Source: an optimization exercise on an open RTL-to-GDS flow (aim: small area and a short achievable clock period). Production flows keep margins and buffers that such runs may drop. At most, simulation tests tie the RTL to the original design; equivalence was not proved. The series may have gaps, and a smaller design here may also do less where the tests do not look. Only the layout flow was run in runs 2, 3, 10 and 11; the RTL was not checked for function there. Power is estimated from default activity; no workload was simulated.

==> flow/design.v <==
`timescale 1ns / 1ps
module Adder_8bit(
    input [7:0] inA,
    input [7:0] inB,
    output [7:0] total
    );
    wire [7:0] carry;
    wire carry_out;
    assign {carry[0], total[0]} = inA[0] + inB[0];
    assign {carry[1], total[1]} = inA[1] + inB[1] + carry[0];
    assign {carry[2], total[2]} = inA[2] + inB[2] + carry[1];
    assign {carry[3], total[3]} = inA[3] + inB[3] + carry[2];
    assign {carry[4], total[4]} = inA[4] + inB[4] + carry[3];
    assign {carry[5], total[5]} = inA[5] + inB[5] + carry[4];
    assign {carry[6], total[6]} = inA[6] + inB[6] + carry[5];
    assign {carry_out, total[7]} = inA[7] + inB[7] + carry[6];
endmodule
`timescale 1ns / 1ps
module ALU(
    input [7:0] inA,
    input [7:0] inB,
    input [2:0] alu_op,
    output [7:0] alu_out,
    output SKZ_cmp
    );
    reg [7:0] alu_result;
    reg SKZ_source;
    wire [7:0] adder_result;
    Adder_8bit ad8(inA, inB, adder_result);
    always @(*)
    begin
        case(alu_op)
        3'b110:  
            alu_result = inA;
        3'b101:  
            alu_result = inB;
        3'b011:  
            alu_result = inA & inB;
        3'b100:  
            alu_result = inA ^ inB;
        3'b010:  
            alu_result = adder_result;
        default:
            alu_result = inA;
        endcase
        case (alu_op)
            3'b000, 3'b001, 3'b110, 3'b111:  
                SKZ_source = ~(inA[7] | inA[6] | inA[5] | inA[4] |
                               inA[3] | inA[2] | inA[1] | inA[0]);
            default:  
                SKZ_source = ~(alu_result[7] | alu_result[6] | alu_result[5] | alu_result[4] |
                               alu_result[3] | alu_result[2] | alu_result[1] | alu_result[0]);
        endcase
    end
    assign alu_out = alu_result;
    assign SKZ_cmp = SKZ_source;
endmodule
`timescale 1ns / 1ps
module Accumulator(
    input clock,
    input reset,
    input en_acc_in,
    input [7:0] alu_result,
    output reg [7:0] acc_out
);
    always @(posedge clock or posedge reset) begin
        if (reset)
            acc_out <= 8'd0;
        else if (en_acc_in)
            acc_out <= alu_result;
    end
endmodule
`timescale 1ns / 1ps
module Controller(
    input clock,
    input reset,
    input Load_in,
    input [2:0] Opcode,
    output En_acc,
    output En_mem,
    output En_cpu,
    output reg [2:0] ALU_OP
    );
    reg En_run;
    reg En_write_reg;
    reg En_write_mem;
    wire write_reg_next;
    wire write_mem_next;
    assign write_mem_next = (Opcode == 3'b110);
    assign write_reg_next = (Opcode == 3'b010 || Opcode == 3'b011 || Opcode == 3'b100 || Opcode == 3'b101);
    assign En_acc = ~Load_in && En_write_reg && En_run;
    assign En_mem = ~Load_in && En_write_mem && En_run;
    assign En_cpu = ~Load_in && | Opcode;
    always @(posedge clock or posedge reset) begin
        if (reset) begin
            En_write_reg <= 1'b0;
            En_write_mem <= 1'b0;
            ALU_OP <= 3'b000;
        end else if (En_cpu) begin
            En_write_reg <= write_reg_next;
            En_write_mem <= write_mem_next;
            ALU_OP <= Opcode;
        end
    end
    always @(posedge clock, posedge reset) begin
        if(reset) En_run <= 1'b0;
        else En_run <= En_cpu;
   end
endmodule
`timescale 1ns / 1ps
module Data_Memory(
    input clock,
    input reset,
    input [7:0] Data_in,
    input En,
    input [4:0] Address,
    output [7:0] Data_out
);
    reg [7:0] memory [31:0];  
    integer i;
    assign Data_out = memory[Address];
    always @(posedge clock or posedge reset) begin
        if (reset) begin
            for (i = 0; i < 32; i = i + 1) begin
                if (i == 8'h1B) memory[i] <= 8'hFF;  
                else if (i == 8'h1C) memory[i] <= 8'hAA;  
                else memory[i] <= 8'h00;  
            end
        end else if (En) begin
            memory[Address] <= Data_in;
        end
    end
endmodule
`timescale 1ns / 1ps
module Instruction_Memory(
    input clock,
    input reset,
    input [7:0] mem_ins,
    output reg [2:0] Opcode_out,
    output reg [4:0] Address_out
    );
    reg [2:0] opcode_next;
    reg [4:0] address_next;
    always @(*) begin
        opcode_next = mem_ins[7:5];
        address_next = mem_ins[4:0];
    end
    always @(posedge clock or posedge reset) begin
        if (reset) begin
            Opcode_out <= 3'b0;      
            Address_out <= 5'b0;    
        end else begin
            Opcode_out <= opcode_next;
            Address_out <= address_next;
        end
    end
endmodule
`timescale 1ns / 1ps
module Program_Counter(
    input clock,
    input reset,
    input [4:0] addr,
    input [2:0] Opcode,
    input SKZ_cmp,
    input Load_in,
    input En_cpu_in,
    output reg [4:0] Program_counter,
    output reg [4:0] Address
);
    reg [4:0] pc_next;
    always @(*) begin
        if (Opcode == 3'b111) begin
            pc_next = addr;  
        end else if (Opcode == 3'b001 && SKZ_cmp) begin
            pc_next = Program_counter + 5'd2;  
        end else if (Opcode == 3'b000) begin
            pc_next = Program_counter;  
        end else begin
            pc_next = Program_counter + 5'd1;  
        end
    end
    always @(posedge clock or posedge reset) begin
        if (reset) begin
            Program_counter <= 5'd0;  
            Address <= 5'd0;          
        end else if (En_cpu_in) begin
            Program_counter <= pc_next;  
            Address <= addr;             
        end
    end
endmodule
`timescale 1ns / 1ps
module CPU(
    input clock,
    input Load,
    input reset,
    input [7:0] data_in,
    output [7:0] Instruction,
    output [7:0] Acc,
    output [7:0] Mem,
    output [4:0] Program_counter
    );
    reg [4:0] PC;
    wire [4:0] addr_wire;
    wire [4:0] Address;
    wire [7:0] Accumulator;
    wire [7:0] Data_out;
    wire En_mem_wire;
    wire En_acc_wire;
    wire En_cpu_wire;
    wire En_run_wire;
    wire [2:0] Opcode_wire;
    wire SKZ_cmp;
    wire [4:0] pc_jmp;
    wire [2:0] ALU_OP;
    wire [7:0] ALU_result;
    assign Instruction = {Opcode_wire, addr_wire};
    assign Acc = Accumulator;
    assign Mem = Data_out;
    Instruction_Memory im(
        .clock(clock),
        .reset(reset),
        .mem_ins(data_in),
        .Opcode_out(Opcode_wire),
        .Address_out(addr_wire)
        );
    Program_Counter pc(
        .clock(clock),
        .reset(reset),
        .addr(addr_wire),
        .Opcode(Opcode_wire),
        .SKZ_cmp(SKZ_cmp),
        .Load_in(Load),
        .En_cpu_in(En_cpu_wire),
        .Program_counter(Program_counter),
        .Address(Address)
       );
    Controller c(
        .clock(clock),
        .reset(reset),
        .Load_in(Load),
        .Opcode(Opcode_wire),
        .En_acc(En_acc_wire),
        .En_mem(En_mem_wire),
        .En_cpu(En_cpu_wire),
        .ALU_OP(ALU_OP)
        );
    Accumulator acc(
       .clock(clock),
       .reset(reset),
       .en_acc_in(En_acc_wire),
       .alu_result(ALU_result),
       .acc_out(Accumulator)
       );
    Data_Memory dm(
       .clock(clock),
       .reset(reset),
       .Data_in(ALU_result),
       .En(En_mem_wire),
       .Address(Address),
       .Data_out(Data_out)
       );
    ALU alu(
        .inA(Accumulator),
       .inB(Data_out),
       .alu_op(ALU_OP),
       .alu_out(ALU_result),
       .SKZ_cmp(SKZ_cmp)
       );
endmodule
==> flow/run.sh <==
#!/bin/bash
# synth_recipe.tcl (not shown) runs the flow's synth.tcl, then flattens the netlist and writes it again
# the make line also repeats each setting of config.mk as NAME=value (left out here)
make -C /OpenROAD-flow-scripts/flow DESIGN_CONFIG=/design/flow/config.mk WORK_HOME=/design/flow/orfs CLKGATE_MAP_FILE= SYNTH_SCRIPT=/design/flow/synth_recipe.tcl finish
==> flow/config.mk <==
export PLATFORM = sky130hd
export DESIGN_NAME = CPU
export DESIGN_NICKNAME = CPU
export VERILOG_FILES = /design/flow/design.v
export SDC_FILE = /design/flow/constraint.sdc
export NUM_CORES = 4
export LEC_CHECK = 0
export CAP_MARGIN = 20
export CORE_MARGIN = 2
export CORE_UTILIZATION = 40
export SLEW_MARGIN = 20
==> flow/constraint.sdc <==
create_clock -name core_clock -period 6.2 [get_ports {clock}]
set_input_delay 1.2400 -clock core_clock [delete_from_list [all_inputs] [get_ports {clock}]]
set_output_delay 1.2400 -clock core_clock [all_outputs]
set_load 0.01 [all_outputs]
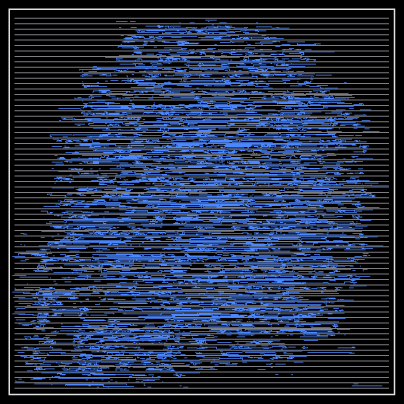
**Above:** run 1 (met1 routing).
Scale: 2 px per um. Supply wires on this layer in gray.
nets with wire on the layer: 1,451
longest straight run: 60.3 um
share of all routed wire: 45%
wire length on this layer: 22.3 mm
main direction: horizontal
met1 Use GR: 39.8%
DRT Wirelength: 49,500 um
via count: 11,888

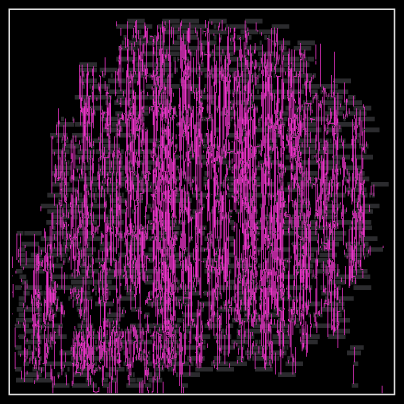
**Above:** run 1 (M2 wires).
Scale: 2 px per um. Cells faint in the background.
main direction: vertical
nets with wire on the layer: 1,286
longest straight run: 72.1 um
GR Util met2: 40.7%

==> run summary, run 1 <==
Worst setup EP type - flop
Critical Path RT - 6590 ps
Starting Density - 40.8%
# clock sinks - 288
GPL Wtd Cong - 0.953
Final Hold Vio Count - 0
largest net degree at the start of global routing - 159
Non-Filler Instances - 2,017
Clock Latency Late Sink - 530 ps
# H-tree levels - 2
Global Route Usage Sum - 27.5%
P_seq - 2.19 mW
NetSw - 1.74 mW
Worst Setup Start Kind - flop
Max Clock Skew - 12.9 ps
row count - 68
Cell Pwr Density - 332 nW/um2
CTS tree - yes
top cell type's share of synthesized area - 48.9%
top power group - sequential cells
Total Power - 5.52 mW
cell total after placement - 1,953
Die W - 192 um
met2 WL - 21,700 um
area of the multi-input gates - 6280 um2
Int Power - 3.78 mW
n_taps - 455
gr ovfl total - 0
Clock power frac - 38.7%
clk buf depth - 3
initial antenna violation count - 1
Synth area leaders - dfrtp_1, a21oi_1, nor2_1
PostCTS Resize Cnt - 0
crit path max fanout - 14
synthesized area - 14,100 um2
Yosys reg bits - 288
min cycle time layout - 5980 ps
# fillers - 3,220
setup TNS - 0 ps
Final ANT Viol Nets - 0
relative max-transition margin - 32.6%
Setup CP Type - flop to flop
crit share post-route - 96.5%
most frequent cells in the layout - dfrtp_1, nor2_1, a21oi_1
fin util - 48.0%
arrival time worst endpoint - 6380 ps
max-cap violations - 0
detailed placement HPWL - 34,400 um
DR vias/cell - 5.89
multi-input gates - 1,045
Worst VDD drop - 0.274 mV
Ports - 40
Worst Tran Pin Value - 986 ps
DRT met1 WL - 22,300 um
Mapped Cells - 1,480
EDFF count, synth - 0
area post-placement - 15,400 um2
routed len/inst - 24.5 um
Finished Cell Area - 16,600 um2
Pre-antenna DRT Iters - 5
Setup Buffers After CTS - 0
Synth area leader - dfrtp_1
LEAKAGE - 7.52 nW
Syn-to-layout area delta - 17.9%
Die ar. - 36,800 um2
Post-synth top flop - dfrtp_1
metal3 WL - 3670 um
pre-CTS setup slack - 182 ps
P_clk - 2.13 mW
GR Util met3 - 5.19%
register area share after synthesis - 51.2%
Top Metal Used - met4
synth warn - 7
HP Class - flop to flop
Logic pwr share - 21.6%
Die Ht - 192 um
first-pass GRT wire length - 74,500 um
Hold Slack - 480 ps
gr busiest metal - met2
Hold Buf Count CTS - 0
top flop regs - dm.memory x256, acc.acc_out x8
multi-input combinational area share - 37.8%
Synth cell types - 90
number of DRC markers in iteration 0 - 1,243
Non-CTS buffers - 142
core area - 34,600 um2
fin. max-slew vios - 0
Seq/total area - 43.4%
# diodes - 0
sequential cell area - 7230 um2
Post-Syn Nets - 1,507
sequential power share - 39.7%
vias in the first global route - 11,478
share of cells above drive strength 1 - 16.5%
most common cell in the netlist - dfrtp_1
Final nets - 1,563
ClkCell Share - 7.22%
# clk buffers - 51
switching part of the total - 31.5%
commonest non-fill, non-tap cell in the layout - dfrtp_1
Max Clk Rate - 167 MHz
Clock Root Buffer - clkbuf_16
final worst setup slack - 217 ps
clock input transition at the sequential cells of the worst setup and hold paths - 60 ps
Port Buf Inserts - 39
max reg flops - 256
Comb group - 1.19 mW
Largest Register - dm.memory
final setup violation count - 0
status - no timing/DRC/antenna violations
syn avg cell area - 9.54 um2
nonclk inv count - 25
sequential cell count - 288
top cell category - flip-flops and latches
Num CTS Buffers - 34
top cells by count, synth - dfrtp_1, nor2_1, a21oi_1
number of remaining DRC errors - 0
Async S/R FF share, synth - 100%
RSZ-0062 raised after global routing - no
buffer share of cell area - 7.57%
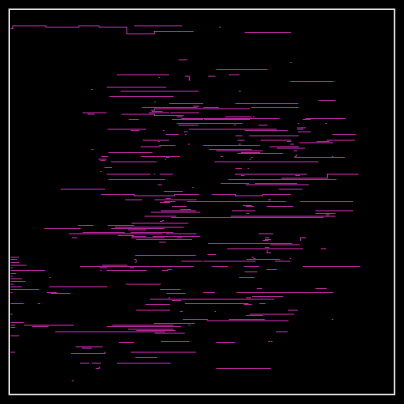
**Above:** run 1 (M3 wires).
Scale: 2 px per um.
wire length on this layer: 3,670 um
longest straight run: 75.9 um
main direction: horizontal
nets with wire on the layer: 179
share of all routed wire: 7.4%

==> run 1: worst paths after layout <==
kind | startpoint | endpoint | slack (ps) | depth (start not counted)
setup / recovery | pc.Address[3] | pc.Program_counter[4] | 220 | 24
hold / removal | dm.memory[5][1] | dm.memory[5][1] | 480 | 2
setup reg to reg | pc.Address[3] | pc.Program_counter[4] | 220 | 24
hold reg to reg | dm.memory[5][1] | dm.memory[5][1] | 480 | 2
max in group asynchronous | reset | pc.Address[0] | 4100 | 3
min in group asynchronous | reset | dm.memory[6][5] | 1290 | 3
==> run 1: kinds of logic after synthesis <==
family	after synthesis	share of synthesized area, %
simple gates	570	19.7
xor+xnor	3	0.186
buf+inv	147	4.66
compound gates	386	17.0
fa+ha+maj	16	1.74
flops	288	51.2
mux	70	5.47
==> run 1: worst max-delay path: stages, from the launching register on <==
cell and delay [ps]:
dfrtp_2 560, buf_4 280, and4b_1 240, and3_1 180, a2111oi_0 60, nand4_1 150, o22ai_1 160, inv_1 110
ha_1 160, inv_1 50, fa_1 370, fa_1 390, fa_1 390, fa_1 390, fa_1 400, fa_1 400
xor2_1 170, nor3_1 140, nor2_1 60, mux2_4 270, and2_4 150, and3_1 170, o311a_1 350, o22ai_1 180
a2bb2oi_2 70
==> run 2: changes to the inputs <==
==> flow/design.v (replaced) <==
`timescale 1ns / 1ps
module CPU(
    input clock,
    input Load,
    input reset,
    input [7:0] data_in,
    output [7:0] Instruction,
    output [7:0] Acc,
    output [7:0] Mem,
    output [4:0] Program_counter
    );
    reg [7:0] ir;        
    reg [4:0] pc;
    reg [4:0] mar;       
    reg [2:0] xop;       
    reg       run;
    reg [7:0] acc;
    reg [7:0] mdr;       
    reg [31:0] vld;      
    reg [255:0] mem;     
    wire [2:0] op = ir[7:5];
    wire [4:0] ad = ir[4:0];
    wire issue = ~Load & (|op);
    wire xalu = xop[2] ^ xop[1];             
    wire xsto = xop == 3'b110;
    wire acc_we = run & ~Load & xalu;
    wire mem_we = run & ~Load & xsto;
    wire [7:0] a = acc;
    wire [7:0] b = mdr;
    wire [7:0] p = a ^ b;
    wire [7:0] g = a & b;
    wire [7:0] o = a | b;
    wire [7:0] g1, p1, g2, p2, g3;
    genvar i;
    generate
        for (i = 0; i < 8; i = i + 1) begin : l1
            if (i % 2 == 1) begin : m
                assign g1[i] = g[i] | (p[i] & g[i-1]);
                assign p1[i] = p[i] & p[i-1];
            end else begin : k
                assign g1[i] = g[i];
                assign p1[i] = p[i];
            end
        end
        for (i = 0; i < 8; i = i + 1) begin : l2
            if (i % 4 >= 2) begin : m
                assign g2[i] = g1[i] | (p1[i] & g1[(i/4)*4+1]);
                assign p2[i] = p1[i] & p1[(i/4)*4+1];
            end else begin : k
                assign g2[i] = g1[i];
                assign p2[i] = p1[i];
            end
        end
        for (i = 0; i < 8; i = i + 1) begin : l3
            if (i >= 4) begin : m
                assign g3[i] = g2[i] | (p2[i] & g2[3]);
            end else begin : k
                assign g3[i] = g2[i];
            end
        end
    endgenerate
    wire [7:0] sum = p ^ {g3[6:0], 1'b0};
    reg [7:0] alu;
    always @(*) begin
        case ({xop[2], xop[0]})
            2'b00: alu = sum;    
            2'b01: alu = g;      
            2'b10: alu = p;      
            default: alu = b;    
        endcase
    end
    wire z_add = ~p[0] & (&(p[7:1] ~^ o[6:0]));
    reg zalu;
    always @(*) begin
        case ({xop[2], xop[0]})
            2'b00: zalu = z_add;
            2'b01: zalu = ~|g;
            2'b10: zalu = ~|p;
            default: zalu = ~|b;
        endcase
    end
    wire zero = xalu ? zalu : ~|a;
    reg [7:0] rdata;
    integer k;
    always @(*) begin
        rdata = 8'h00;
        for (k = 0; k < 32; k = k + 1)
            if (ad == k) begin
                if (vld[k])
                    rdata = mem[8*k +: 8];
                else if (k == 27)
                    rdata = 8'hFF;
                else if (k == 28)
                    rdata = 8'hAA;
            end
    end
    wire fwd = mem_we & (mar == ad);
    always @(posedge clock or posedge reset) begin
        if (reset) begin
            ir  <= 8'd0;
            pc  <= 5'd0;
            mar <= 5'd0;
            xop <= 3'd0;
            run <= 1'b0;
            acc <= 8'd0;
            mdr <= 8'd0;
            vld <= 32'd0;
        end else begin
            ir  <= data_in;
            run <= issue;
            if (issue) begin
                mar <= ad;
                xop <= op;
                if (op == 3'b111)
                    pc <= ad;
                else if (op == 3'b001 && zero)
                    pc <= pc + 5'd2;
                else
                    pc <= pc + 5'd1;
                mdr <= fwd ? acc : rdata;
            end else if (mem_we) begin
                mdr <= acc;
            end
            if (acc_we)
                acc <= alu;
            if (mem_we)
                vld[mar] <= 1'b1;
        end
    end
    always @(posedge clock) begin
        if (mem_we)
            mem[8*mar +: 8] <= acc;
    end
    assign Instruction = ir;
    assign Acc = acc;
    assign Mem = mdr;
    assign Program_counter = pc;
endmodule
==> run summary, run 2 <==
final worst setup slack - 2490 ps (+2270 ps)
clk buf depth - 3 (unchanged)
Worst setup EP type - flop
commonest non-fill, non-tap cell in the layout - edfxtp_1
Non-CTS buffers - 55 (-61%)
Worst path top cell family by delay - simple AND/OR/NAND/NOR gates
Crit path buffers/inverters - 0 (-3)
Hold Slack - 447 ps (-33.6 ps)
Max Clk Rate - 269 MHz (+61%)
sequential power share - 45.0% (+5.3 points)
crit share post-route - 59.9% (-37 points)
# clock sinks - 326 (+13%)
initial antenna violation count - 4 (+3)
synthesized area - 16,900 um2 (+20%)
# diodes - 4 (+4)
Finished Cell Area - 18,900 um2 (+14%)
CTS tree - yes
multi-input gates - 1,050 (+0.48%)
Post-Syn Nets - 1,535 (+1.9%)
Synth cell types - 80 (-11%)
sequential cell area - 9440 um2 (+31%)
Largest Register - mem
sequential cell count - 326 (+13%)
Max Clock Skew - 19.7 ps (+6.79 ps)
Num CTS Buffers - 37 (+8.8%)
syn avg cell area - 11.3 um2 (+18%)
CP peak stage delay - 860 ps (+300 ps)
crit path cell chain - nor3b_2 > and3_1 > or2_1 > o311a_1 > o311ai_1 > a31oi_1 > a21oi_1
top flop regs - mem x256, vld x32
fin. max-slew vios - 0 (unchanged)
top cells by count, synth - edfxtp_1, nand2_1, o21ai_0
Clock Latency Late Sink - 540 ps (about the same)
n_taps - 539 (+18%)
pre-CTS setup slack - 2080 ps (+1900 ps)
Hold Buf Count CTS - 0 (unchanged)
Die ar. - 44,000 um2 (+19%)
relative max-transition margin - 21.5% (-11 points)
Global Route Usage Sum - 22.7% (-4.8 points)
Logic pwr share - 19.8% (-1.8 points)
# H-tree levels - 2 (unchanged)
Non-Filler Instances - 2,064 (+2.3%)
Ports - 40 (unchanged)
Worst Tran Pin Value - 1180 ps (+191 ps)
Worst Setup Start Kind - flop
Cell Pwr Density - 328 nW/um2 (-1.1%)
Synth area leader - edfxtp_1
routed len/inst - 24.3 um (-0.88%)
Total Power - 6.20 mW (+12%)
ClkCell Share - 6.32% (-0.90 points)
Worst VDD drop - 0.266 mV (-2.6%)
GPL Wtd Cong - 0.844 (-11%)
Pre-antenna DRT Iters - 5 (unchanged)
DR vias/cell - 6.08 (+3.2%)
Setup Buffers After CTS - 0 (unchanged)
arrival time worst endpoint - 4090 ps (-2290 ps)
top power group - sequential cells
most frequent cells in the layout - edfxtp_1, nand2_1, o21ai_0
final setup violation count - 0 (unchanged)
area post-placement - 17,700 um2 (+15%)
PostCTS Resize Cnt - 0 (unchanged)
Comb group - 1.23 mW (+3%)
Final ANT Viol Nets - 0 (unchanged)
Syn-to-layout area delta - 11.7%
Final Hold Vio Count - 0 (unchanged)
# fillers - 3,854 (+20%)
setup TNS - 0 ps (unchanged)
LEAKAGE - 6.97 nW (-7.3%)
top cell type's share of synthesized area - 45.4% (-3.5 points)
status - no timing/DRC/antenna violations
EDFF count, synth - 256 (+256)
register area share after synthesis - 55.8% (+4.6 points)
Async S/R FF share, synth - 21.5% (-79 points)
most common cell in the netlist - edfxtp_1
nonclk inv count - 26 (+4.0%)
max-cap violations - 0 (unchanged)
multi-input combinational area share - 36.8% (-0.95 points)
vias in the first global route - 12,049 (+5.0%)
Port Buf Inserts - 39 (unchanged)
Seq/total area - 50.0% (+6.5 points)
P_clk - 2.18 mW (+2%)
gr ovfl total - 0 (unchanged)
max reg flops - 256 (unchanged)
min cycle time layout - 3710 ps (-2270 ps)
area of the multi-input gates - 6960 um2 (+11%)
via count - 12,555 (+5.6%)
Post-synth top flop - edfxtp_1
number of DRC markers in iteration 0 - 1,531 (+23%)
Clock power frac - 35.1% (-3.6 points)
Die Ht - 210 um (+9.3%)
RSZ-0062 raised after global routing - no
Setup CP Type - flop to flop
synth warn - 1 (-6)
Synth area leaders - edfxtp_1, dfrtp_1, mux2_2
fin util - 45.2% (-2.9 points)
HP Class - flop to flop
core area - 41,900 um2 (+21%)
switching part of the total - 31.8% (+0.25 points)
row count - 75 (+10%)
Critical Path Slowest Stage Cell - dfrtp_1
detailed placement HPWL - 32,800 um (-4.8%)
# clk buffers - 55 (+7.8%)
top cell category - flip-flops and latches
P_seq - 2.79 mW (+27%)
buffer share of cell area - 2.77% (-4.8 points)
number of remaining DRC errors - 0 (unchanged)
Int Power - 4.23 mW (+12%)
cell total after placement - 1,996 (+2.2%)
Clock Root Buffer - clkbuf_16
Die W - 210 um (+9.3%)
Critical Path RT - 6580 ps (about the same)
clock input transition at the sequential cells of the worst setup and hold paths - 60 ps (about the same)
NetSw - 1.97 mW (+13%)
Mapped Cells - 1,502 (+1.5%)
first-pass GRT wire length - 75,900 um (+1.9%)
Yosys reg bits - 326 (+13%)
Final nets - 1,529 (-2.2%)
[run 2: final timing paths]
check	to	cells after the start	from	slack, ps
setup reg to reg	mdr[5]	7	ir[2]	2490
min in group asynchronous	pc[3]	3	reset	1340
hold / removal	vld[19]	1	vld[19]	450
hold reg to reg	vld[19]	1	vld[19]	450
max in group asynchronous	vld[4]	3	reset	4230
setup / recovery	mdr[5]	7	ir[2]	2490
[run 2: logic make-up (layout without fill, tap and decap cells)]
family / after synthesis / after routing / synth area share (%)
compound gates: 468 / 468 / 18.2
xor+xnor: 20 / 20 / 1.03
fa+ha+maj: 22 / 22 / 1.76
buf+inv: 126 / 145 / 3.19
flops: 326 / 326 / 55.8
mux: 123 / 123 / 8.35
other cells: 0 / 4 / 0
simple gates: 417 / 417 / 11.6
[run 2: metal layers]
metal / up-vias / GRT usage, % / wire length, um
met3: 105 / 5.16 / 4030
met4: 2 / 9.64 / 1970
li1: 5743 / - / -
met2: 498 / 35.1 / 22600
met1: 6207 / 30.8 / 21600
met5: - / 0 / 18
[run 2: worst register-to-register path: cells and delay by family, from the launching register on]
family	cells	cell delay (ps)
flip-flops	1	860
AND/OR/NAND/NOR	3	1400
AO/OA/AOI/OAI	4	1310
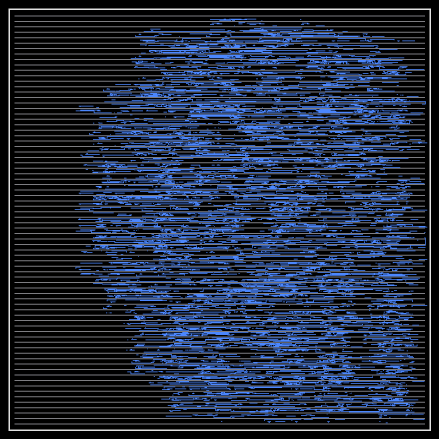
**Above:** run 2 (met1 routing).
Scale: 2 px per um. Supply wires on this layer in gray.
longest straight run: 63.7 um
share of all routed wire: 43%

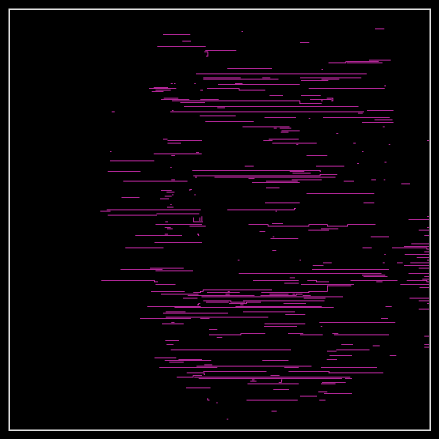
**Above:** run 2 (M3 wires).
Scale: 2 px per um.
nets with wire on the layer: 170
share of all routed wire: 8.0%

==> run 3: changes to the inputs <==
--- a/flow/config.mk
+++ b/flow/config.mk
@@ -7,5 +7,6 @@
 export LEC_CHECK = 0
 export CAP_MARGIN = 20
 export CORE_MARGIN = 2
-export CORE_UTILIZATION = 40
+export CORE_UTILIZATION = 60
+export SETUP_SLACK_MARGIN = 3.8
 export SLEW_MARGIN = 20
==> run summary, run 3 <==
status - no timing/DRC/antenna violations
P_seq - 2.63 mW (-6%)
area post-placement - 17,700 um2 (-0.15%)
sequential power share - 33.3% (-12 points)
HP Class - flop to flop
Pre-antenna DRT Iters - 8 (+3)
compound-gate portion of the synthesized area - 18.2% (unchanged)
Yosys reg bits - 326 (unchanged)
# fillers - 1,042 (-73%)
gr ovfl total - 0 (unchanged)
number of DRC markers in iteration 0 - 3,196 (+110%)
# clock sinks - 326 (unchanged)
synthesized area - 16,900 um2 (unchanged)
Setup CP Type - flop to flop
Port Buf Inserts - 39 (unchanged)
Die W - 172 um (-18%)
crit path cell chain - buf_4 > and3_1 > and3_4 > a22oi_1 > o2111ai_1 > a31oi_4 > a21oi_1
EDFF count, synth - 256 (unchanged)
Cell Pwr Density - 317 nW/um2 (-3.4%)
GPL Wtd Cong - 1.16 (+37%)
Async S/R FF share, synth - 21.5% (unchanged)
Synth area leaders - edfxtp_1, dfrtp_1, mux2_2
Post-Synth Simple-Gate Area - 11.6% (unchanged)
top cell type's share of synthesized area - 45.4% (unchanged)
Worst setup EP type - flop
switching part of the total - 37.3% (+5.5 points)
fin util - 89.8% (+45 points)
Clock Latency Late Sink - 570 ps (+30 ps)
top power group - combinational logic
PostCTS Resize Cnt - 564 (+564)
Largest Register - mem
Int Power - 4.95 mW (+17%)
initial antenna violation count - 10 (+6)
row count - 61 (-19%)
Mapped Cells - 1,502 (unchanged)
most frequent cells in the layout - edfxtp_1, buf_4, nand2_1
top cells by count, synth - edfxtp_1, nand2_1, o21ai_0
Worst Setup Start Kind - flop
Hold Buf Count CTS - 0 (unchanged)
syn avg cell area - 11.3 um2 (unchanged)
NetSw - 2.95 mW (+50%)
setup TNS - 0 ps (unchanged)
Clock power frac - 27.7% (-7.4 points)
Final nets - 1,807 (+18%)
Worst VDD drop - 0.297 mV (+11%)
CTS tree - yes
synth warn - 1 (unchanged)
max-cap violations - 0 (unchanged)
LEAKAGE - 9.45 nW (+36%)
Ports - 40 (unchanged)
fin. max-slew vios - 0 (unchanged)
min cycle time layout - 3490 ps (-221 ps)
first-pass GRT wire length - 94,000 um (+24%)
Hold Crit Start - vld[30]
Syn-to-layout area delta - 47.4%
clk buf depth - 3 (unchanged)
clock input transition at the sequential cells of the worst setup and hold paths - 70 ps (about the same)
Post-Syn Nets - 1,535 (unchanged)
mux cell area share after synthesis - 8.35% (unchanged)
pre-CTS setup slack - 2180 ps (+101 ps)
core area - 27,800 um2 (-34%)
Die ar. - 29,600 um2 (-33%)
Post-Synth Adder-Cell Area - 1.76% (unchanged)
Hold Slack - 478 ps (+31.7 ps)
Synth area leader - edfxtp_1
Non-Filler Instances - 2,186 (+5.9%)
final setup violation count - 0 (unchanged)
# H-tree levels - 2 (unchanged)
RSZ-0062 raised after global routing - yes
vias in the first global route - 14,504 (+20%)
Final ANT Viol Nets - 0 (unchanged)
XOR/XNOR Fraction of Synth Area - 1.03% (unchanged)
worst r2r src - ir[0]
Num CTS Buffers - 37 (unchanged)
Comb group - 3.08 mW (+150%)
Synth cell types - 80 (unchanged)
-- run 3: final timing paths --
path / slack [ps] / cells after the start / to
max: 2710 / 7 / mdr[5]
min: 480 / 1 / vld[30]
max reg2reg: 2710 / 7 / mdr[5]
min reg2reg: 480 / 1 / vld[30]
max in group asynchronous: 4250 / 3 / acc[5]
min in group asynchronous: 980 / 2 / ir[2]
-- run 3: per-layer routing --
metal	global-route usage, %	up-vias	routed length (um)
met5	0	-	109
met4	34.9	12	8300
met3	12.7	661	13400
met2	63.2	1809	32700
met1	55.7	8032	24200
li1	-	6369	-
-- run 3: layout make-up --
| cell class | instances | area [um2] | share of cell area [%] |
|---|---|---|---|
| multi-input combinational | 1067 | 10200 | 41.0 |
| sequential | 326 | 9500 | 38.1 |
| timing repair buffer | 316 | 3460 | 13.9 |
| clock buffer | 54 | 1050 | 4.22 |
| tap | 378 | 473 | 1.90 |
| inverter | 26 | 119 | 0.476 |
| clock inverter | 14 | 98.8 | 0.396 |
| antenna | 5 | 12.5 | 0.0501 |
-- run 3: critical path, delay by kind of cell, from the launching register on --
family,cells,cell delay (ps)
AOI/OAI and AO/OA,4,2150
buffers and inverters,1,180
DFF,1,520
and+or+nand+nor,2,510
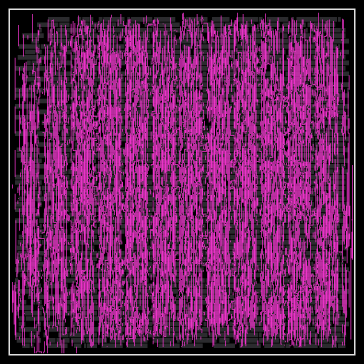
**Above:** run 3 (M2 wires).
Scale: 2 px per um. Cells faint in the background.
via count: 16,883
GR Util met2: 63.2%
DRT Wirelength: 78,700 um

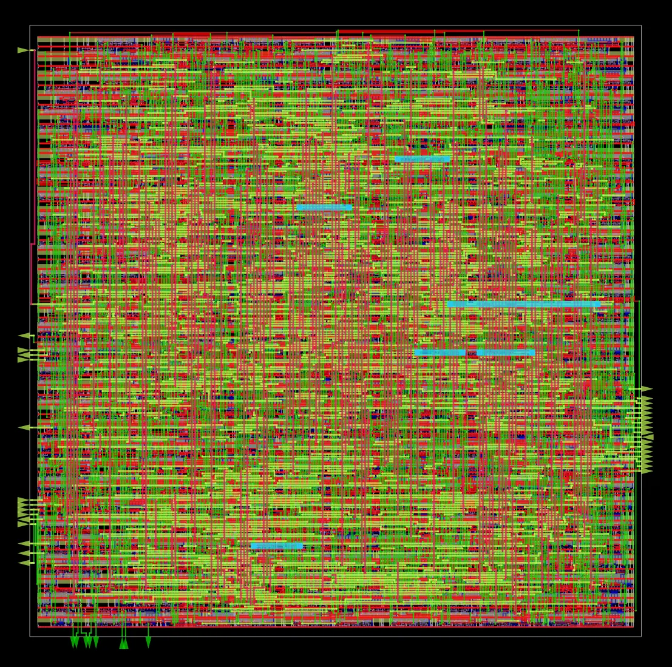
**Above:** run 3 (wires after detailed routing).
Global Route Usage Sum: 43.9%
met2 WL: 32,700 um
routed len/inst: 36.0 um
Top Metal Used: met5
metal3 WL: 13,400 um

==> run 4: changes to the inputs <==
--- a/flow/design.v
+++ b/flow/design.v
@@ -80,20 +80,25 @@
         endcase
     end
     wire zero = xalu ? zalu : ~|a;
-    reg [7:0] rdata;
-    integer k;
-    always @(*) begin
-        rdata = 8'h00;
-        for (k = 0; k < 32; k = k + 1)
-            if (ad == k) begin
-                if (vld[k])
-                    rdata = mem[8*k +: 8];
-                else if (k == 27)
-                    rdata = 8'hFF;
-                else if (k == 28)
-                    rdata = 8'hAA;
+    wire [3:0] rda = 4'b1 << ad[1:0];
+    wire [7:0] rdb = 8'b1 << ad[4:2];
+    wire [31:0] rsel;
+    wire [7:0] rdata;
+    generate
+        for (i = 0; i < 32; i = i + 1) begin : rs
+            assign rsel[i] = rda[i % 4] & rdb[i / 4] & vld[i];
+        end
+        for (i = 0; i < 8; i = i + 1) begin : rb
+            wire [31:0] t;
+            genvar j;
+            for (j = 0; j < 32; j = j + 1) begin : w
+                assign t[j] = rsel[j] & mem[8*j + i];
             end
-    end
+            wire r1b = rda[3] & rdb[6] & ~vld[27];
+            wire r1c = rda[0] & rdb[7] & ~vld[28];
+            assign rdata[i] = (|t) | r1b | ((i % 2 == 1) ? r1c : 1'b0);
+        end
+    endgenerate
     wire fwd = mem_we & (mar == ad);
     always @(posedge clock or posedge reset) begin
         if (reset) begin
@@ -123,14 +128,21 @@
             end
             if (acc_we)
                 acc <= alu;
-            if (mem_we)
-                vld[mar] <= 1'b1;
+            vld <= vld | wsel;
         end
     end
-    always @(posedge clock) begin
-        if (mem_we)
-            mem[8*mar +: 8] <= acc;
-    end
+    wire [3:0] wra = 4'b1 << mar[1:0];
+    wire [7:0] wrb = 8'b1 << mar[4:2];
+    wire [31:0] wsel;
+    generate
+        for (i = 0; i < 32; i = i + 1) begin : ws
+            assign wsel[i] = mem_we & wra[i % 4] & wrb[i / 4];
+            always @(posedge clock) begin
+                if (wsel[i])
+                    mem[8*i +: 8] <= acc;
+            end
+        end
+    endgenerate
     assign Instruction = ir;
     assign Acc = acc;
     assign Mem = mdr;
--- a/flow/config.mk
+++ b/flow/config.mk
@@ -7,6 +7,5 @@
 export LEC_CHECK = 0
 export CAP_MARGIN = 20
 export CORE_MARGIN = 2
-export CORE_UTILIZATION = 60
-export SETUP_SLACK_MARGIN = 3.8
+export CORE_UTILIZATION = 40
 export SLEW_MARGIN = 20
==> run summary, run 4 <==
status - no timing/DRC/antenna violations
area post-placement - 14,600 um2 (-18%)
share of cells above drive strength 1 - 11.8%
commonest non-fill, non-tap cell in the layout - edfxtp_1
initial antenna violation count - 0 (-10)
Post-synth top flop - edfxtp_1
Clock power frac - 37.1% (+9.4 points)
Hold Slack - 456 ps (-22.2 ps)
row count - 68 (+11%)
Worst VDD drop - 0.269 mV (-9.3%)
Synth area leader - edfxtp_1
cell total after placement - 1,484
met1 Use GR - 35.8% (-20 points)
Post-Synth Simple-Gate Area - 19.5% (+7.9 points)
max-cap violations - 0 (unchanged)
Worst Setup EP - Acc[0]
max reg flops - 256
R2R depth - 6 (-1)
Ports - 40 (unchanged)
# clock sinks - 326 (unchanged)
crit path max fanout - 20
register area share after synthesis - 68.3%
fin util - 46.2% (-44 points)
XOR/XNOR Fraction of Synth Area - 0.887% (-0.15 points)
Worst Tran Pin Value - 1060 ps
Critical Path RT - 4960 ps
met2 WL - 20,200 um (-38%)
Hold Crit Start - vld[2]
sequential power share - 45.7% (+12 points)
NetSw - 1.74 mW (-41%)
routed len/inst - 29.1 um (-19%)
# H-tree levels - 2 (unchanged)
most common cell in the netlist - edfxtp_1
detailed placement HPWL - 29,600 um
gr busiest metal - met2
Pre-antenna DRT Iters - 6 (-2)
top flop regs - mem x256, vld x32
top cell type's share of synthesized area - 55.6% (+10 points)
Final Hold Vio Count - 0
Mapped Cells - 1,039 (-31%)
synthesized area - 13,800 um2 (-18%)
CTS tree - yes
first-pass GRT wire length - 64,900 um (-31%)
area of the multi-input gates - 3940 um2 (-62%)
Max Clock Skew - 14.4 ps
relative max-transition margin - 29.4%
arrival time worst endpoint - 2510 ps
Max Clk Rate - 266 MHz
Starting Density - 40.3%
fin. max-slew vios - 0 (unchanged)
pre-CTS setup slack - 2180 ps (-2.09 ps)
DRT met1 WL - 17,800 um (-26%)
final setup violation count - 0 (unchanged)
synth warn - 1 (unchanged)
largest net degree at the start of global routing - 44
switching part of the total - 28.4% (-8.9 points)
Largest Register - mem
Logic pwr share - 17.2%
Yosys reg bits - 326 (unchanged)
largest family of logic cells by synthesized area - simple AND/OR/NAND/NOR gates
Synth area leaders - edfxtp_1, dfrtp_1, nand3_1
Syn-to-layout area delta - 14.6%
Port Buf Inserts - 39 (unchanged)
Die ar. - 36,000 um2 (+22%)
# fillers - 3,066 (+190%)
Setup Buffers After CTS - 0
Worst R2R End - mdr[4]
setup TNS - 0 ps (unchanged)
Die W - 190 um (+10%)
Hold Path Sink - vld[2]
EDFF count, synth - 256 (unchanged)
number of remaining DRC errors - 0
# diodes - 0 (-5)
crit share post-route - 60.5%
PostCTS Resize Cnt - 0 (-100%)
RSZ-0062 raised after global routing - no
Setup CP Type - flop to output pin
Final nets - 1,098 (-39%)
Hold Buf Count CTS - 0 (unchanged)
clock input transition at the sequential cells of the worst setup and hold paths - 60 ps (about the same)
mux cell area share after synthesis - 0.960% (-7.4 points)
Clock Latency Late Sink - 530 ps (-40 ps)
HP Class - flop to flop
gr ovfl total - 0 (unchanged)
top cells by count, synth - edfxtp_1, nand3_1, nand4_1
Die Ht - 190 um
Cell Pwr Density - 386 nW/um2 (+22%)
sequential cell area - 9440 um2 (-0.62%)
DR vias/cell - 6.21
Clock Root Buffer - clkbuf_16
vias in the first global route - 9,151 (-37%)
GR Util met3 - 4.94% (-7.7 points)
Int Power - 4.38 mW (-12%)
clk buf depth - 3 (unchanged)
LEAKAGE - 5.80 nW (-39%)
Worst Setup Start Kind - flop
Final ANT Viol Nets - 0 (unchanged)
Post-Synth Adder-Cell Area - 1.97% (+0.21 points)
syn avg cell area - 13.3 um2 (+18%)
number of DRC markers in iteration 0 - 1,429 (-55%)
worst r2r src - ir[3]
Async S/R FF share, synth - 21.5% (unchanged)
Total Power - 6.12 mW
compound-gate portion of the synthesized area - 4.99% (-13 points)
Num CTS Buffers - 36 (-2.7%)
Worst Hold Depth - 1 (unchanged)
Worst setup EP type - output pin
Synth cell types - 63 (-21%)
CP startpoint - acc[0]
r2r setup slk - 2990 ps (+280 ps)
Post-Syn Nets - 1,070 (-30%)
GPL Wtd Cong - 0.990 (-15%)
Finished Cell Area - 15,800 um2
min cycle time layout - 3750 ps (+260 ps)
most frequent cells in the layout - edfxtp_1, nand3_1, nand4_1
final worst setup slack - 2450 ps
Non-Filler Instances - 1,550 (-29%)
core area - 34,300 um2 (+23%)
run 4: changes by cell type after synthesis, moves of 23 or more:
| cell | previous run | this run |
|---|---|---|
| nand2_1 | 216 | 57 |
| a21oi_1 | 39 | 10 |
| o21ai_0 | 204 | 18 |
| clkbuf_1 | 57 | 34 |
| nand4_1 | 6 | 96 |
| mux2_2 | 116 | 4 |
| nand3_1 | 28 | 143 |
| or2_2 | 3 | 33 |
| a221oi_1 | 24 | 0 |
run 4: worst max-delay path: stages, from the launching register on:
cell and delay, ps:
dfrtp_1 910, buf_4 450, clkdlybuf4s50_1 610
run 4: power by group through the flow:
stage | combinational (mW) | clock, mW | sequential (mW)
final | 1.05 | 2.27 | 2.80
after global routing | 1.13 | 2.37 | 2.81
after CTS | 1.06 | 2.30 | 2.80
after detailed placement | 1.05 | 0 | 2.84
after global placement | 1.04 | 0 | 2.84
after floorplan | 0.421 | 0 | 2.91
run 4: area by class of cell:
type                            count  area share (%)
Multi-Input combinational cell    622            24.9
Clock inverter                     15            1.45
Tap cell                          455            3.60
Clock buffer                       51            6.55
Inverter                           25           0.601
Timing Repair Buffer               56            3.27
Sequential cell                   326            59.6
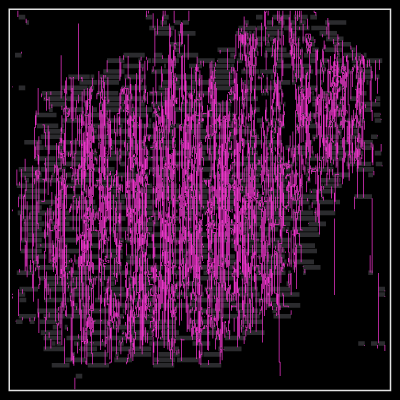
**Above:** run 4 (M2 wires).
Scale: 2 px per um. Cells faint in the background.
via count: 9,626
DRT Wirelength: 45,100 um
GR Util met2: 38.2%

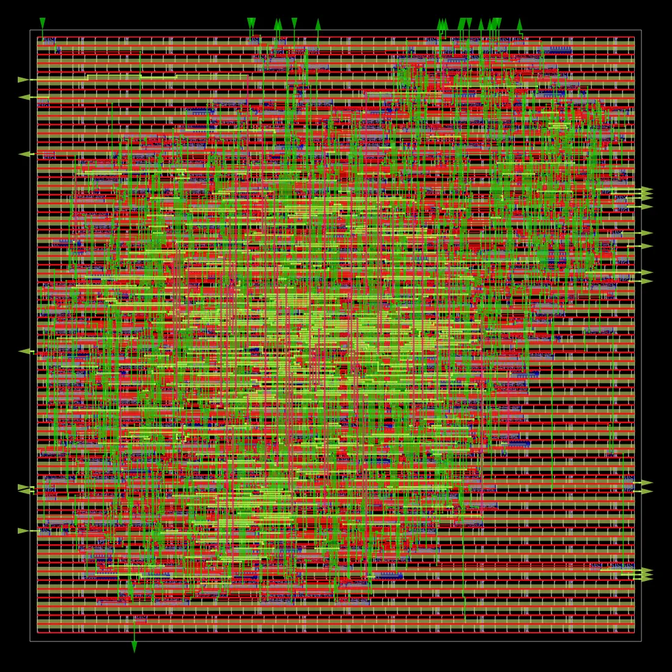
**Above:** run 4 (wires after detailed routing).
Global Route Usage Sum: 25.2%
Top Metal Used: met4
metal3 WL: 5240 um

==> run 5: changes to the inputs <==
--- a/flow/config.mk
+++ b/flow/config.mk
@@ -7,5 +7,6 @@
 export LEC_CHECK = 0
 export CAP_MARGIN = 20
 export CORE_MARGIN = 2
-export CORE_UTILIZATION = 40
+export CORE_UTILIZATION = 65
+export CTS_BUF_LIST = sky130_fd_sc_hd__clkbuf_4 sky130_fd_sc_hd__clkbuf_8
 export SLEW_MARGIN = 20
==> run summary, run 5 <==
status - no timing/DRC/antenna violations
clk buf depth - 3 (unchanged)
Synth cell types - 63 (unchanged)
crit path cell chain - buf_4 > clkdlybuf4s50_1
DR vias/cell - 7.03 (+13%)
Yosys reg bits - 326 (unchanged)
Synth area leaders - edfxtp_1, dfrtp_1, nand3_1
GPL Wtd Cong - 0.974 (-1.5%)
Final Hold Vio Count - 0 (unchanged)
LEAKAGE - 5.73 nW (-1.1%)
Ports - 40 (unchanged)
Hold Slack - 457 ps (+1.26 ps)
Critical Path RT - 4960 ps (about the same)
Num CTS Buffers - 51 (+42%)
Starting Density - 65.9% (+26 points)
multi-input combinational area share - 25.6% (+0.67 points)
sequential cell count - 326 (unchanged)
sequential cell area - 9440 um2 (unchanged)
Async S/R FF share, synth - 21.5% (unchanged)
Die ar. - 22,400 um2 (-38%)
top power group - sequential cells
commonest non-fill, non-tap cell in the layout - edfxtp_1
CTS tree - yes
initial antenna violation count - 3 (+3)
Die Ht - 150 um (-21%)
number of remaining DRC errors - 0 (unchanged)
Mapped Cells - 1,039 (unchanged)
most common cell in the netlist - edfxtp_1
n_taps - 275 (-40%)
Top Metal Used - met4
routed len/inst - 29.9 um (+2.7%)
# fillers - 1,442 (-53%)
register area share after synthesis - 68.3% (unchanged)
HP Class - flop to flop
arrival time worst endpoint - 2550 ps (+40 ps)
top cells by count, synth - edfxtp_1, nand3_1, nand4_1
fin. max-slew vios - 0 (unchanged)
P_clk - 1.84 mW (-19%)
Cell Pwr Density - 367 nW/um2 (-4.9%)
Final ANT Viol Nets - 0 (unchanged)
max-cap violations - 0 (unchanged)
Worst setup EP type - output pin
Clock Root Buffer - clkbuf_8
top flop regs - mem x256, vld x32
Clock power frac - 32.5% (-4.6 points)
gr ovfl total - 0 (unchanged)
Post-Syn Nets - 1,070 (unchanged)
PostCTS Resize Cnt - 0 (unchanged)
first-pass GRT wire length - 60,500 um (-6.7%)
buffer share of cell area - 3.37% (+0.094 points)
Pre-antenna DRT Iters - 8 (+2)
Setup Buffers After CTS - 0 (unchanged)
# clock sinks - 326 (unchanged)
Worst VDD drop - 0.305 mV (+13%)
# H-tree levels - 2 (unchanged)
Non-CTS buffers - 56 (unchanged)
relative max-transition margin - 24.8% (-4.7 points)
final worst setup slack - 2410 ps (-34.7 ps)
Non-Filler Instances - 1,400 (-9.7%)
top cell type's share of synthesized area - 55.6% (unchanged)
max reg flops - 256 (unchanged)
Setup CP Type - flop to output pin
metal3 WL - 5860 um (+12%)
Largest Register - mem
Max Clock Skew - 16.8 ps (+2.42 ps)
syn avg cell area - 13.3 um2 (unchanged)
Max Clk Rate - 264 MHz (-0.92%)
met2 WL - 18,800 um (-6.8%)
share of cells above drive strength 1 - 14.3% (+2.6 points)
==> run 5: path summary, 6_finish.rpt <==
path                            startpoint  slack [ps]  cells past startpoint      end
worst max-delay path                acc[0]        2410                      2   Acc[0]
worst min-delay path               vld[20]         460                      1  vld[20]
worst max register to register      acc[0]        2600                      9    pc[4]
worst min register to register     vld[20]         460                      1  vld[20]
max in group asynchronous            reset        4070                      3   acc[5]
min in group asynchronous            reset         940                      2  vld[22]
==> run 5: critical path: cells and delay by family, from the launching register on <==
kind | cells | cell delay, ps
buf+inv | 2 | 1030
flops | 1 | 930
==> run 5: cell families after synthesis <==
family                   after synthesis  synth area share (%)
flip-flops                           326                  68.3
AO/OA/AOI/OAI                         95                  4.99
AND/OR/NAND/NOR                      484                  19.5
buffers and inverters                 91                  3.35
XOR/XNOR                              14                 0.887
multiplexers                           9                 0.960
adder cells (fa/ha/maj)               20                  1.97
==> run 5: routing by layer <==
layer / track usage (%) / vias to the layer above
met3: 9.39 / 121
met4: 14.9 / 0
li1: - / 4119
met1: 55.8 / 4776
met2: 56.7 / 826
met5: 0 / -
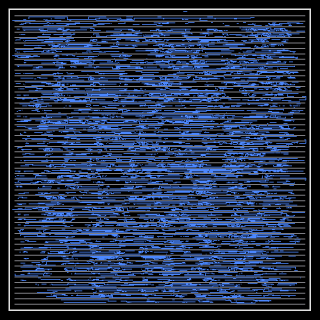
**Above:** run 5 (met1 routing).
Scale: 2 px per um. Supply wires on this layer in gray.
main direction: horizontal
wire length on this layer: 15,500 um

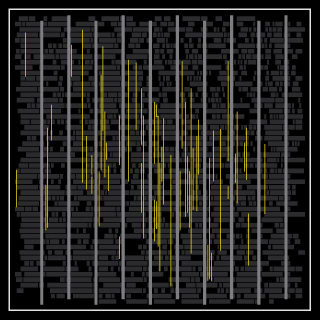
**Above:** run 5 (M4 wires).
Scale: 2 px per um. Supply wires on this layer in gray. Cells faint in the background.
main direction: vertical
longest straight run: 82.3 um
nets with wire on the layer: 45

==> run 6: changes to the inputs <==
--- a/flow/config.mk
+++ b/flow/config.mk
@@ -7,6 +7,8 @@
 export LEC_CHECK = 0
 export CAP_MARGIN = 20
 export CORE_MARGIN = 2
-export CORE_UTILIZATION = 65
-export CTS_BUF_LIST = sky130_fd_sc_hd__clkbuf_4 sky130_fd_sc_hd__clkbuf_8
+export CORE_UTILIZATION = 55
+export CTS_CLUSTER_DIAMETER = 80
+export CTS_CLUSTER_SIZE = 30
+export SETUP_SLACK_MARGIN = 3.2
 export SLEW_MARGIN = 20
==> run summary, run 6 <==
status - no timing/DRC/antenna violations
multi-input gates - 622
multi-input combinational area share - 26.4% (+0.83 points)
commonest non-fill, non-tap cell in the layout - edfxtp_1
Pre-antenna DRT Iters - 5 (-3)
max reg flops - 256 (unchanged)
Critical Path Stages - 5 (+3)
largest family of logic cells by synthesized area - simple AND/OR/NAND/NOR gates
Non-Filler Instances - 1,405 (+0.36%)
Setup CP Type - primary input to flop
Mapped Cells - 1,039 (unchanged)
sequential cell area - 9450 um2 (+0.12%)
top cells by count, synth - edfxtp_1, nand3_1, nand4_1
GR Util met2 - 51.7% (-5.0 points)
Total Power - 5.41 mW
crit path cell chain - clkdlybuf4s50_1 > nor2b_1 > and2_1 > nand3_2 > nor2_2
syn avg cell area - 13.3 um2 (unchanged)
PostCTS Resize Cnt - 57 (+57)
Top Metal Used - met5
GR Util met3 - 5.91% (-3.5 points)
Max Clk Rate - 327 MHz (+24%)
Non-CTS buffers - 74 (+32%)
Crit path buffers/inverters - 1 (-1)
buffer share of cell area - 5.99% (+2.6 points)
clk buf depth - 3 (unchanged)
Die ar. - 26,400 um2 (+18%)
Die Ht - 163 um (+8.5%)
GPL Wtd Cong - 0.933 (-4.2%)
Worst VDD drop - 0.307 mV (+0.68%)
Async S/R FF share, synth - 21.5% (unchanged)
gr busiest metal - met1
met2 WL - 20,300 um (+8.0%)
Clock Root Buffer - clkbuf_16
XOR/XNOR Fraction of Synth Area - 0.887% (unchanged)
top flop regs - mem x256, vld x32
relative max-transition margin - 31.7% (+6.9 points)
LEAKAGE - 5.60 nW (-2.3%)
share of cells above drive strength 1 - 14.9% (+0.55 points)
number of DRC markers in iteration 0 - 2,000
HP Class - flop to flop
DR vias/cell - 6.87 (-2.2%)
Worst Tran Pin Value - 1020 ps
Syn-to-layout area delta - 12.2%
Post-Synth Adder-Cell Area - 1.97% (unchanged)
Final Hold Vio Count - 0 (unchanged)
first-pass GRT wire length - 64,600 um (+6.7%)
Worst Hold Depth - 1 (unchanged)
Post-Syn Nets - 1,070 (unchanged)
max-cap violations - 0 (unchanged)
initial antenna violation count - 1 (-2)
Max Clock Skew - 28.9 ps (+12.0 ps)
Cell Pwr Density - 349 nW/um2 (-5.0%)
compound-gate portion of the synthesized area - 4.99% (unchanged)
Synth cell types - 63 (unchanged)
arrival time worst endpoint - 3230 ps (+680 ps)
routed len/inst - 32.1 um (+7.4%)
register area share after synthesis - 68.3% (unchanged)
gr ovfl total - 0 (unchanged)
R2R depth - 7 (-2)
# fillers - 1,936 (+34%)
n_taps - 330 (+20%)
Worst setup EP type - flop
sequential cell count - 326 (unchanged)
Synth area leaders - edfxtp_1, dfrtp_1, nand3_1
top cell type's share of synthesized area - 55.6% (unchanged)
Critical Path RT - 6370 ps (+1410 ps)
largest net degree at the start of global routing - 42
Clock power frac - 23.4% (-9.1 points)
Final ANT Viol Nets - 0 (unchanged)
Num CTS Buffers - 16 (-69%)
CTS tree - yes
Worst path top cell family by delay - simple AND/OR/NAND/NOR gates
fin. max-slew vios - 0 (unchanged)
# H-tree levels - 1 (-1)
metal3 WL - 4780 um (-18%)
synth warn - 1
Post-Synth Simple-Gate Area - 19.5% (unchanged)
number of remaining DRC errors - 0 (unchanged)
Final nets - 1,096
Largest Register - mem
Ports - 40 (unchanged)
## run 6: cell counts after synthesis
No cell type changed its count.
## run 6: metrics by stage
step	cell area (um2)	setup slack [ps]	util, %	hold slack [ps]
floorplan	13800	3370	-	428
global placement	14400	2350	57.9	444
detailed placement	14400	2280	57.9	444
CTS	15400	3000	61.8	471
global route	15500	3050	62.3	484
finish	15500	3140	62.3	472
## run 6: power groups by stage
stage               Combinational (mW)  Sequential [mW]  Clock (mW)
floorplan                        0.421             2.91           0
global placement                  1.07             2.79           0
detailed placement                1.07             2.79           0
CTS                               1.35             2.77        1.27
global route                      1.44             2.78        1.33
finish                            1.38             2.77        1.26
## run 6: final timing paths
path | start | slack (ps) | to
setup reg to reg | ir[0] | 3260 | mdr[3]
hold / removal | vld[11] | 470 | vld[11]
hold reg to reg | vld[11] | 470 | vld[11]
setup / recovery | Load | 3140 | mem[221]
min in group asynchronous | reset | 1160 | ir[6]
max in group asynchronous | reset | 3840 | acc[2]
## run 6: cells by family after synthesis
logic type	after synthesis
xor gates and xnor gates	14
DFF	326
and+or+nand+nor	484
muxes	9
adders and majority gates	20
AOI/OAI and AO/OA	95
buffers and inverters	91
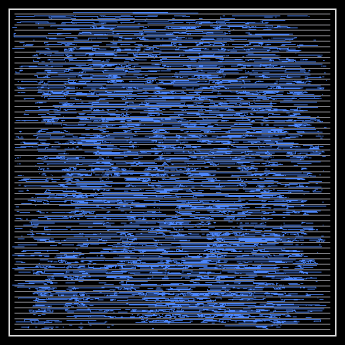
**Above:** run 6 (met1 routing).
Scale: 2 px per um. Supply wires on this layer in gray.
longest straight run: 64.9 um
nets with wire on the layer: 1,031
wire length on this layer: 18,500 um
main direction: horizontal
share of all routed wire: 41%
met1 Use GR: 53.4%
via count: 9,655
DRT Wirelength: 45,100 um

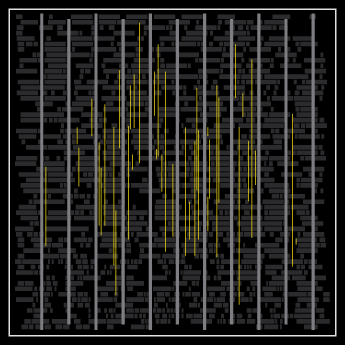
**Above:** run 6 (M4 wires).
Scale: 2 px per um. Supply wires on this layer in gray. Cells faint in the background.
nets with wire on the layer: 33
longest straight run: 89.8 um
main direction: vertical
share of all routed wire: 3.4%

==> run 7: changes to the inputs <==
--- a/flow/config.mk
+++ b/flow/config.mk
@@ -10,5 +10,5 @@
 export CORE_UTILIZATION = 55
 export CTS_CLUSTER_DIAMETER = 80
 export CTS_CLUSTER_SIZE = 30
-export SETUP_SLACK_MARGIN = 3.2
+export SETUP_SLACK_MARGIN = 3.5
 export SLEW_MARGIN = 20
==> run summary, run 7 <==
multi-input gates - 628 (+0.96%)
nonclk inv count - 25
gr ovfl total - 0 (unchanged)
Setup CP Type - flop to output pin
multi-input combinational area share - 27.2% (+0.77 points)
initial antenna violation count - 2 (+1)
Die Ht - 163 um (unchanged)
GPL Wtd Cong - 0.998 (+6.9%)
final worst setup slack - 3520 ps (+378 ps)
met2 WL - 19,900 um (-1.9%)
metal3 WL - 5990 um (+25%)
Comb group - 1.44 mW (+4%)
HP Class - flop to flop
number of DRC markers in iteration 0 - 1,591 (-20%)
Final Hold Vio Count - 0 (unchanged)
Critical Path RT - 4960 ps (-1410 ps)
DR vias/cell - 6.82 (-0.78%)
Clock power frac - 23.4% (about the same)
syn avg cell area - 13.3 um2 (unchanged)
P_clk - 1.28 mW (about the same)
Worst path top cell family by delay - buffers and inverters
sequential cell count - 326 (unchanged)
Die ar. - 26,400 um2 (unchanged)
Ports - 40 (unchanged)
Total Power - 5.46 mW (+0.94%)
synth warn - 1 (unchanged)
share of cells above drive strength 1 - 21.4% (+6.5 points)
Pre-antenna DRT Iters - 5 (unchanged)
number of remaining DRC errors - 0 (unchanged)
Finished Cell Area - 16,200 um2 (+4.6%)
# fillers - 1,873 (-3.3%)
n_taps - 330 (unchanged)
Crit path buffers/inverters - 2 (+1)
Largest Register - mem
pre-CTS setup slack - 2330 ps (+58.7 ps)
LEAKAGE - 5.95 nW (+6.2%)
fin. max-slew vios - 0 (unchanged)
Post-Syn Nets - 1,070 (unchanged)
relative max-transition margin - 39.3% (+7.6 points)
Num CTS Buffers - 16 (unchanged)
Final nets - 1,140 (+4.0%)
fin util - 65.2% (+2.9 points)
met1 Use GR - 53.2% (-0.14 points)
first-pass GRT wire length - 65,300 um (+1.1%)
Final ANT Viol Nets - 0 (unchanged)
RSZ-0062 raised after global routing - yes
top cell type's share of synthesized area - 55.6% (unchanged)
Clock Root Buffer - clkbuf_16
GR Util met3 - 7.82% (+1.9 points)
crit share post-route - 43.3%
register area share after synthesis - 68.3% (unchanged)
top cells by count, synth - edfxtp_1, nand3_1, nand4_1
P_seq - 2.74 mW (about the same)
area post-placement - 14,400 um2 (+0.12%)
top power group - sequential cells
Top Metal Used - met4
Max Clk Rate - 373 MHz (+14%)
Worst Tran Pin Value - 909 ps (-116 ps)
routed len/inst - 31.9 um (-0.57%)
max reg flops - 256 (unchanged)
CTS tree - yes
Mapped Cells - 1,039 (unchanged)
Async S/R FF share, synth - 21.5% (unchanged)
largest net degree at the start of global routing - 41 (-2.4%)
max-cap violations - 0 (unchanged)
sequential cell area - 9460 um2 (+0.13%)
Syn-to-layout area delta - 17.4%
# H-tree levels - 1 (unchanged)
status - no timing/DRC/antenna violations
Hold Slack - 468 ps (-3.28 ps)
Synth cell types - 63 (unchanged)
Max Clock Skew - 32.6 ps (+3.76 ps)
top flop regs - mem x256, vld x32
crit path cell chain - buf_12 > dlygate4sd2_1
clk buf depth - 3 (unchanged)
crit path max fanout - 15
synthesized area - 13,800 um2
area of the multi-input gates - 4410 um2
Worst setup EP type - output pin
commonest non-fill, non-tap cell in the layout - edfxtp_1
Cell Pwr Density - 337 nW/um2 (-3.5%)
Non-CTS buffers - 112 (+51%)
Non-Filler Instances - 1,451 (+3.3%)
gr busiest metal - met1
buffer share of cell area - 7.98% (+2.0 points)
==> run 7: what timing repair did <==
item,in CTS,in global routing
gates resized for setup,132,37
cloned,6,6
setup buffers,40,7
endpoints found under the setup margin,334,293
pin swaps,16,25
==> run 7: final timing paths <==
| check | slack, ps | start | to | cells after the start |
|---|---|---|---|---|
| setup / recovery | 3520 | ir[1] | Instruction[1] | 2 |
| setup reg to reg | 3530 | ir[4] | mdr[0] | 7 |
| max in group asynchronous | 3800 | reset | acc[3] | 3 |
| hold reg to reg | 470 | vld[20] | vld[20] | 1 |
| min in group asynchronous | 1230 | reset | mar[4] | 2 |
| hold / removal | 470 | vld[20] | vld[20] | 1 |
==> run 7: kinds of logic (layout without fill, tap and decap cells) <==
family                   Yosys count  after routing  share of synthesized area [%]
XOR/XNOR                          14             14                          0.887
flip-flops                       326            326                           68.3
AND/OR/NAND/NOR                  484            490                           19.5
adder cells (fa/ha/maj)           20             20                           1.97
multiplexers                       9              9                          0.960
buffers and inverters             91            165                           3.35
other                              0              2                              0
AO/OA/AOI/OAI                     95             95                           4.99
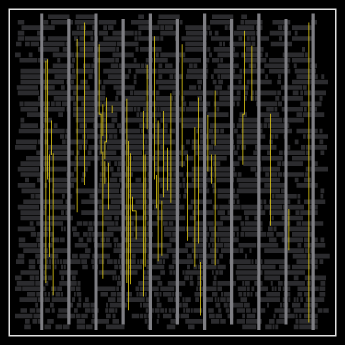
**Above:** run 7 (M4 wires).
Scale: 2 px per um. Supply wires on this layer in gray. Cells faint in the background.
DRT Wirelength: 46,300 um
via count: 9,893

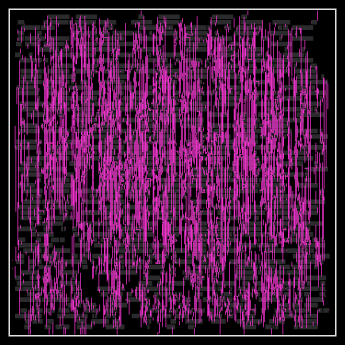
**Above:** run 7 (M2 wires).
Scale: 2 px per um. Cells faint in the background.
longest straight run: 74.8 um
wire length on this layer: 19,900 um
nets with wire on the layer: 961
GR Util met2: 51.5%

==> run 8: changes to the inputs <==
==> flow/flow/run.sh (new file) <==
#!/bin/bash
# Layout: the standard ORFS flow, with the port buffers made plain buffers
# (buf_4) instead of the cell buffer_ports picks by default (a delay cell).
set -euo pipefail
bash standard.sh BUFFER_PORTS_ARGS="-buffer_cell sky130_fd_sc_hd__buf_4" finish > flow_standard.log 2>&1
==> flow/standard.sh (new file) <==
#!/bin/bash
# synth_recipe.tcl (not shown) runs the flow's synth.tcl, then flattens the netlist and writes it again
# the make line also repeats each setting of config.mk as NAME=value (left out here)
make -C /OpenROAD-flow-scripts/flow DESIGN_CONFIG=/design/flow/config.mk WORK_HOME=/design/flow/orfs CLKGATE_MAP_FILE= SYNTH_SCRIPT=/design/flow/synth_recipe.tcl "${@:-finish}"
--- a/flow/config.mk
+++ b/flow/config.mk
@@ -9,6 +9,6 @@
 export CORE_MARGIN = 2
 export CORE_UTILIZATION = 55
 export CTS_CLUSTER_DIAMETER = 80
-export CTS_CLUSTER_SIZE = 30
-export SETUP_SLACK_MARGIN = 3.5
+export CTS_CLUSTER_SIZE = 24
+export SETUP_SLACK_MARGIN = 3.6
 export SLEW_MARGIN = 20
removed: flow/run.sh
==> run summary, run 8 <==
status - no timing/DRC/antenna violations
number of DRC markers in iteration 0 - 1,821 (+14%)
largest family of logic cells by synthesized area - simple AND/OR/NAND/NOR gates
Largest Register - mem
largest net degree at the start of global routing - 42 (+2.4%)
number of remaining DRC errors - 0 (unchanged)
share of cells above drive strength 1 - 22.6% (+1.3 points)
Worst Tran Pin Value - 926 ps (+17.4 ps)
P_clk - 1.31 mW (about the same)
initial antenna violation count - 2 (unchanged)
Post-Synth Adder-Cell Area - 1.97% (unchanged)
Die ar. - 26,400 um2 (unchanged)
gr ovfl total - 0 (unchanged)
Pre-antenna DRT Iters - 5 (unchanged)
Max Clock Skew - 22.3 ps (-10.3 ps)
Cell Pwr Density - 350 nW/um2 (+3.9%)
relative max-transition margin - 37.4% (-1.8 points)
Non-Filler Instances - 1,422 (-2.0%)
crit path max fanout - 9 (-6)
Mapped Cells - 1,039 (unchanged)
Num CTS Buffers - 18 (+2)
R2R depth - 8 (+1)
register area share after synthesis - 68.3% (unchanged)
Clock power frac - 23.5% (about the same)
Syn-to-layout area delta - 14.9%
fin. max-slew vios - 0 (unchanged)
mux cell area share after synthesis - 0.960% (unchanged)
RSZ-0062 raised after global routing - yes
clk buf depth - 3 (unchanged)
Hold Crit Start - vld[11]
Ports - 40 (unchanged)
Async S/R FF share, synth - 21.5% (unchanged)
Post-Syn Nets - 1,070 (unchanged)
top flop regs - mem x256, vld x32
GPL Wtd Cong - 0.946 (-5.3%)
HP Class - flop to flop
LEAKAGE - 5.75 nW (-3.4%)
max reg flops - 256 (unchanged)
worst r2r src - ir[0]
DR vias/cell - 6.91 (+1.3%)
Final ANT Viol Nets - 0 (unchanged)
Comb group - 1.48 mW (+3%)
top cells by count, synth - edfxtp_1, nand3_1, nand4_1
Worst Setup EP - mem[20]
Setup Buffers After CTS - 9 (-78%)
top power group - sequential cells
final worst setup slack - 3530 ps (+16.8 ps)
Yosys reg bits - 326
Max Clk Rate - 375 MHz (+0.63%)
Die Ht - 163 um (unchanged)
routed len/inst - 32.5 um (+1.8%)
# H-tree levels - 1 (unchanged)
Post-Synth Simple-Gate Area - 19.5% (unchanged)
Hold Slack - 465 ps (-3.29 ps)
Total Power - 5.56 mW (+1.8%)
synth warn - 1 (unchanged)
CP startpoint - Load
top cell type's share of synthesized area - 55.6% (unchanged)
pre-CTS setup slack - 2720 ps (+383 ps)
syn avg cell area - 13.3 um2 (unchanged)
fin util - 63.8% (-1.4 points)
Worst setup EP type - flop
compound-gate portion of the synthesized area - 4.99% (unchanged)
XOR/XNOR Fraction of Synth Area - 0.887% (unchanged)
crit path cell chain - buf_4 > nor2b_1 > nand2_1 > nor2_1 > nand2_1 > nor2_2
PostCTS Resize Cnt - 81 (-39%)
commonest non-fill, non-tap cell in the layout - edfxtp_1
Finished Cell Area - 15,900 um2 (-2.1%)
Clock Root Buffer - clkbuf_16
first-pass GRT wire length - 63,700 um (-2.5%)
max-cap violations - 0 (unchanged)
r2r setup slk - 3530 ps (about the same)
[run 8: changes by cell type in the layout (fill, tap and decap cells not counted), moves of 7 or more]
cell / before / now
buf_4: 49 / 64
clkdlybuf4s50_1: 20 / 0
nor2_4: 33 / 20
dlygate4sd2_1: 12 / 0
clkbuf_16: 17 / 24
[run 8: per-layer routing]
layer  global-route usage (%)  part of all wire [%]  vias up
li1                         -                     -     4099
met2                     48.9                    44      669
met3                     7.79                    12       95
met5                        0                     0        -
met4                     9.98                   4.0        0
met1                     52.5                    41     4960
[run 8: layout make-up]
cell class                      instances  area, um2  share of cell area (%)
Sequential cell                       326       9460                    59.6
Multi-Input combinational cell        622       4370                    27.5
Timing Repair Buffer                   86        972                    6.12
Clock buffer                           29        513                    3.23
Tap cell                              330        413                    2.60
Inverter                               25        105                   0.662
Clock inverter                          3       43.8                   0.276
Antenna cell                            1       2.50                  0.0158
[run 8: worst max-delay path, delay by kind of cell]
family                 cells  cell delay [ps]
AND/OR/NAND/NOR            5             1460
buffers and inverters      1              120
[run 8: kinds of logic after synthesis]
logic type	count (synthesis)
AOI/OAI and AO/OA	95
xor gates and xnor gates	14
adders and majority gates	20
buffers and inverters	91
DFF	326
muxes	9
and+or+nand+nor	484
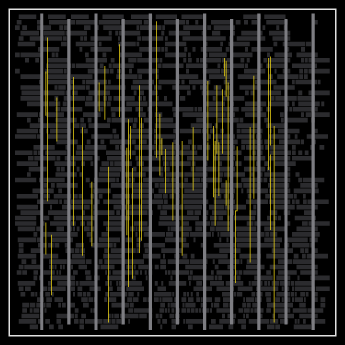
**Above:** run 8 (M4 wires).
Scale: 2 px per um. Supply wires on this layer in gray. Cells faint in the background.
share of all routed wire: 4.0%
longest straight run: 97.9 um
nets with wire on the layer: 36

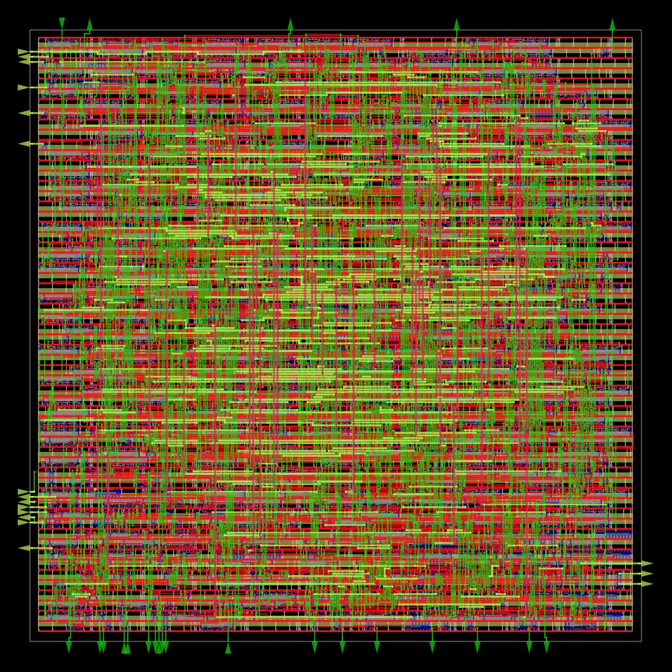
**Above:** run 8 (wires after detailed routing).
DRT Wirelength: 46,200 um
via count: 9,823

==> run 9: changes to the inputs <==
--- a/flow/config.mk
+++ b/flow/config.mk
@@ -10,5 +10,5 @@
 export CORE_UTILIZATION = 55
 export CTS_CLUSTER_DIAMETER = 80
 export CTS_CLUSTER_SIZE = 24
-export SETUP_SLACK_MARGIN = 3.6
+export SETUP_SLACK_MARGIN = 3.8
 export SLEW_MARGIN = 20
==> run summary, run 9 <==
metal3 WL - 6130 um (+13%)
fin util - 66.8% (+3.0 points)
Ports - 40 (unchanged)
Max Clk Rate - 393 MHz (+4.8%)
Final Hold Vio Count - 0
clk buf depth - 3 (unchanged)
Hold Slack - 467 ps (+1.67 ps)
number of remaining DRC errors - 0 (unchanged)
initial antenna violation count - 1 (-1)
Die ar. - 26,400 um2 (unchanged)
arrival time worst endpoint - 1310 ps
worst r2r src - acc[7]
Port Buf Inserts - 39
clock input transition at the sequential cells of the worst setup and hold paths - 90 ps
Comb group - 1.59 mW (+7%)
final setup violation count - 0
final worst setup slack - 3650 ps (+121 ps)
max reg flops - 256 (unchanged)
Critical Path RT - 4960 ps
commonest non-fill, non-tap cell in the layout - edfxtp_1
DRT met1 WL - 19,100 um (+1.3%)
P_clk - 1.20 mW (-8%)
GR Util met3 - 6.88% (-0.92 points)
Worst Setup EP - Instruction[4]
Global Route Usage Sum - 37.0%
row count - 58
gr busiest metal - met1
most common cell in the netlist - edfxtp_1
Worst setup EP type - output pin
NetSw - 1.76 mW
CP startpoint - ir[4]
first-pass GRT wire length - 68,500 um (+7.6%)
GPL Wtd Cong - 0.947 (+0.19%)
Hold Crit Start - vld[15]
register area share after synthesis - 68.3% (unchanged)
Starting Density - 55.5%
DR vias/cell - 6.91 (about the same)
LEAKAGE - 6.04 nW (+5.2%)
Num CTS Buffers - 17 (-1)
most frequent cells in the layout - edfxtp_1, nand3_1, nand4_1
Worst Tran Pin Value - 779 ps (-147 ps)
GR Util met2 - 54.9% (+6.0 points)
# H-tree levels - 1 (unchanged)
met2 WL - 21,400 um (+6.4%)
Worst R2R End - pc[0]
number of DRC markers in iteration 0 - 1,698 (-6.8%)
sequential power share - 50.0%
via count - 10,203 (+3.9%)
pre-CTS setup slack - 2800 ps (+87.0 ps)
gr ovfl total - 0 (unchanged)
Yosys reg bits - 326 (unchanged)
switching part of the total - 31.6%
Mapped Cells - 1,039 (unchanged)
Hold Buf Count CTS - 0
Die W - 163 um
R2R depth - 9 (+1)
Worst Setup Start Kind - flop
Final ANT Viol Nets - 0 (unchanged)
top cell type's share of synthesized area - 55.6% (unchanged)
Largest Register - mem
Finished Cell Area - 16,600 um2 (+4.8%)
Max Clock Skew - 13.7 ps (-8.66 ps)
Non-Filler Instances - 1,477 (+3.9%)
crit share post-route - 41.1%
# fillers - 1,840
CTS tree - yes
area post-placement - 14,500 um2
Pre-antenna DRT Iters - 7 (+2)
Syn-to-layout area delta - 20.4%
detailed placement HPWL - 28,400 um
Synth area leaders - edfxtp_1, dfrtp_1, nand3_1
core area - 24,900 um2
synth warn - 1 (unchanged)
met1 Use GR - 56.1% (+3.6 points)
status - no timing/DRC/antenna violations
Total Power - 5.58 mW (+0.36%)
DRT Wirelength - 48,600 um (+5.1%)
top power group - sequential cells
fin. max-slew vios - 0 (unchanged)
Synth cell types - 63
Clock Latency Late Sink - 520 ps
max-cap violations - 0 (unchanged)
r2r setup slk - 3670 ps (+140 ps)
Clock Root Buffer - clkbuf_16
Setup CP Type - flop to output pin
routed len/inst - 32.9 um (+1.2%)
min cycle time layout - 2550 ps
Final nets - 1,167
relative max-transition margin - 47.8% (+10 points)
Post-Syn Nets - 1,070 (unchanged)
Hold Path Sink - vld[15]
share of cells above drive strength 1 - 30.5% (+7.8 points)
setup TNS - 0 ps
Cell Pwr Density - 335 nW/um2 (-4.2%)
# clock sinks - 326
Post-synth top flop - edfxtp_1
Worst Hold Depth - 1
Synth area leader - edfxtp_1
crit path max fanout - 3 (-6)
synthesized area - 13,800 um2
RSZ-0062 raised after global routing - yes
Clock power frac - 21.6% (-1.9 points)
cell total after placement - 1,356
syn avg cell area - 13.3 um2 (unchanged)
top cells by count, synth - edfxtp_1, nand3_1, nand4_1
vias in the first global route - 9,339
P_seq - 2.79 mW
Int Power - 3.82 mW
Async S/R FF share, synth - 21.5% (unchanged)
top flop regs - mem x256, vld x32
largest net degree at the start of global routing - 45 (+7.1%)
Top Metal Used - met4
Die Ht - 163 um (unchanged)
EDFF count, synth - 256
HP Class - flop to flop
Logic pwr share - 28.5%
Worst VDD drop - 0.435 mV
-- run 9: what timing repair did --
| action | CTS | global route |
|---|---|---|
| pin swaps | 25 | 52 |
| endpoints found under the hold margin | 0 | 0 |
| gates resized for setup | 120 | 78 |
| setup endpoints to repair | 263 | 161 |
| gates cloned | 3 | 3 |
| setup buffers | 73 | 12 |
-- run 9: final cells by class --
| class | count | area (um2) | share of cell area [%] |
|---|---|---|---|
| Inverter | 25 | 103 | 0.617 |
| Timing Repair Buffer | 143 | 1540 | 9.26 |
| Sequential cell | 326 | 9480 | 57.0 |
| Tap cell | 330 | 413 | 2.48 |
| Antenna cell | 1 | 2.50 | 0.0150 |
| Clock buffer | 27 | 463 | 2.78 |
| Clock inverter | 2 | 11.3 | 0.0677 |
| Multi-Input combinational cell | 623 | 4620 | 27.8 |
-- run 9: cell families after synthesis --
group / after synthesis / synth area share (%)
compound gates: 95 / 4.99
fa+ha+maj: 20 / 1.97
mux: 9 / 0.960
simple gates: 484 / 19.5
buf+inv: 91 / 3.35
flops: 326 / 68.3
xor+xnor: 14 / 0.887
-- run 9: worst max-delay path: stages, from the launching register on --
cell and delay [ps]:
dfrtp_2 440, buf_6 120, buf_6 110, buf_6 110
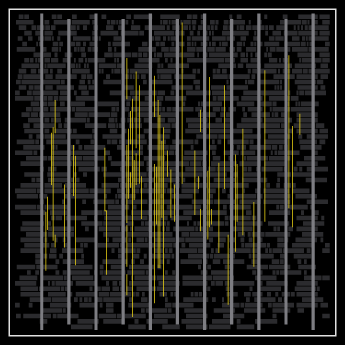
**Above:** run 9 (M4 wires).
Scale: 2 px per um. Supply wires on this layer in gray. Cells faint in the background.
nets with wire on the layer: 42
wire length on this layer: 1,940 um

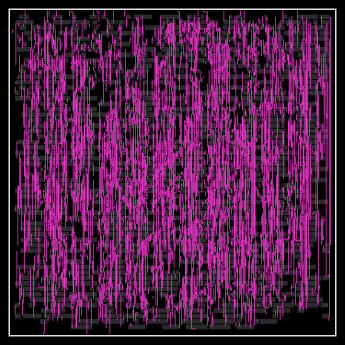
**Above:** run 9 (M2 wires).
Scale: 2 px per um. Cells faint in the background.
nets with wire on the layer: 1,003
longest straight run: 139 um
wire length on this layer: 21.4 mm
main direction: vertical
share of all routed wire: 44%

==> run 10: changes to the inputs <==
--- a/flow/design.v
+++ b/flow/design.v
@@ -18,6 +18,9 @@
     reg [7:0] mdr;       
     reg [31:0] vld;      
     reg [255:0] mem;     
+    reg       pv;        
+    reg [4:0] pa;        
+    reg [7:0] pd;        
     wire [2:0] op = ir[7:5];
     wire [4:0] ad = ir[4:0];
     wire issue = ~Load & (|op);
@@ -99,7 +102,8 @@
             assign rdata[i] = (|t) | r1b | ((i % 2 == 1) ? r1c : 1'b0);
         end
     endgenerate
-    wire fwd = mem_we & (mar == ad);
+    wire fwd = mem_we & (mar == ad);        
+    wire pfwd = pv & (pa == ad);            
     always @(posedge clock or posedge reset) begin
         if (reset) begin
             ir  <= 8'd0;
@@ -122,7 +126,7 @@
                     pc <= pc + 5'd2;
                 else
                     pc <= pc + 5'd1;
-                mdr <= fwd ? acc : rdata;
+                mdr <= fwd ? acc : pfwd ? pd : rdata;
             end else if (mem_we) begin
                 mdr <= acc;
             end
@@ -131,15 +135,25 @@
             vld <= vld | wsel;
         end
     end
-    wire [3:0] wra = 4'b1 << mar[1:0];
-    wire [7:0] wrb = 8'b1 << mar[4:2];
+    always @(posedge clock or posedge reset) begin
+        if (reset)
+            pv <= 1'b0;
+        else
+            pv <= mem_we;
+    end
+    always @(posedge clock) begin
+        pa <= mar;
+        pd <= acc;
+    end
+    wire [3:0] wra = 4'b1 << pa[1:0];
+    wire [7:0] wrb = 8'b1 << pa[4:2];
     wire [31:0] wsel;
     generate
         for (i = 0; i < 32; i = i + 1) begin : ws
-            assign wsel[i] = mem_we & wra[i % 4] & wrb[i / 4];
+            assign wsel[i] = pv & wra[i % 4] & wrb[i / 4];
             always @(posedge clock) begin
                 if (wsel[i])
-                    mem[8*i +: 8] <= acc;
+                    mem[8*i +: 8] <= pd;
             end
         end
     endgenerate
==> run summary, run 10 <==
Final Hold Vio Count - 0 (unchanged)
P_clk - 1.30 mW (+8%)
arrival time worst endpoint - 2910 ps (+1600 ps)
clock input transition at the sequential cells of the worst setup and hold paths - 90 ps (about the same)
min cycle time layout - 2520 ps (-22.9 ps)
fin util - 64.6% (-2.3 points)
Seq/total area - 62.2% (+5.2 points)
Post-Synth Simple-Gate Area - 12.0% (-7.6 points)
number of remaining DRC errors - 0 (unchanged)
Clock Latency Late Sink - 540 ps (+20 ps)
Die Ht - 161 um (-0.74%)
# H-tree levels - 1 (unchanged)
max reg flops - 256 (unchanged)
crit path max fanout - 8 (+5)
Final ANT Viol Nets - 0 (unchanged)
final worst setup slack - 3680 ps (+22.9 ps)
Int Power - 3.77 mW (-1.2%)
top cell type's share of synthesized area - 56.5% (+0.86 points)
commonest non-fill, non-tap cell in the layout - edfxtp_1
Critical Path RT - 6590 ps (+1630 ps)
final setup violation count - 0 (unchanged)
XOR/XNOR Fraction of Synth Area - 1.22% (+0.34 points)
status - no timing/DRC/antenna violations
Logic pwr share - 18.1% (-10 points)
core area - 24,300 um2 (-2.3%)
crit share post-route - 40.7% (-0.37 points)
first-pass GRT wire length - 59,600 um (-13%)
top flop regs - mem x256, vld x32
clk buf depth - 3 (unchanged)
vias in the first global route - 8,759 (-6.2%)
EDFF count, synth - 256 (unchanged)
Max Clk Rate - 396 MHz (+0.91%)
Cell Pwr Density - 335 nW/um2 (about the same)
Clock power frac - 24.6% (+3.0 points)
Syn-to-layout area delta - 15.4%
Worst setup EP type - flop
DRT Wirelength - 41,800 um (-14%)
sequential power share - 57.3% (+7.3 points)
Worst path top cell family by delay - simple AND/OR/NAND/NOR gates
initial antenna violation count - 0 (-1)
# fillers - 1,781 (-3.2%)
Starting Density - 56.0% (+0.44 points)
crit path cell chain - clkbuf_2 > nor2b_1 > and3_2 > a22oi_1 > nand4_1 > nor4_2 > a211oi_1
Setup CP Type - flop to flop
sequential cell area - 9770 um2 (+3.0%)
Async S/R FF share, synth - 20.9% (-0.59 points)
largest family of logic cells by synthesized area - simple AND/OR/NAND/NOR gates
Port Buf Inserts - 39 (unchanged)
Critical Path Slowest Stage Cell - dfrtp_4
multi-input combinational area share - 25.8% (-2.0 points)
top cells by count, synth - edfxtp_1, a22oi_1, nand2_1
Hold Buf Count CTS - 0 (unchanged)
Yosys reg bits - 340 (+4.3%)
Comb group - 951 uW (-40%)
Post-synth top flop - edfxtp_1
Worst Tran Pin Value - 1210 ps (+431 ps)
gr ovfl total - 0 (unchanged)
Synth cell types - 65 (+3.2%)
Die ar. - 26,000 um2 (-1.5%)
most common cell in the netlist - edfxtp_1
max-cap violations - 0 (unchanged)
Non-Filler Instances - 1,355 (-8.3%)
GPL Wtd Cong - 0.936 (-1.2%)
Num CTS Buffers - 18 (+1)
Max Clock Skew - 27.8 ps (+14.1 ps)
top cell category - flip-flops and latches
nonclk inv count - 22 (-12%)
Worst Setup Start Kind - flop
Pre-antenna DRT Iters - 6 (-1)
Synth area leader - edfxtp_1
n_taps - 324 (-1.8%)
Crit path buffers/inverters - 1 (-2)
Post-Syn Nets - 976 (-8.8%)
# diodes - 0 (-1)
fin. max-slew vios - 0 (unchanged)
setup TNS - 0 ps (unchanged)
detailed placement HPWL - 27,100 um (-4.7%)
Ports - 40 (unchanged)
sequential cell count - 340 (+4.3%)
multi-input gates - 530 (-15%)
pre-CTS setup slack - 2980 ps (+178 ps)
## run 10: per-layer routing
layer / up-vias / global-route usage [%] / routed length (um) / part of all wire (%)
met3: 102 / 8.63 / 5480 / 13
met4: 0 / 11.6 / 1760 / 4.2
li1: 3768 / - / - / -
met5: - / 0 / 0 / 0
met2: 632 / 47.0 / 18300 / 44
met1: 4487 / 47.6 / 16300 / 39
## run 10: per-stage QoR
stage / instance area [um2] / hold slack, ps / total power, mW
after floorplan: 13700 / 386 / 3.41
after global placement: 14200 / 403 / 3.78
after detailed placement: 14300 / 415 / 3.81
after CTS: 15300 / 436 / 5.17
after global routing: 15700 / 447 / 5.45
final: 15700 / 435 / 5.26
## run 10: worst paths after layout
path / start / to / slack [ps] / cells after the start
min in group asynchronous: reset / mar[0] / 840 / 2
max in group asynchronous: reset / ir[1] / 4330 / 3
worst min-delay path: mar[3] / pa[3] / 430 / 0
worst max-delay path: ir[1] / mdr[0] / 3680 / 7
worst min register to register: mar[3] / pa[3] / 430 / 0
worst max register to register: ir[1] / mdr[0] / 3680 / 7
## run 10: what timing repair did
item,CTS,global route
setup buffers,41,11
endpoints found under the setup margin,38,28
pin swaps,3,18
resized for setup,74,72
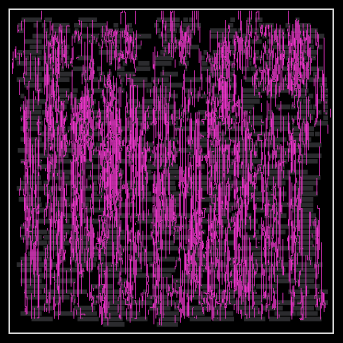
**Above:** run 10 (M2 wires).
Scale: 2 px per um. Cells faint in the background.
nets with wire on the layer: 904
wire length on this layer: 18,300 um
longest straight run: 83.8 um
share of all routed wire: 44%

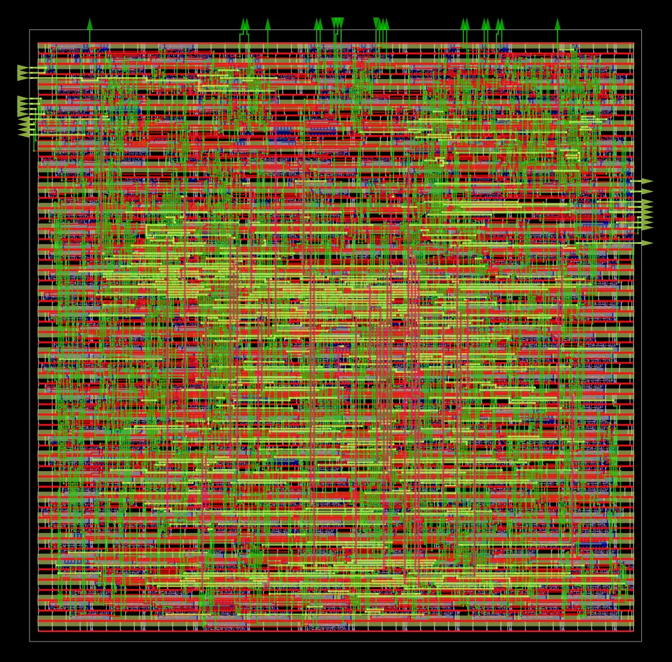
**Above:** run 10 (wires after detailed routing).
via count: 8,989
DRT met1 WL: 16,300 um
Global Route Usage Sum: 32.3%
met2 WL: 18,300 um
routed len/inst: 30.9 um

==> run 11: changes to the inputs <==
--- a/flow/config.mk
+++ b/flow/config.mk
@@ -10,5 +10,5 @@
 export CORE_UTILIZATION = 55
 export CTS_CLUSTER_DIAMETER = 80
 export CTS_CLUSTER_SIZE = 24
-export SETUP_SLACK_MARGIN = 3.8
+export SETUP_SLACK_MARGIN = 3.95
 export SLEW_MARGIN = 20
==> run summary, run 11 <==
Hold Buf Count CTS - 0 (unchanged)
Die ar. - 26,000 um2 (unchanged)
clock input transition at the sequential cells of the worst setup and hold paths - 90 ps (about the same)
Starting Density - 56.0% (unchanged)
Global Route Usage Sum - 32.5% (+0.16 points)
status - no timing/DRC/antenna violations
XOR/XNOR Fraction of Synth Area - 1.22% (unchanged)
# clock sinks - 340
Setup CP Type - flop to flop
final worst setup slack - 3690 ps (+17.4 ps)
arrival time worst endpoint - 2890 ps (-20 ps)
number of remaining DRC errors - 0 (unchanged)
Synth cell types - 65 (unchanged)
commonest non-fill, non-tap cell in the layout - edfxtp_1
routed len/inst - 30.2 um (-2.1%)
met1 Use GR - 48.4% (+0.79 points)
Yosys reg bits - 340 (unchanged)
top cell type's share of synthesized area - 56.5% (unchanged)
pre-CTS setup slack - 3000 ps (+13.0 ps)
Post-synth top flop - edfxtp_1
core area - 24,300 um2 (unchanged)
area post-placement - 14,300 um2 (+0.17%)
met2 WL - 19,100 um (+4.3%)
GPL Wtd Cong - 0.935 (-0.14%)
fin. max-slew vios - 0 (unchanged)
top cells by count, synth - edfxtp_1, a22oi_1, nand2_1
# diodes - 0 (unchanged)
Async S/R FF share, synth - 20.9% (unchanged)
Ports - 40 (unchanged)
Clock Latency Late Sink - 530 ps (about the same)
vias in the first global route - 8,920 (+1.8%)
metal3 WL - 4800 um (-12%)
Final ANT Viol Nets - 0 (unchanged)
Hold Crit Start - mar[4]
EDFF count, synth - 256 (unchanged)
Post-Syn Nets - 976 (unchanged)
Port Buf Inserts - 39 (unchanged)
DRT met1 WL - 16,300 um (+0.46%)
# H-tree levels - 1 (unchanged)
Pre-antenna DRT Iters - 6 (unchanged)
Num CTS Buffers - 18 (unchanged)
setup TNS - 0 ps (unchanged)
gr ovfl total - 0 (unchanged)
crit path cell chain - ha_4 > fa_2 > a21o_1 > a21o_1 > fa_2 > mux4_2 > nand2_1 > o21ai_1
gr busiest metal - met2
PostCTS Resize Cnt - 181 (+140%)
largest family of logic cells by synthesized area - simple AND/OR/NAND/NOR gates
Max Clk Rate - 399 MHz (+0.69%)
max-cap violations - 0 (unchanged)
crit share post-route - 40.4% (-0.28 points)
worst r2r src - mdr[0]
Critical Path RT - 6590 ps (about the same)
Worst setup EP type - flop
# fillers - 1,669 (-6.3%)
Post-Synth Simple-Gate Area - 12.0% (unchanged)
Cell Pwr Density - 334 nW/um2 (-0.40%)
Synth area leader - edfxtp_1
Setup Buffers After CTS - 67 (+63%)
Crit path buffers/inverters - 0 (-1)
Top Metal Used - met4
final setup violation count - 0 (unchanged)
Worst Setup Start Kind - flop
CP startpoint - mdr[0]
detailed placement HPWL - 26,900 um (-0.89%)
clk buf depth - 3 (unchanged)
Worst path top cell family by delay - adder cells
Max Clock Skew - 14.4 ps (-13.4 ps)
Worst Tran Pin Value - 1120 ps (-88.7 ps)
Syn-to-layout area delta - 21.0%
top flop regs - mem x256, vld x32
Critical Path Slowest Stage Cell - dfrtp_2
first-pass GRT wire length - 60,900 um (+2.2%)
[run 11: report_power, final]
part	internal [mW]	switching (mW)	total, mW
registers	2.78	0.164	2.94
logic	0.522	0.689	1.21
clock network	0.625	0.719	1.34
total	3.93	1.57	5.50
[run 11: cell type report]
cell class	instances	area [um2]	share of cell area [%]
sequential	340	9760	59.3
multi-input combinational	530	4390	26.7
timing repair buffer	140	1240	7.51
clock buffer	29	514	3.12
tap	324	405	2.46
inverter	22	103	0.623
clock inverter	3	50.0	0.304
[run 11: through the flow]
step	hold WS [ps]	instances	power, mW
2_1_floorplan	386	945	3.41
3_3_place_gp	404	1272	3.79
3_5_place_dp	402	1274	3.82
4_1_cts	426	1373	5.34
5_1_grt	440	1388	5.67
6_report	425	1388	5.50
[run 11: worst paths after layout]
path / cells past startpoint / slack (ps) / endpoint
min reg2reg: 0 / 430 / pa[4]
min in group asynchronous: 3 / 1030 / mar[0]
max in group asynchronous: 3 / 4460 / acc[3]
max reg2reg: 8 / 3690 / acc[4]
max: 8 / 3690 / acc[4]
min: 0 / 430 / pa[4]
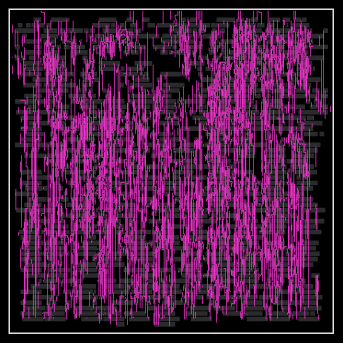
**Above:** run 11 (M2 wires).
Scale: 2 px per um. Cells faint in the background.
longest straight run: 97.2 um
wire length on this layer: 19,100 um
main direction: vertical
share of all routed wire: 46%
GR Util met2: 50.0%
via count: 9,205
DRT Wirelength: 41,900 um

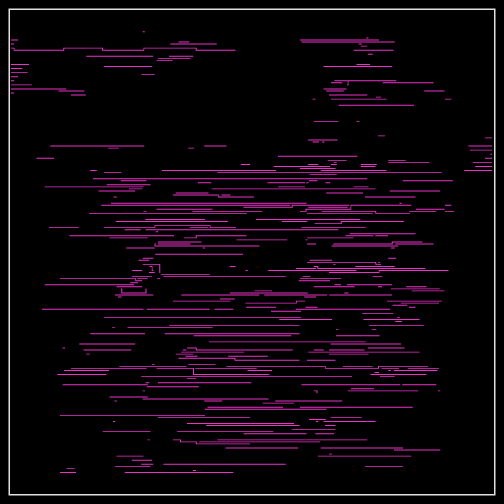
**Above:** run 11 (M3 wires).
Scale: 3 px per um.
main direction: horizontal
longest straight run: 91.1 um
wire length on this layer: 4,800 um
nets with wire on the layer: 184
share of all routed wire: 11%
GR Util met3: 5.14%

==> run 12: changes to the inputs <==
--- a/flow/design.v
+++ b/flow/design.v
@@ -10,6 +10,8 @@
     output [4:0] Program_counter
     );
     reg [7:0] ir;        
+    reg [3:0] rda;       
+    reg [7:0] rdb;       
     reg [4:0] pc;
     reg [4:0] mar;       
     reg [2:0] xop;       
@@ -83,8 +85,6 @@
         endcase
     end
     wire zero = xalu ? zalu : ~|a;
-    wire [3:0] rda = 4'b1 << ad[1:0];
-    wire [7:0] rdb = 8'b1 << ad[4:2];
     wire [31:0] rsel;
     wire [7:0] rdata;
     generate
@@ -107,6 +107,8 @@
     always @(posedge clock or posedge reset) begin
         if (reset) begin
             ir  <= 8'd0;
+            rda <= 4'b0001;
+            rdb <= 8'b00000001;
             pc  <= 5'd0;
             mar <= 5'd0;
             xop <= 3'd0;
@@ -116,6 +118,8 @@
             vld <= 32'd0;
         end else begin
             ir  <= data_in;
+            rda <= 4'b1 << data_in[1:0];
+            rdb <= 8'b1 << data_in[4:2];
             run <= issue;
             if (issue) begin
                 mar <= ad;
--- a/flow/config.mk
+++ b/flow/config.mk
@@ -10,5 +10,5 @@
 export CORE_UTILIZATION = 55
 export CTS_CLUSTER_DIAMETER = 80
 export CTS_CLUSTER_SIZE = 24
-export SETUP_SLACK_MARGIN = 3.95
+export SETUP_SLACK_MARGIN = 3.8
 export SLEW_MARGIN = 20
==> run summary, run 12 <==
status - no timing/DRC/antenna violations
Starting Density - 56.2% (+0.28 points)
Worst path top cell family by delay - flip-flops
GPL Wtd Cong - 0.913 (-2.3%)
arrival time worst endpoint - 1260 ps (-1630 ps)
# diodes - 0 (unchanged)
first-pass GRT wire length - 59,300 um (-2.7%)
Die ar. - 26,200 um2 (+0.78%)
Critical Path Stages - 2 (-6)
Die Ht - 162 um
final setup violation count - 0 (unchanged)
Hold Buf Count CTS - 0 (unchanged)
via count - 8,825 (-4.1%)
cell mode on critical path - buf_6
syn avg cell area - 15.3 um2
setup TNS - 0 ps (unchanged)
largest net degree at the start of global routing - 84
Comb group - 984 uW (-19%)
clock input transition at the sequential cells of the worst setup and hold paths - 90 ps (about the same)
share of cells above drive strength 1 - 27.9%
top cells by count, synth - edfxtp_1, dfrtp_1, a221oi_1, a22o_1, nor2_1
metal3 WL - 4270 um (-11%)
Mapped Cells - 899
Total Power - 5.37 mW (-2.3%)
worst r2r src - mdr[3]
EDFF count, synth - 256 (unchanged)
Die W - 162 um
area post-placement - 14,400 um2 (+1.2%)
Post-Syn Nets - 930 (-4.7%)
number of remaining DRC errors - 0 (unchanged)
crit path cell chain - buf_6 > buf_6
gr ovfl total - 0 (unchanged)
max reg flops - 256
Hold Path Sink - pa[0]
GR Util met3 - 5.44% (+0.30 points)
row count - 57
detailed placement HPWL - 26,400 um (-1.6%)
vias in the first global route - 8,724 (-2.2%)
most common cell in the netlist - edfxtp_1
# clock sinks - 352 (+3.5%)
Synth area leader - edfxtp_1
Final nets - 1,006
Port Buf Inserts - 39 (unchanged)
sequential power share - 57.6% (+4.1 points)
Int Power - 3.87 mW (-1.4%)
cell total after placement - 1,240 (-2.7%)
Final Hold Vio Count - 0
CP startpoint - mdr[3]
Largest Register - mem
fin util - 64.1%
top power group - sequential cells
LEAKAGE - 5.71 nW
Hold Crit Start - mar[0]
Global Route Usage Sum - 31.9% (-0.61 points)
P_seq - 3.09 mW (+5%)
Non-Filler Instances - 1,311 (-5.5%)
# H-tree levels - 1 (unchanged)
crit path max fanout - 5
gr busiest metal - met2
number of DRC markers in iteration 0 - 1,219
HP Class - flop to flop
initial antenna violation count - 0
Worst VDD drop - 0.207 mV
r2r setup slk - 3750 ps (+60 ps)
NetSw - 1.50 mW (-4.7%)
Worst Setup EP - Mem[3]
R2R depth - 9 (+1)
min cycle time layout - 2500 ps
met1 Use GR - 44.7% (-3.8 points)
Critical Path RT - 4960 ps (-1630 ps)
CTS tree - yes
Finished Cell Area - 15,600 um2
Clock Latency Late Sink - 520 ps (about the same)
Top Metal Used - met4
Final ANT Viol Nets - 0 (unchanged)
met2 WL - 19,500 um (+2.1%)
final worst setup slack - 3700 ps (+6.37 ps)
Synth area leaders - edfxtp_1, dfrtp_1, a221oi_1
fin. max-slew vios - 0 (unchanged)
synthesized area - 13,700 um2
Yosys reg bits - 352 (+3.5%)
Logic pwr share - 18.3% (-3.7 points)
Worst R2R End - pc[4]
max-cap violations - 0 (unchanged)
pre-CTS setup slack - 3300 ps (+308 ps)
most frequent cells in the layout - edfxtp_1, buf_4, a22o_1
Max Clock Skew - 14.4 ps (-0.0102 ps)
Async S/R FF share, synth - 23.6% (+2.7 points)
Worst Hold Depth - 0 (unchanged)
Post-synth top flop - edfxtp_1
Clock Root Buffer - clkbuf_16
Worst Setup Start Kind - flop
Worst Tran Pin Value - 1110 ps (-9.07 ps)
Clock power frac - 24.1% (-0.3 points)
P_clk - 1.29 mW (-4%)
synth warn - 1
Cell Pwr Density - 344 nW/um2 (+2.9%)
Hold Slack - 423 ps (-2.02 ps)
Pre-antenna DRT Iters - 5 (-1)
DRT met1 WL - 15,700 um (-3.8%)
clk buf depth - 3 (unchanged)
Num CTS Buffers - 18 (unchanged)
switching part of the total - 27.9% (-0.68 points)
top flop regs - mem x256, vld x32
crit share post-route - 40.3% (-0.10 points)
DR vias/cell - 6.73
Synth cell types - 64 (-1.5%)
top cell type's share of synthesized area - 56.0% (-0.45 points)
RSZ-0062 raised after global routing - yes
commonest non-fill, non-tap cell in the layout - edfxtp_1
Ports - 40 (unchanged)
Worst setup EP type - output pin
Crit path buffers/inverters - 2 (+2)
relative max-transition margin - 25.5%
Max Clk Rate - 400 MHz (+0.25%)
DRT Wirelength - 41,400 um (-1.4%)
routed len/inst - 31.5 um (+4.4%)
core area - 24,400 um2 (+0.29%)
Critical Path Slowest Stage Cell - dfrtp_2
register area share after synthesis - 73.1%
Setup CP Type - flop to output pin
Syn-to-layout area delta - 13.9%
GR Util met2 - 50.7% (+0.62 points)
CP peak stage delay - 490 ps
[run 12: cell count changes after synthesis, moves of 10 or more]
| cell | before | now |
|---|---|---|
| a22oi_1 | 105 | 10 |
| dfrtp_1 | 71 | 81 |
| a221oi_1 | 1 | 58 |
| a21oi_1 | 8 | 18 |
| nand2_1 | 77 | 42 |
| a22o_1 | 2 | 58 |
| nor4_1 | 19 | 5 |
[run 12: repair_timing]
action                     4_1_cts  5_1_grt
pin swaps                        3       11
setup endpoints to repair       38       39
cloned                           0        0
resized for setup               55       62
setup buffers                   21       18
[run 12: layout make-up]
cell class,instances,area (um2)
Sequential cell,352,10100
Fill cell,1814,8760
Multi-Input combinational cell,477,3720
Timing Repair Buffer,102,807
Clock buffer,30,517
Tap cell,324,405
Inverter,24,97.6
Clock inverter,2,12.5
[run 12: kinds of logic after synthesis]
family | share of synthesized area (%)
adders and majority gates | 1.99
xor gates and xnor gates | 1.35
and+or+nand+nor | 8.92
buffers and inverters | 2.02
muxes | 0.730
DFF | 73.1
AOI/OAI and AO/OA | 11.9
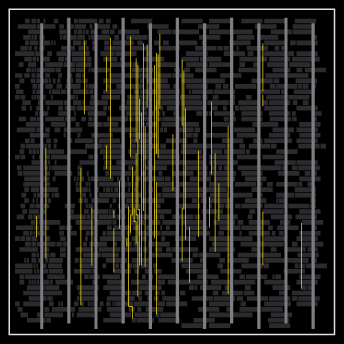
**Above:** run 12 (M4 wires).
Scale: 2 px per um. Supply wires on this layer in gray. Cells faint in the background.
wire length on this layer: 1,890 um
share of all routed wire: 4.6%
main direction: vertical

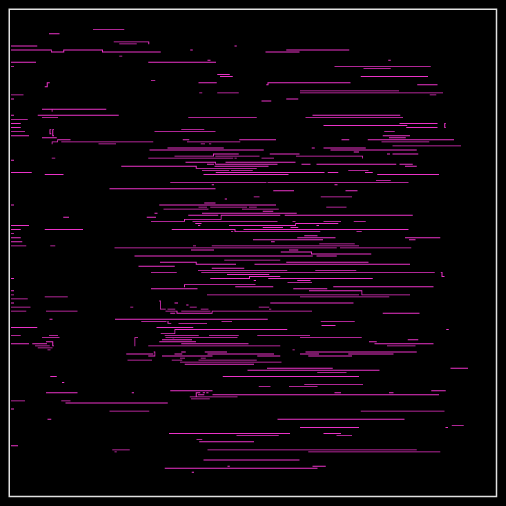
**Above:** run 12 (M3 wires).
Scale: 3 px per um.
longest straight run: 77.5 um
nets with wire on the layer: 176
main direction: horizontal
wire length on this layer: 4,270 um
share of all routed wire: 10%

==> run 13: changes to the inputs <==
==> flow/flow/run.sh (replaced) <==
#!/bin/bash
# Layout: the standard ORFS flow, with the port buffers made plain buffers
# (buf_2) instead of the cell buffer_ports picks by default (a delay cell).
set -euo pipefail
bash standard.sh BUFFER_PORTS_ARGS="-buffer_cell sky130_fd_sc_hd__buf_2" finish > flow_standard.log 2>&1
==> run summary, run 13 <==
Synth area leaders - edfxtp_1, dfrtp_1, a221oi_1
crit share post-route - 39.7% (-0.64 points)
Worst Tran Pin Value - 1160 ps (+44.8 ps)
cell total after placement - 1,237 (-0.24%)
detailed placement HPWL - 26,200 um (-0.78%)
P_seq - 3.13 mW (+1%)
crit path max fanout - 5 (unchanged)
GPL Wtd Cong - 0.913 (about the same)
Final Hold Vio Count - 0 (unchanged)
# clk buffers - 30 (unchanged)
Ports - 40 (unchanged)
Final ANT Viol Nets - 0 (unchanged)
clock input transition at the sequential cells of the worst setup and hold paths - 100 ps (about the same)
Worst VDD drop - 0.247 mV (+19%)
commonest non-fill, non-tap cell in the layout - edfxtp_1
max reg flops - 256 (unchanged)
largest net degree at the start of global routing - 84 (unchanged)
HP Class - flop to flop
syn avg cell area - 15.3 um2 (unchanged)
Non-Filler Instances - 1,310 (-0.076%)
Die W - 162 um (unchanged)
Num CTS Buffers - 18 (unchanged)
# H-tree levels - 1 (unchanged)
first-pass GRT wire length - 59,900 um (+1.0%)
Setup Buffers After CTS - 22 (+4.8%)
Hold Slack - 421 ps (-2.38 ps)
most frequent cells in the layout - edfxtp_1, a22o_1, buf_4
gr ovfl total - 0 (unchanged)
fin util - 64.1% (about the same)
synthesized area - 13,700 um2 (unchanged)
final setup violation count - 0 (unchanged)
routed len/inst - 31.6 um (+0.14%)
multi-input gates - 477 (unchanged)
Comb group - 976 uW (-0.8%)
Worst R2R End - pc[4]
Die ar. - 26,200 um2 (unchanged)
row count - 57 (unchanged)
gr busiest metal - met2
LEAKAGE - 5.68 nW (-0.45%)
R2R depth - 10 (+1)
switching part of the total - 28.2% (+0.28 points)
vias in the first global route - 8,920 (+2.2%)
Crit path buffers/inverters - 2 (unchanged)
Worst path top cell family by delay - flip-flops
top cells by count, synth - edfxtp_1, dfrtp_1, a221oi_1, a22o_1, nor2_1
Finished Cell Area - 15,600 um2 (about the same)
Post-Syn Nets - 930 (unchanged)
CTS tree - yes
initial antenna violation count - 1 (+1)
# clock sinks - 352 (unchanged)
top power group - sequential cells
min cycle time layout - 2460 ps (-39.8 ps)
sequential cell count - 352 (unchanged)
DR vias/cell - 6.84 (+1.7%)
relative max-transition margin - 22.7% (-2.8 points)
Hold Buf Count CTS - 0 (unchanged)
ClkCell Share - 3.38% (about the same)
nonclk inv count - 24 (unchanged)
Critical Path RT - 4960 ps (about the same)
core area - 24,400 um2 (unchanged)
met1 Use GR - 45.1% (+0.41 points)
NetSw - 1.53 mW (+1.8%)
Critical Path Slowest Stage Cell - dfrtp_2
r2r setup slk - 3790 ps (+40 ps)
PostCTS Resize Cnt - 66 (+20%)
P_clk - 1.30 mW (about the same)
number of DRC markers in iteration 0 - 1,052 (-14%)
area post-placement - 14,300 um2 (-0.89%)
worst r2r src - mdr[0]
Non-CTS buffers - 101 (-0.98%)
most common cell in the netlist - edfxtp_1
Post-synth top flop - edfxtp_1
# diodes - 0 (unchanged)
Starting Density - 56.2% (unchanged)
# fillers - 1,785 (-1.6%)
clk buf depth - 3 (unchanged)
buffer share of cell area - 4.62% (-0.54 points)
Clock Root Buffer - clkbuf_16
Clock Latency Late Sink - 520 ps (about the same)
Seq/total area - 64.4% (about the same)
Async S/R FF share, synth - 23.6% (unchanged)
Hold Path Sink - pa[4]
Hold Crit Start - mar[4]
Pre-antenna DRT Iters - 5 (unchanged)
Setup CP Type - flop to output pin
setup TNS - 0 ps (unchanged)
status - no timing/DRC/antenna violations
Int Power - 3.88 mW (+0.35%)
Max Clk Rate - 407 MHz (+1.6%)
Synth area leader - edfxtp_1
CP peak stage delay - 450 ps (-40 ps)
Die Ht - 162 um (unchanged)
max-cap violations - 0 (unchanged)
Port Buf Inserts - 39 (unchanged)
Worst Setup Start Kind - flop
arrival time worst endpoint - 1220 ps (-40 ps)
Syn-to-layout area delta - 14.0% (about the same)
GR Util met2 - 52.5% (+1.9 points)
crit path cell chain - buf_6 > buf_6
n_taps - 324 (unchanged)
Largest Register - mem
Clock power frac - 24.1% (about the same)
top cell category - flip-flops and latches
RSZ-0062 raised after global routing - yes
Logic pwr share - 18.0% (-0.3 points)
cell mode on critical path - buf_6
Synth cell types - 64 (unchanged)
synth warn - 1 (unchanged)
register area share after synthesis - 73.1% (unchanged)
sequential cell area - 10,100 um2 (about the same)
EDFF count, synth - 256 (unchanged)
Total Power - 5.41 mW (+0.75%)
Mapped Cells - 899 (unchanged)
multi-input combinational area share - 24.4% (+0.57 points)
Cell Pwr Density - 346 nW/um2 (+0.67%)
sequential power share - 57.9% (+0.3 points)
Final nets - 1,005 (-0.099%)
pre-CTS setup slack - 3280 ps (-23.6 ps)
run 13: cell count changes in the layout (fill, tap and decap cells not counted), moves of 4 or more:
cell | before | now
and3_2 | 17 | 11
buf_2 | 0 | 32
buf_4 | 91 | 57
o21ai_1 | 4 | 0
run 13: how the worst max path moves through the flow:
stage	to	cells past startpoint	startpoint	slack (ps)
finish	Mem[0]	2	mdr[0]	3740
global route	Mem[0]	2	mdr[0]	3710
CTS	Mem[0]	2	mdr[0]	3690
detailed placement	acc[6]	4	Load	3280
global placement	acc[6]	4	Load	3330
floorplan	acc[5]	10	mdr[0]	3820
run 13: cells by family (layout without fill, tap and decap cells):
| logic type | Yosys count | count (layout) | share of synthesized area (%) |
|---|---|---|---|
| flops | 352 | 352 | 73.1 |
| simple gates | 226 | 226 | 8.92 |
| compound gates | 204 | 204 | 11.9 |
| buf+inv | 70 | 157 | 2.02 |
| fa+ha+maj | 20 | 20 | 1.99 |
| xor+xnor | 19 | 19 | 1.35 |
| mux | 8 | 8 | 0.730 |
run 13: per-layer routing:
layer	vias to the layer above	wire length [um]
met5	-	0
met4	0	1700
met3	107	3640
met2	536	19900
met1	4660	16200
li1	3663	-
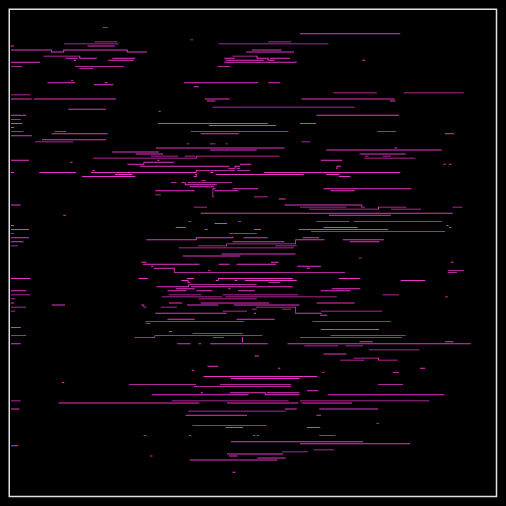
**Above:** run 13 (M3 wires).
Scale: 3 px per um.
main direction: horizontal
wire length on this layer: 3,640 um
longest straight run: 83.7 um
GR Util met3: 3.37%
DRT Wirelength: 41,400 um
via count: 8,966

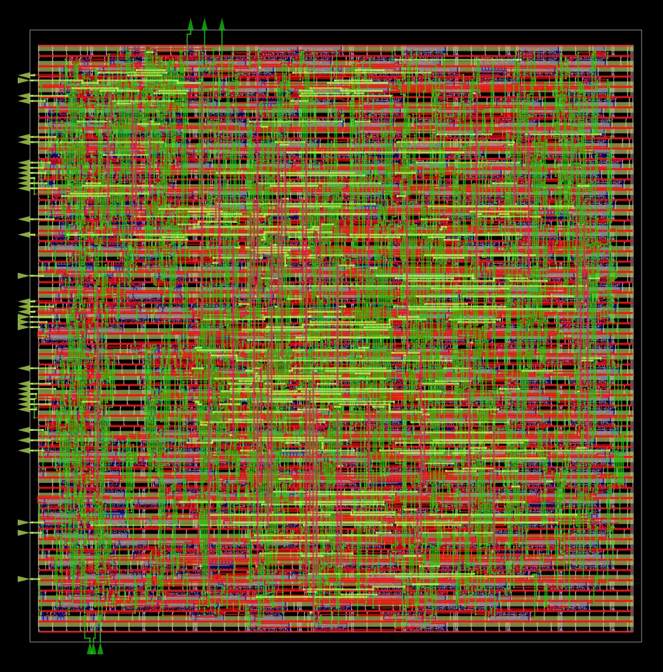
**Above:** run 13 (wires after detailed routing).
metal3 WL: 3640 um
met2 WL: 19,900 um
Global Route Usage Sum: 31.9%
DRT met1 WL: 16,200 um

==> run 14: changes to the inputs <==
--- a/flow/config.mk
+++ b/flow/config.mk
@@ -5,6 +5,7 @@
 export SDC_FILE = /design/flow/constraint.sdc
 export NUM_CORES = 4
 export LEC_CHECK = 0
+export ABC_CLOCK_PERIOD_IN_PS = 2500
 export CAP_MARGIN = 20
 export CORE_MARGIN = 2
 export CORE_UTILIZATION = 55
==> run summary, run 14 <==
routed len/inst - 31.6 um (unchanged)
Critical Path Slowest Stage Cell - dfrtp_2
Final ANT Viol Nets - 0 (unchanged)
setup TNS - 0 ps (unchanged)
Die Ht - 162 um (unchanged)
Clock power frac - 24.1% (about the same)
largest family of logic cells by synthesized area - compound AO/OA/AOI/OAI gates
multi-input combinational area share - 24.4% (unchanged)
Starting Density - 56.2% (unchanged)
status - no timing/DRC/antenna violations
Hold Slack - 421 ps (unchanged)
EDFF count, synth - 256 (unchanged)
sequential cell count - 352 (unchanged)
relative max-transition margin - 22.7% (unchanged)
Ports - 40 (unchanged)
compound-gate portion of the synthesized area - 11.9% (unchanged)
NetSw - 1.53 mW (unchanged)
clk buf depth - 3 (unchanged)
initial antenna violation count - 1 (unchanged)
# diodes - 0 (unchanged)
row count - 57 (unchanged)
min cycle time layout - 2460 ps (unchanged)
n_taps - 324 (unchanged)
LEAKAGE - 5.68 nW (unchanged)
P_seq - 3.13 mW (about the same)
RSZ-0062 raised after global routing - yes
switching part of the total - 28.2% (unchanged)
Critical Path RT - 4960 ps (about the same)
number of DRC markers in iteration 0 - 1,052 (unchanged)
Die W - 162 um (unchanged)
top power group - sequential cells
Global Route Usage Sum - 31.9% (unchanged)
Comb group - 976 uW (about the same)
final setup violation count - 0 (unchanged)
P_clk - 1.30 mW (about the same)
nonclk inv count - 24 (unchanged)
DR vias/cell - 6.84 (unchanged)
GPL Wtd Cong - 0.913 (unchanged)
Pre-antenna DRT Iters - 5 (unchanged)
gr ovfl total - 0 (unchanged)
fin util - 64.1% (unchanged)
detailed placement HPWL - 26,200 um (unchanged)
commonest non-fill, non-tap cell in the layout - edfxtp_1
Post-Synth Adder-Cell Area - 1.99% (unchanged)
Mapped Cells - 899 (unchanged)
Finished Cell Area - 15,600 um2 (unchanged)
Cell Pwr Density - 346 nW/um2 (unchanged)
DRT Wirelength - 41,400 um (unchanged)
Post-synth top flop - edfxtp_1
Int Power - 3.88 mW (unchanged)
clock input transition at the sequential cells of the worst setup and hold paths - 100 ps (about the same)
multi-input gates - 477 (unchanged)
crit path cell chain - buf_6 > buf_6
largest net degree at the start of global routing - 84 (unchanged)
Worst path top cell family by delay - flip-flops
Max Clk Rate - 407 MHz (unchanged)
arrival time worst endpoint - 1220 ps (about the same)
crit share post-route - 39.7% (unchanged)
HP Class - flop to flop
Seq/total area - 64.4% (unchanged)
Non-CTS buffers - 101 (unchanged)
syn avg cell area - 15.3 um2 (unchanged)
max-cap violations - 0 (unchanged)
Port Buf Inserts - 39 (unchanged)
crit path max fanout - 5 (unchanged)
Clock Latency Late Sink - 520 ps (about the same)
# H-tree levels - 1 (unchanged)
top cells by count, synth - edfxtp_1, dfrtp_1, a221oi_1, a22o_1, nor2_1
first-pass GRT wire length - 59,900 um (unchanged)
Largest Register - mem
Synth area leaders - edfxtp_1, dfrtp_1, a221oi_1
top cell category - flip-flops and latches
Post-Synth Simple-Gate Area - 8.92% (unchanged)
via count - 8,966 (unchanged)
max reg flops - 256 (unchanged)
Num CTS Buffers - 18 (unchanged)
ClkCell Share - 3.38% (unchanged)
synthesized area - 13,700 um2 (unchanged)
sequential cell area - 10,100 um2 (unchanged)
XOR/XNOR Fraction of Synth Area - 1.35% (unchanged)
Crit path buffers/inverters - 2 (unchanged)
Worst VDD drop - 0.247 mV (unchanged)
-- run 14: what timing repair did --
item                                    4_1_cts  5_1_grt
resized for setup                            66       65
gates cloned                                  0        0
endpoints found under the setup margin       37       28
setup buffers                                22       18
pin swaps                                     7       15
-- run 14: worst paths after layout --
path | start | endpoint | slack (ps) | cells past startpoint
max | mdr[0] | Mem[0] | 3740 | 2
min | mar[4] | pa[4] | 420 | 0
max reg2reg | mdr[0] | pc[4] | 3790 | 10
min reg2reg | mar[4] | pa[4] | 420 | 0
max in group asynchronous | reset | acc[6] | 4660 | 3
min in group asynchronous | reset | ir[3] | 970 | 3
-- run 14: stage by stage --
step	cells	power (mW)
2_1_floorplan	899	3.53
3_3_place_gp	1236	3.84
3_5_place_dp	1237	3.88
4_1_cts	1291	5.28
5_1_grt	1310	5.59
6_report	1310	5.41
-- run 14: metal layers --
layer  share of wire [%]  up-vias  global-route usage, %
met4                 4.1        0                   10.7
met3                 8.8      107                   3.37
li1                    -     3663                      -
met2                  48      536                   52.5
met1                  39     4660                   45.1
met5                   0        -                      0
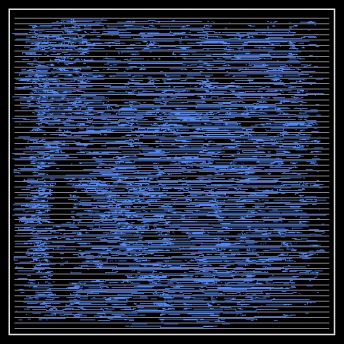
**Above:** run 14 (met1 routing).
Scale: 2 px per um. Supply wires on this layer in gray.
met1 Use GR: 45.1%

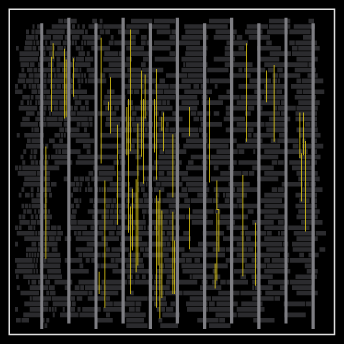
**Above:** run 14 (M4 wires).
Scale: 2 px per um. Supply wires on this layer in gray. Cells faint in the background.
wire length on this layer: 1,700 um
main direction: vertical
nets with wire on the layer: 38

==> run 15: changes to the inputs <==
==> flow/config.mk (replaced) <==
export PLATFORM = sky130hd
export DESIGN_NAME = CPU
export DESIGN_NICKNAME = CPU
export VERILOG_FILES = /design/flow/design.v
export SDC_FILE = /design/flow/constraint.sdc
export NUM_CORES = 4
export LEC_CHECK = 0
export CAP_MARGIN = 20
export CORE_MARGIN = 2
export CORE_UTILIZATION = 55
export CTS_CLUSTER_DIAMETER = 80
export CTS_CLUSTER_SIZE = 24
export SETUP_SLACK_MARGIN = 3.9
export SLEW_MARGIN = 20
==> run summary, run 15 <==
Hold Path Sink - pa[2]
n_taps - 324 (unchanged)
RSZ-0062 raised after global routing - yes
Int Power - 3.94 mW (+1.4%)
Largest Register - mem
clock input transition at the sequential cells of the worst setup and hold paths - 100 ps (about the same)
share of cells above drive strength 1 - 31.4%
relative max-transition margin - 15.5% (-7.2 points)
Max Clk Rate - 403 MHz (-1.0%)
gr ovfl total - 0 (unchanged)
Port Buf Inserts - 39 (unchanged)
Mapped Cells - 899 (unchanged)
switching part of the total - 28.4% (+0.18 points)
top cell category - flip-flops and latches
status - no timing/DRC/antenna violations
sequential cell area - 10,100 um2 (unchanged)
nonclk inv count - 24 (unchanged)
row count - 57 (unchanged)
Setup Buffers After CTS - 33 (+50%)
multi-input gates - 477 (unchanged)
routed len/inst - 31.6 um (about the same)
sequential cell count - 352 (unchanged)
Critical Path Slowest Stage Cell - dfrtp_2
Synth area leaders - edfxtp_1, dfrtp_1, a221oi_1
P_clk - 1.35 mW (+4%)
Comb group - 1.06 mW (+9%)
Hold Slack - 421 ps (+0.124 ps)
# diodes - 0 (unchanged)
crit path cell chain - buf_6 > buf_6
crit path max fanout - 4 (-1)
XOR/XNOR Fraction of Synth Area - 1.35% (unchanged)
Non-CTS buffers - 107 (+5.9%)
Die Ht - 162 um (unchanged)
Final ANT Viol Nets - 0 (unchanged)
Synth area leader - edfxtp_1
max reg flops - 256 (unchanged)
number of DRC markers in iteration 0 - 1,185 (+13%)
first-pass GRT wire length - 59,800 um (about the same)
min cycle time layout - 2480 ps (+25.2 ps)
DR vias/cell - 6.70 (-2.1%)
P_seq - 3.09 mW (-1%)
initial antenna violation count - 1 (unchanged)
DRT met1 WL - 15,700 um (-2.5%)
Ports - 40 (unchanged)
Finished Cell Area - 15,900 um2 (+1.9%)
Worst VDD drop - 0.341 mV (+38%)
Starting Density - 56.2% (unchanged)
top power group - sequential cells
# H-tree levels - 1 (unchanged)
setup TNS - 0 ps (unchanged)
EDFF count, synth - 256 (unchanged)
Num CTS Buffers - 19 (+1)
max-cap violations - 0 (unchanged)
Final Hold Vio Count - 0
R2R depth - 12 (+2)
synthesized area - 13,700 um2 (unchanged)
fin util - 65.3% (+1.2 points)
Global Route Usage Sum - 32.2% (+0.30 points)
met2 WL - 20,100 um (+0.85%)
largest family of logic cells by synthesized area - compound AO/OA/AOI/OAI gates
syn avg cell area - 15.3 um2 (unchanged)
Async S/R FF share, synth - 23.6%
PostCTS Resize Cnt - 120 (+82%)
Top Metal Used - met4
metal3 WL - 4090 um (+12%)
Worst path top cell family by delay - flip-flops
top cells by count, synth - edfxtp_1, dfrtp_1, a221oi_1, a22o_1, nor2_1
Pre-antenna DRT Iters - 5 (unchanged)
Clock Latency Late Sink - 540 ps (+20 ps)
final setup violation count - 0 (unchanged)
detailed placement HPWL - 26,300 um (+0.19%)
Post-Synth Adder-Cell Area - 1.99% (unchanged)
crit share post-route - 40.1% (+0.41 points)
NetSw - 1.56 mW (+2.3%)
Post-Synth Simple-Gate Area - 8.92% (unchanged)
HP Class - flop to flop
Post-synth top flop - edfxtp_1
clk buf depth - 3 (unchanged)
Worst Hold Depth - 0 (unchanged)
arrival time worst endpoint - 1240 ps (+20 ps)
Cell Pwr Density - 345 nW/um2 (-0.27%)
Hold Crit Start - mar[2]
## run 15: cell counts after synthesis
No cell type changed its count.
## run 15: metal layers
layer | up-vias | GRT usage (%)
met5 | - | 0
met4 | 0 | 11.1
met3 | 102 | 6.38
met2 | 510 | 52.5
met1 | 4539 | 43.7
li1 | 3682 | -
## run 15: worst max path at each step
stage            from  endpoint  slack, ps  cells after the start
2_1_floorplan  acc[0]    acc[5]       3900                     10
3_3_place_gp     Load    mdr[3]       3420                      4
3_5_place_dp     Load    mdr[3]       3390                      4
4_1_cts        rdb[1]    mdr[0]       3800                      6
5_1_grt        mdr[0]    acc[5]       3690                     12
6_report       mdr[0]    Mem[0]       3720                      2
## run 15: cell families after synthesis
family                   after synthesis
XOR/XNOR                              19
multiplexers                           8
AND/OR/NAND/NOR                      226
flip-flops                           352
adder cells (fa/ha/maj)               20
AO/OA/AOI/OAI                        204
buffers and inverters                 70
## run 15: worst reg2reg max path, stage by stage (launching register included)
cell,delay [ps]
dfrtp_2,460
ha_4,160
inv_2,40
fa_2,330
nor2b_1,110
o21a_1,160
nor2_2,50
fa_2,420
nor3_2,160
a21oi_2,60
nor2_2,150
a2111oi_4,60
a21oi_1,140
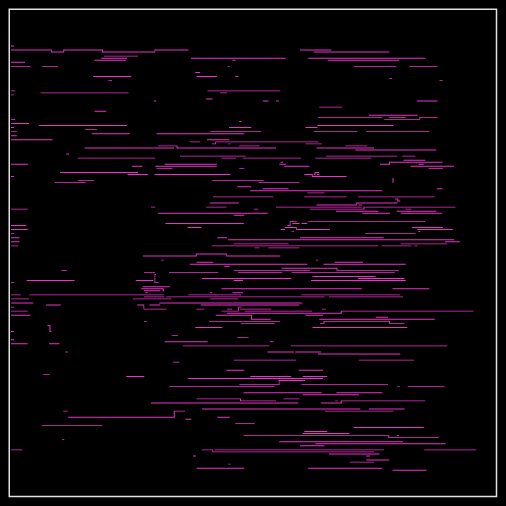
**Above:** run 15 (M3 wires).
Scale: 3 px per um.
longest straight run: 75.0 um
share of all routed wire: 9.8%
nets with wire on the layer: 155
wire length on this layer: 4,090 um

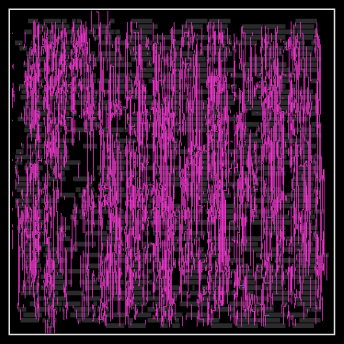
**Above:** run 15 (M2 wires).
Scale: 2 px per um. Cells faint in the background.
share of all routed wire: 48%
main direction: vertical
DRT Wirelength: 41,700 um
via count: 8,833
GR Util met2: 52.5%


==> screenshots <==
Wires after detailed routing.
image #1
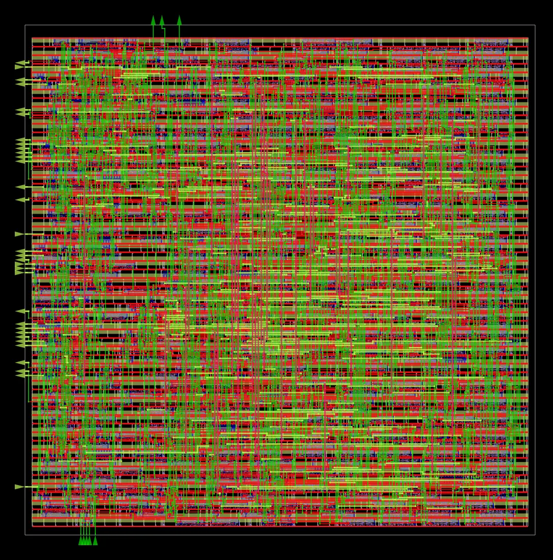
image #2
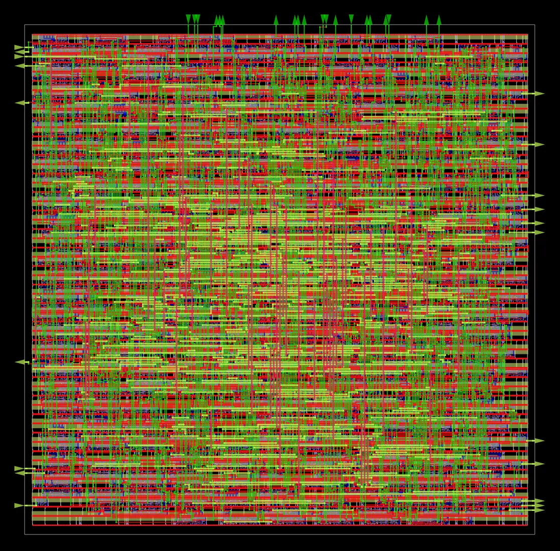
image #3
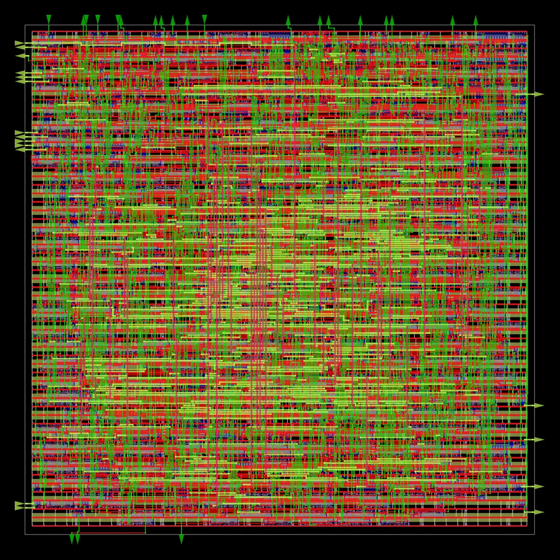
image #4
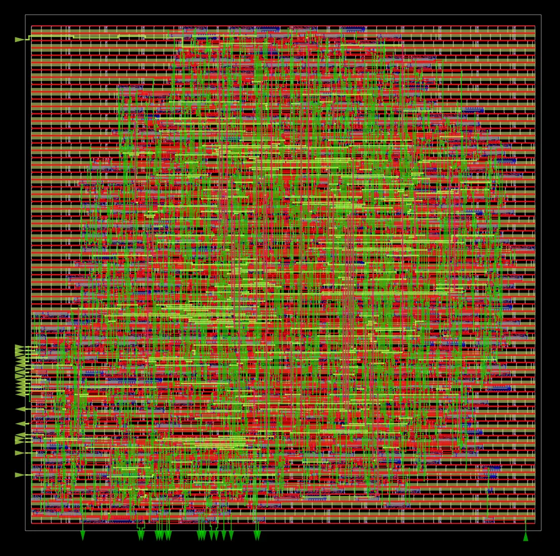
image #5
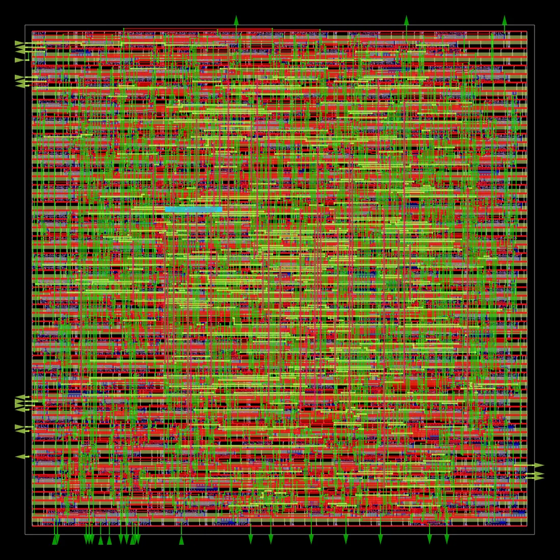
image #6
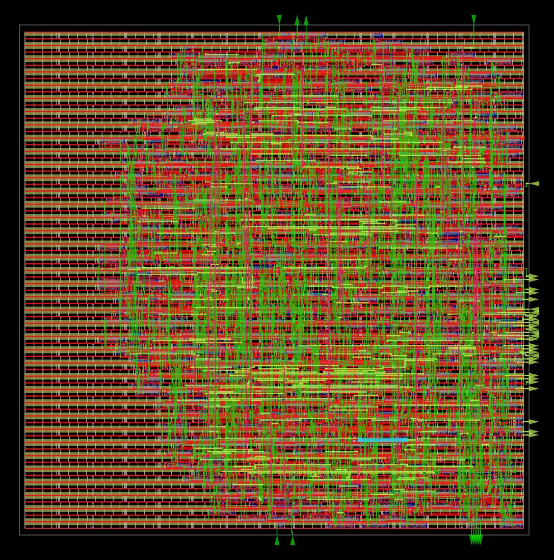
The one with the lowest track usage is image #6.
Run 15 is image #1.
Run 2 is image #6.
Run 6 is image #5.
Run 9 is image #3.
Run 1 is image #4.
Run 5 is image #2.


==> notes/layouts.md <==
Pictures saved along the way, in no particular order.

M2 wires.
Scale: 2 px per um. Cells faint in the background.
(a)
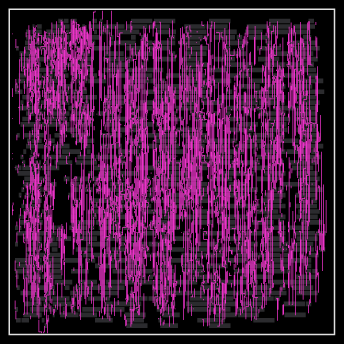
(b)
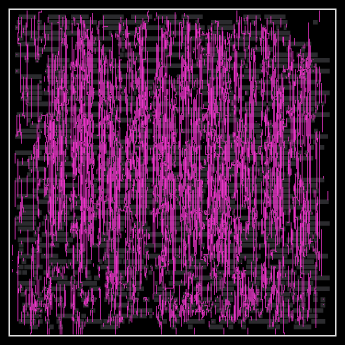
(c)
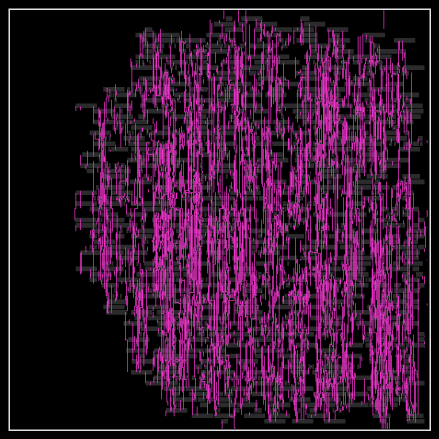
(d)
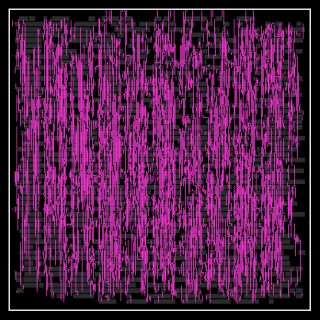
run 14: (a)
run 5: (d)
run 8: (b)
run 2: (c)

Key to (a):
main direction: vertical
wire length on this layer: 19,900 um

==> port drivers added, routing unchanged <==
Ports are ideal in the flow. The routed layouts listed here were re-timed in OpenROAD.
Step 1, drivers: a clkbuf_16 drives clock and a buf_2 each remaining input, both assumed.
Step 2 moves the port delays by t, midway between the first and last clock arrival at a register: inputs arrive t later, outputs are due t later. That takes back most of the time a late clock gives input paths.
Slacks: no drivers / after step 1 / after step 2; pairs: no drivers / after step 1.
| run | shift t [ns] | setup slack, ns | latest minus earliest clock arrival (ns) |
|---|---|---|---|
| run 1 | 0.573 | 0.217 / 0.217 / 0.217 | 0.012 / 0.013 |
| run 2 | 0.578 | 2.487 / 2.487 / 2.031 | 0.025 / 0.024 |
| run 3 | 0.599 | 2.708 / 2.708 / 2.708 | 0.036 / 0.037 |
| run 4 | 0.573 | 2.447 / 2.397 / 2.126 | 0.016 / 0.016 |
| run 5 | 0.629 | 2.412 / 2.363 / 2.145 | 0.018 / 0.019 |
| run 6 | 0.571 | 3.139 / 3.167 / 2.597 | 0.029 / 0.029 |
| run 7 | 0.576 | 3.517 / 3.463 / 3.000 | 0.034 / 0.034 |
| run 8 | 0.565 | 3.533 / 3.509 / 2.995 | 0.023 / 0.022 |
| run 9 | 0.566 | 3.655 / 3.600 / 3.294 | 0.019 / 0.019 |
| run 10 | 0.571 | 3.678 / 3.678 / 3.326 | 0.029 / 0.030 |
| run 11 | 0.571 | 3.695 / 3.661 / 3.281 | 0.015 / 0.015 |
| run 12 | 0.564 | 3.701 / 3.650 / 3.386 | 0.014 / 0.014 |
| run 13 | 0.559 | 3.741 / 3.691 / 3.313 | 0.019 / 0.018 |
| run 14 | 0.559 | 3.741 / 3.691 / 3.313 | 0.019 / 0.018 |
| run 15 | 0.562 | 3.716 / 3.670 / 3.518 | 0.045 / 0.045 |
After both steps setup and hold are still met in every run listed. The setup slack of run 6, which loses most, moves by +0.028 ns with the drivers and by -0.542 ns with both steps.
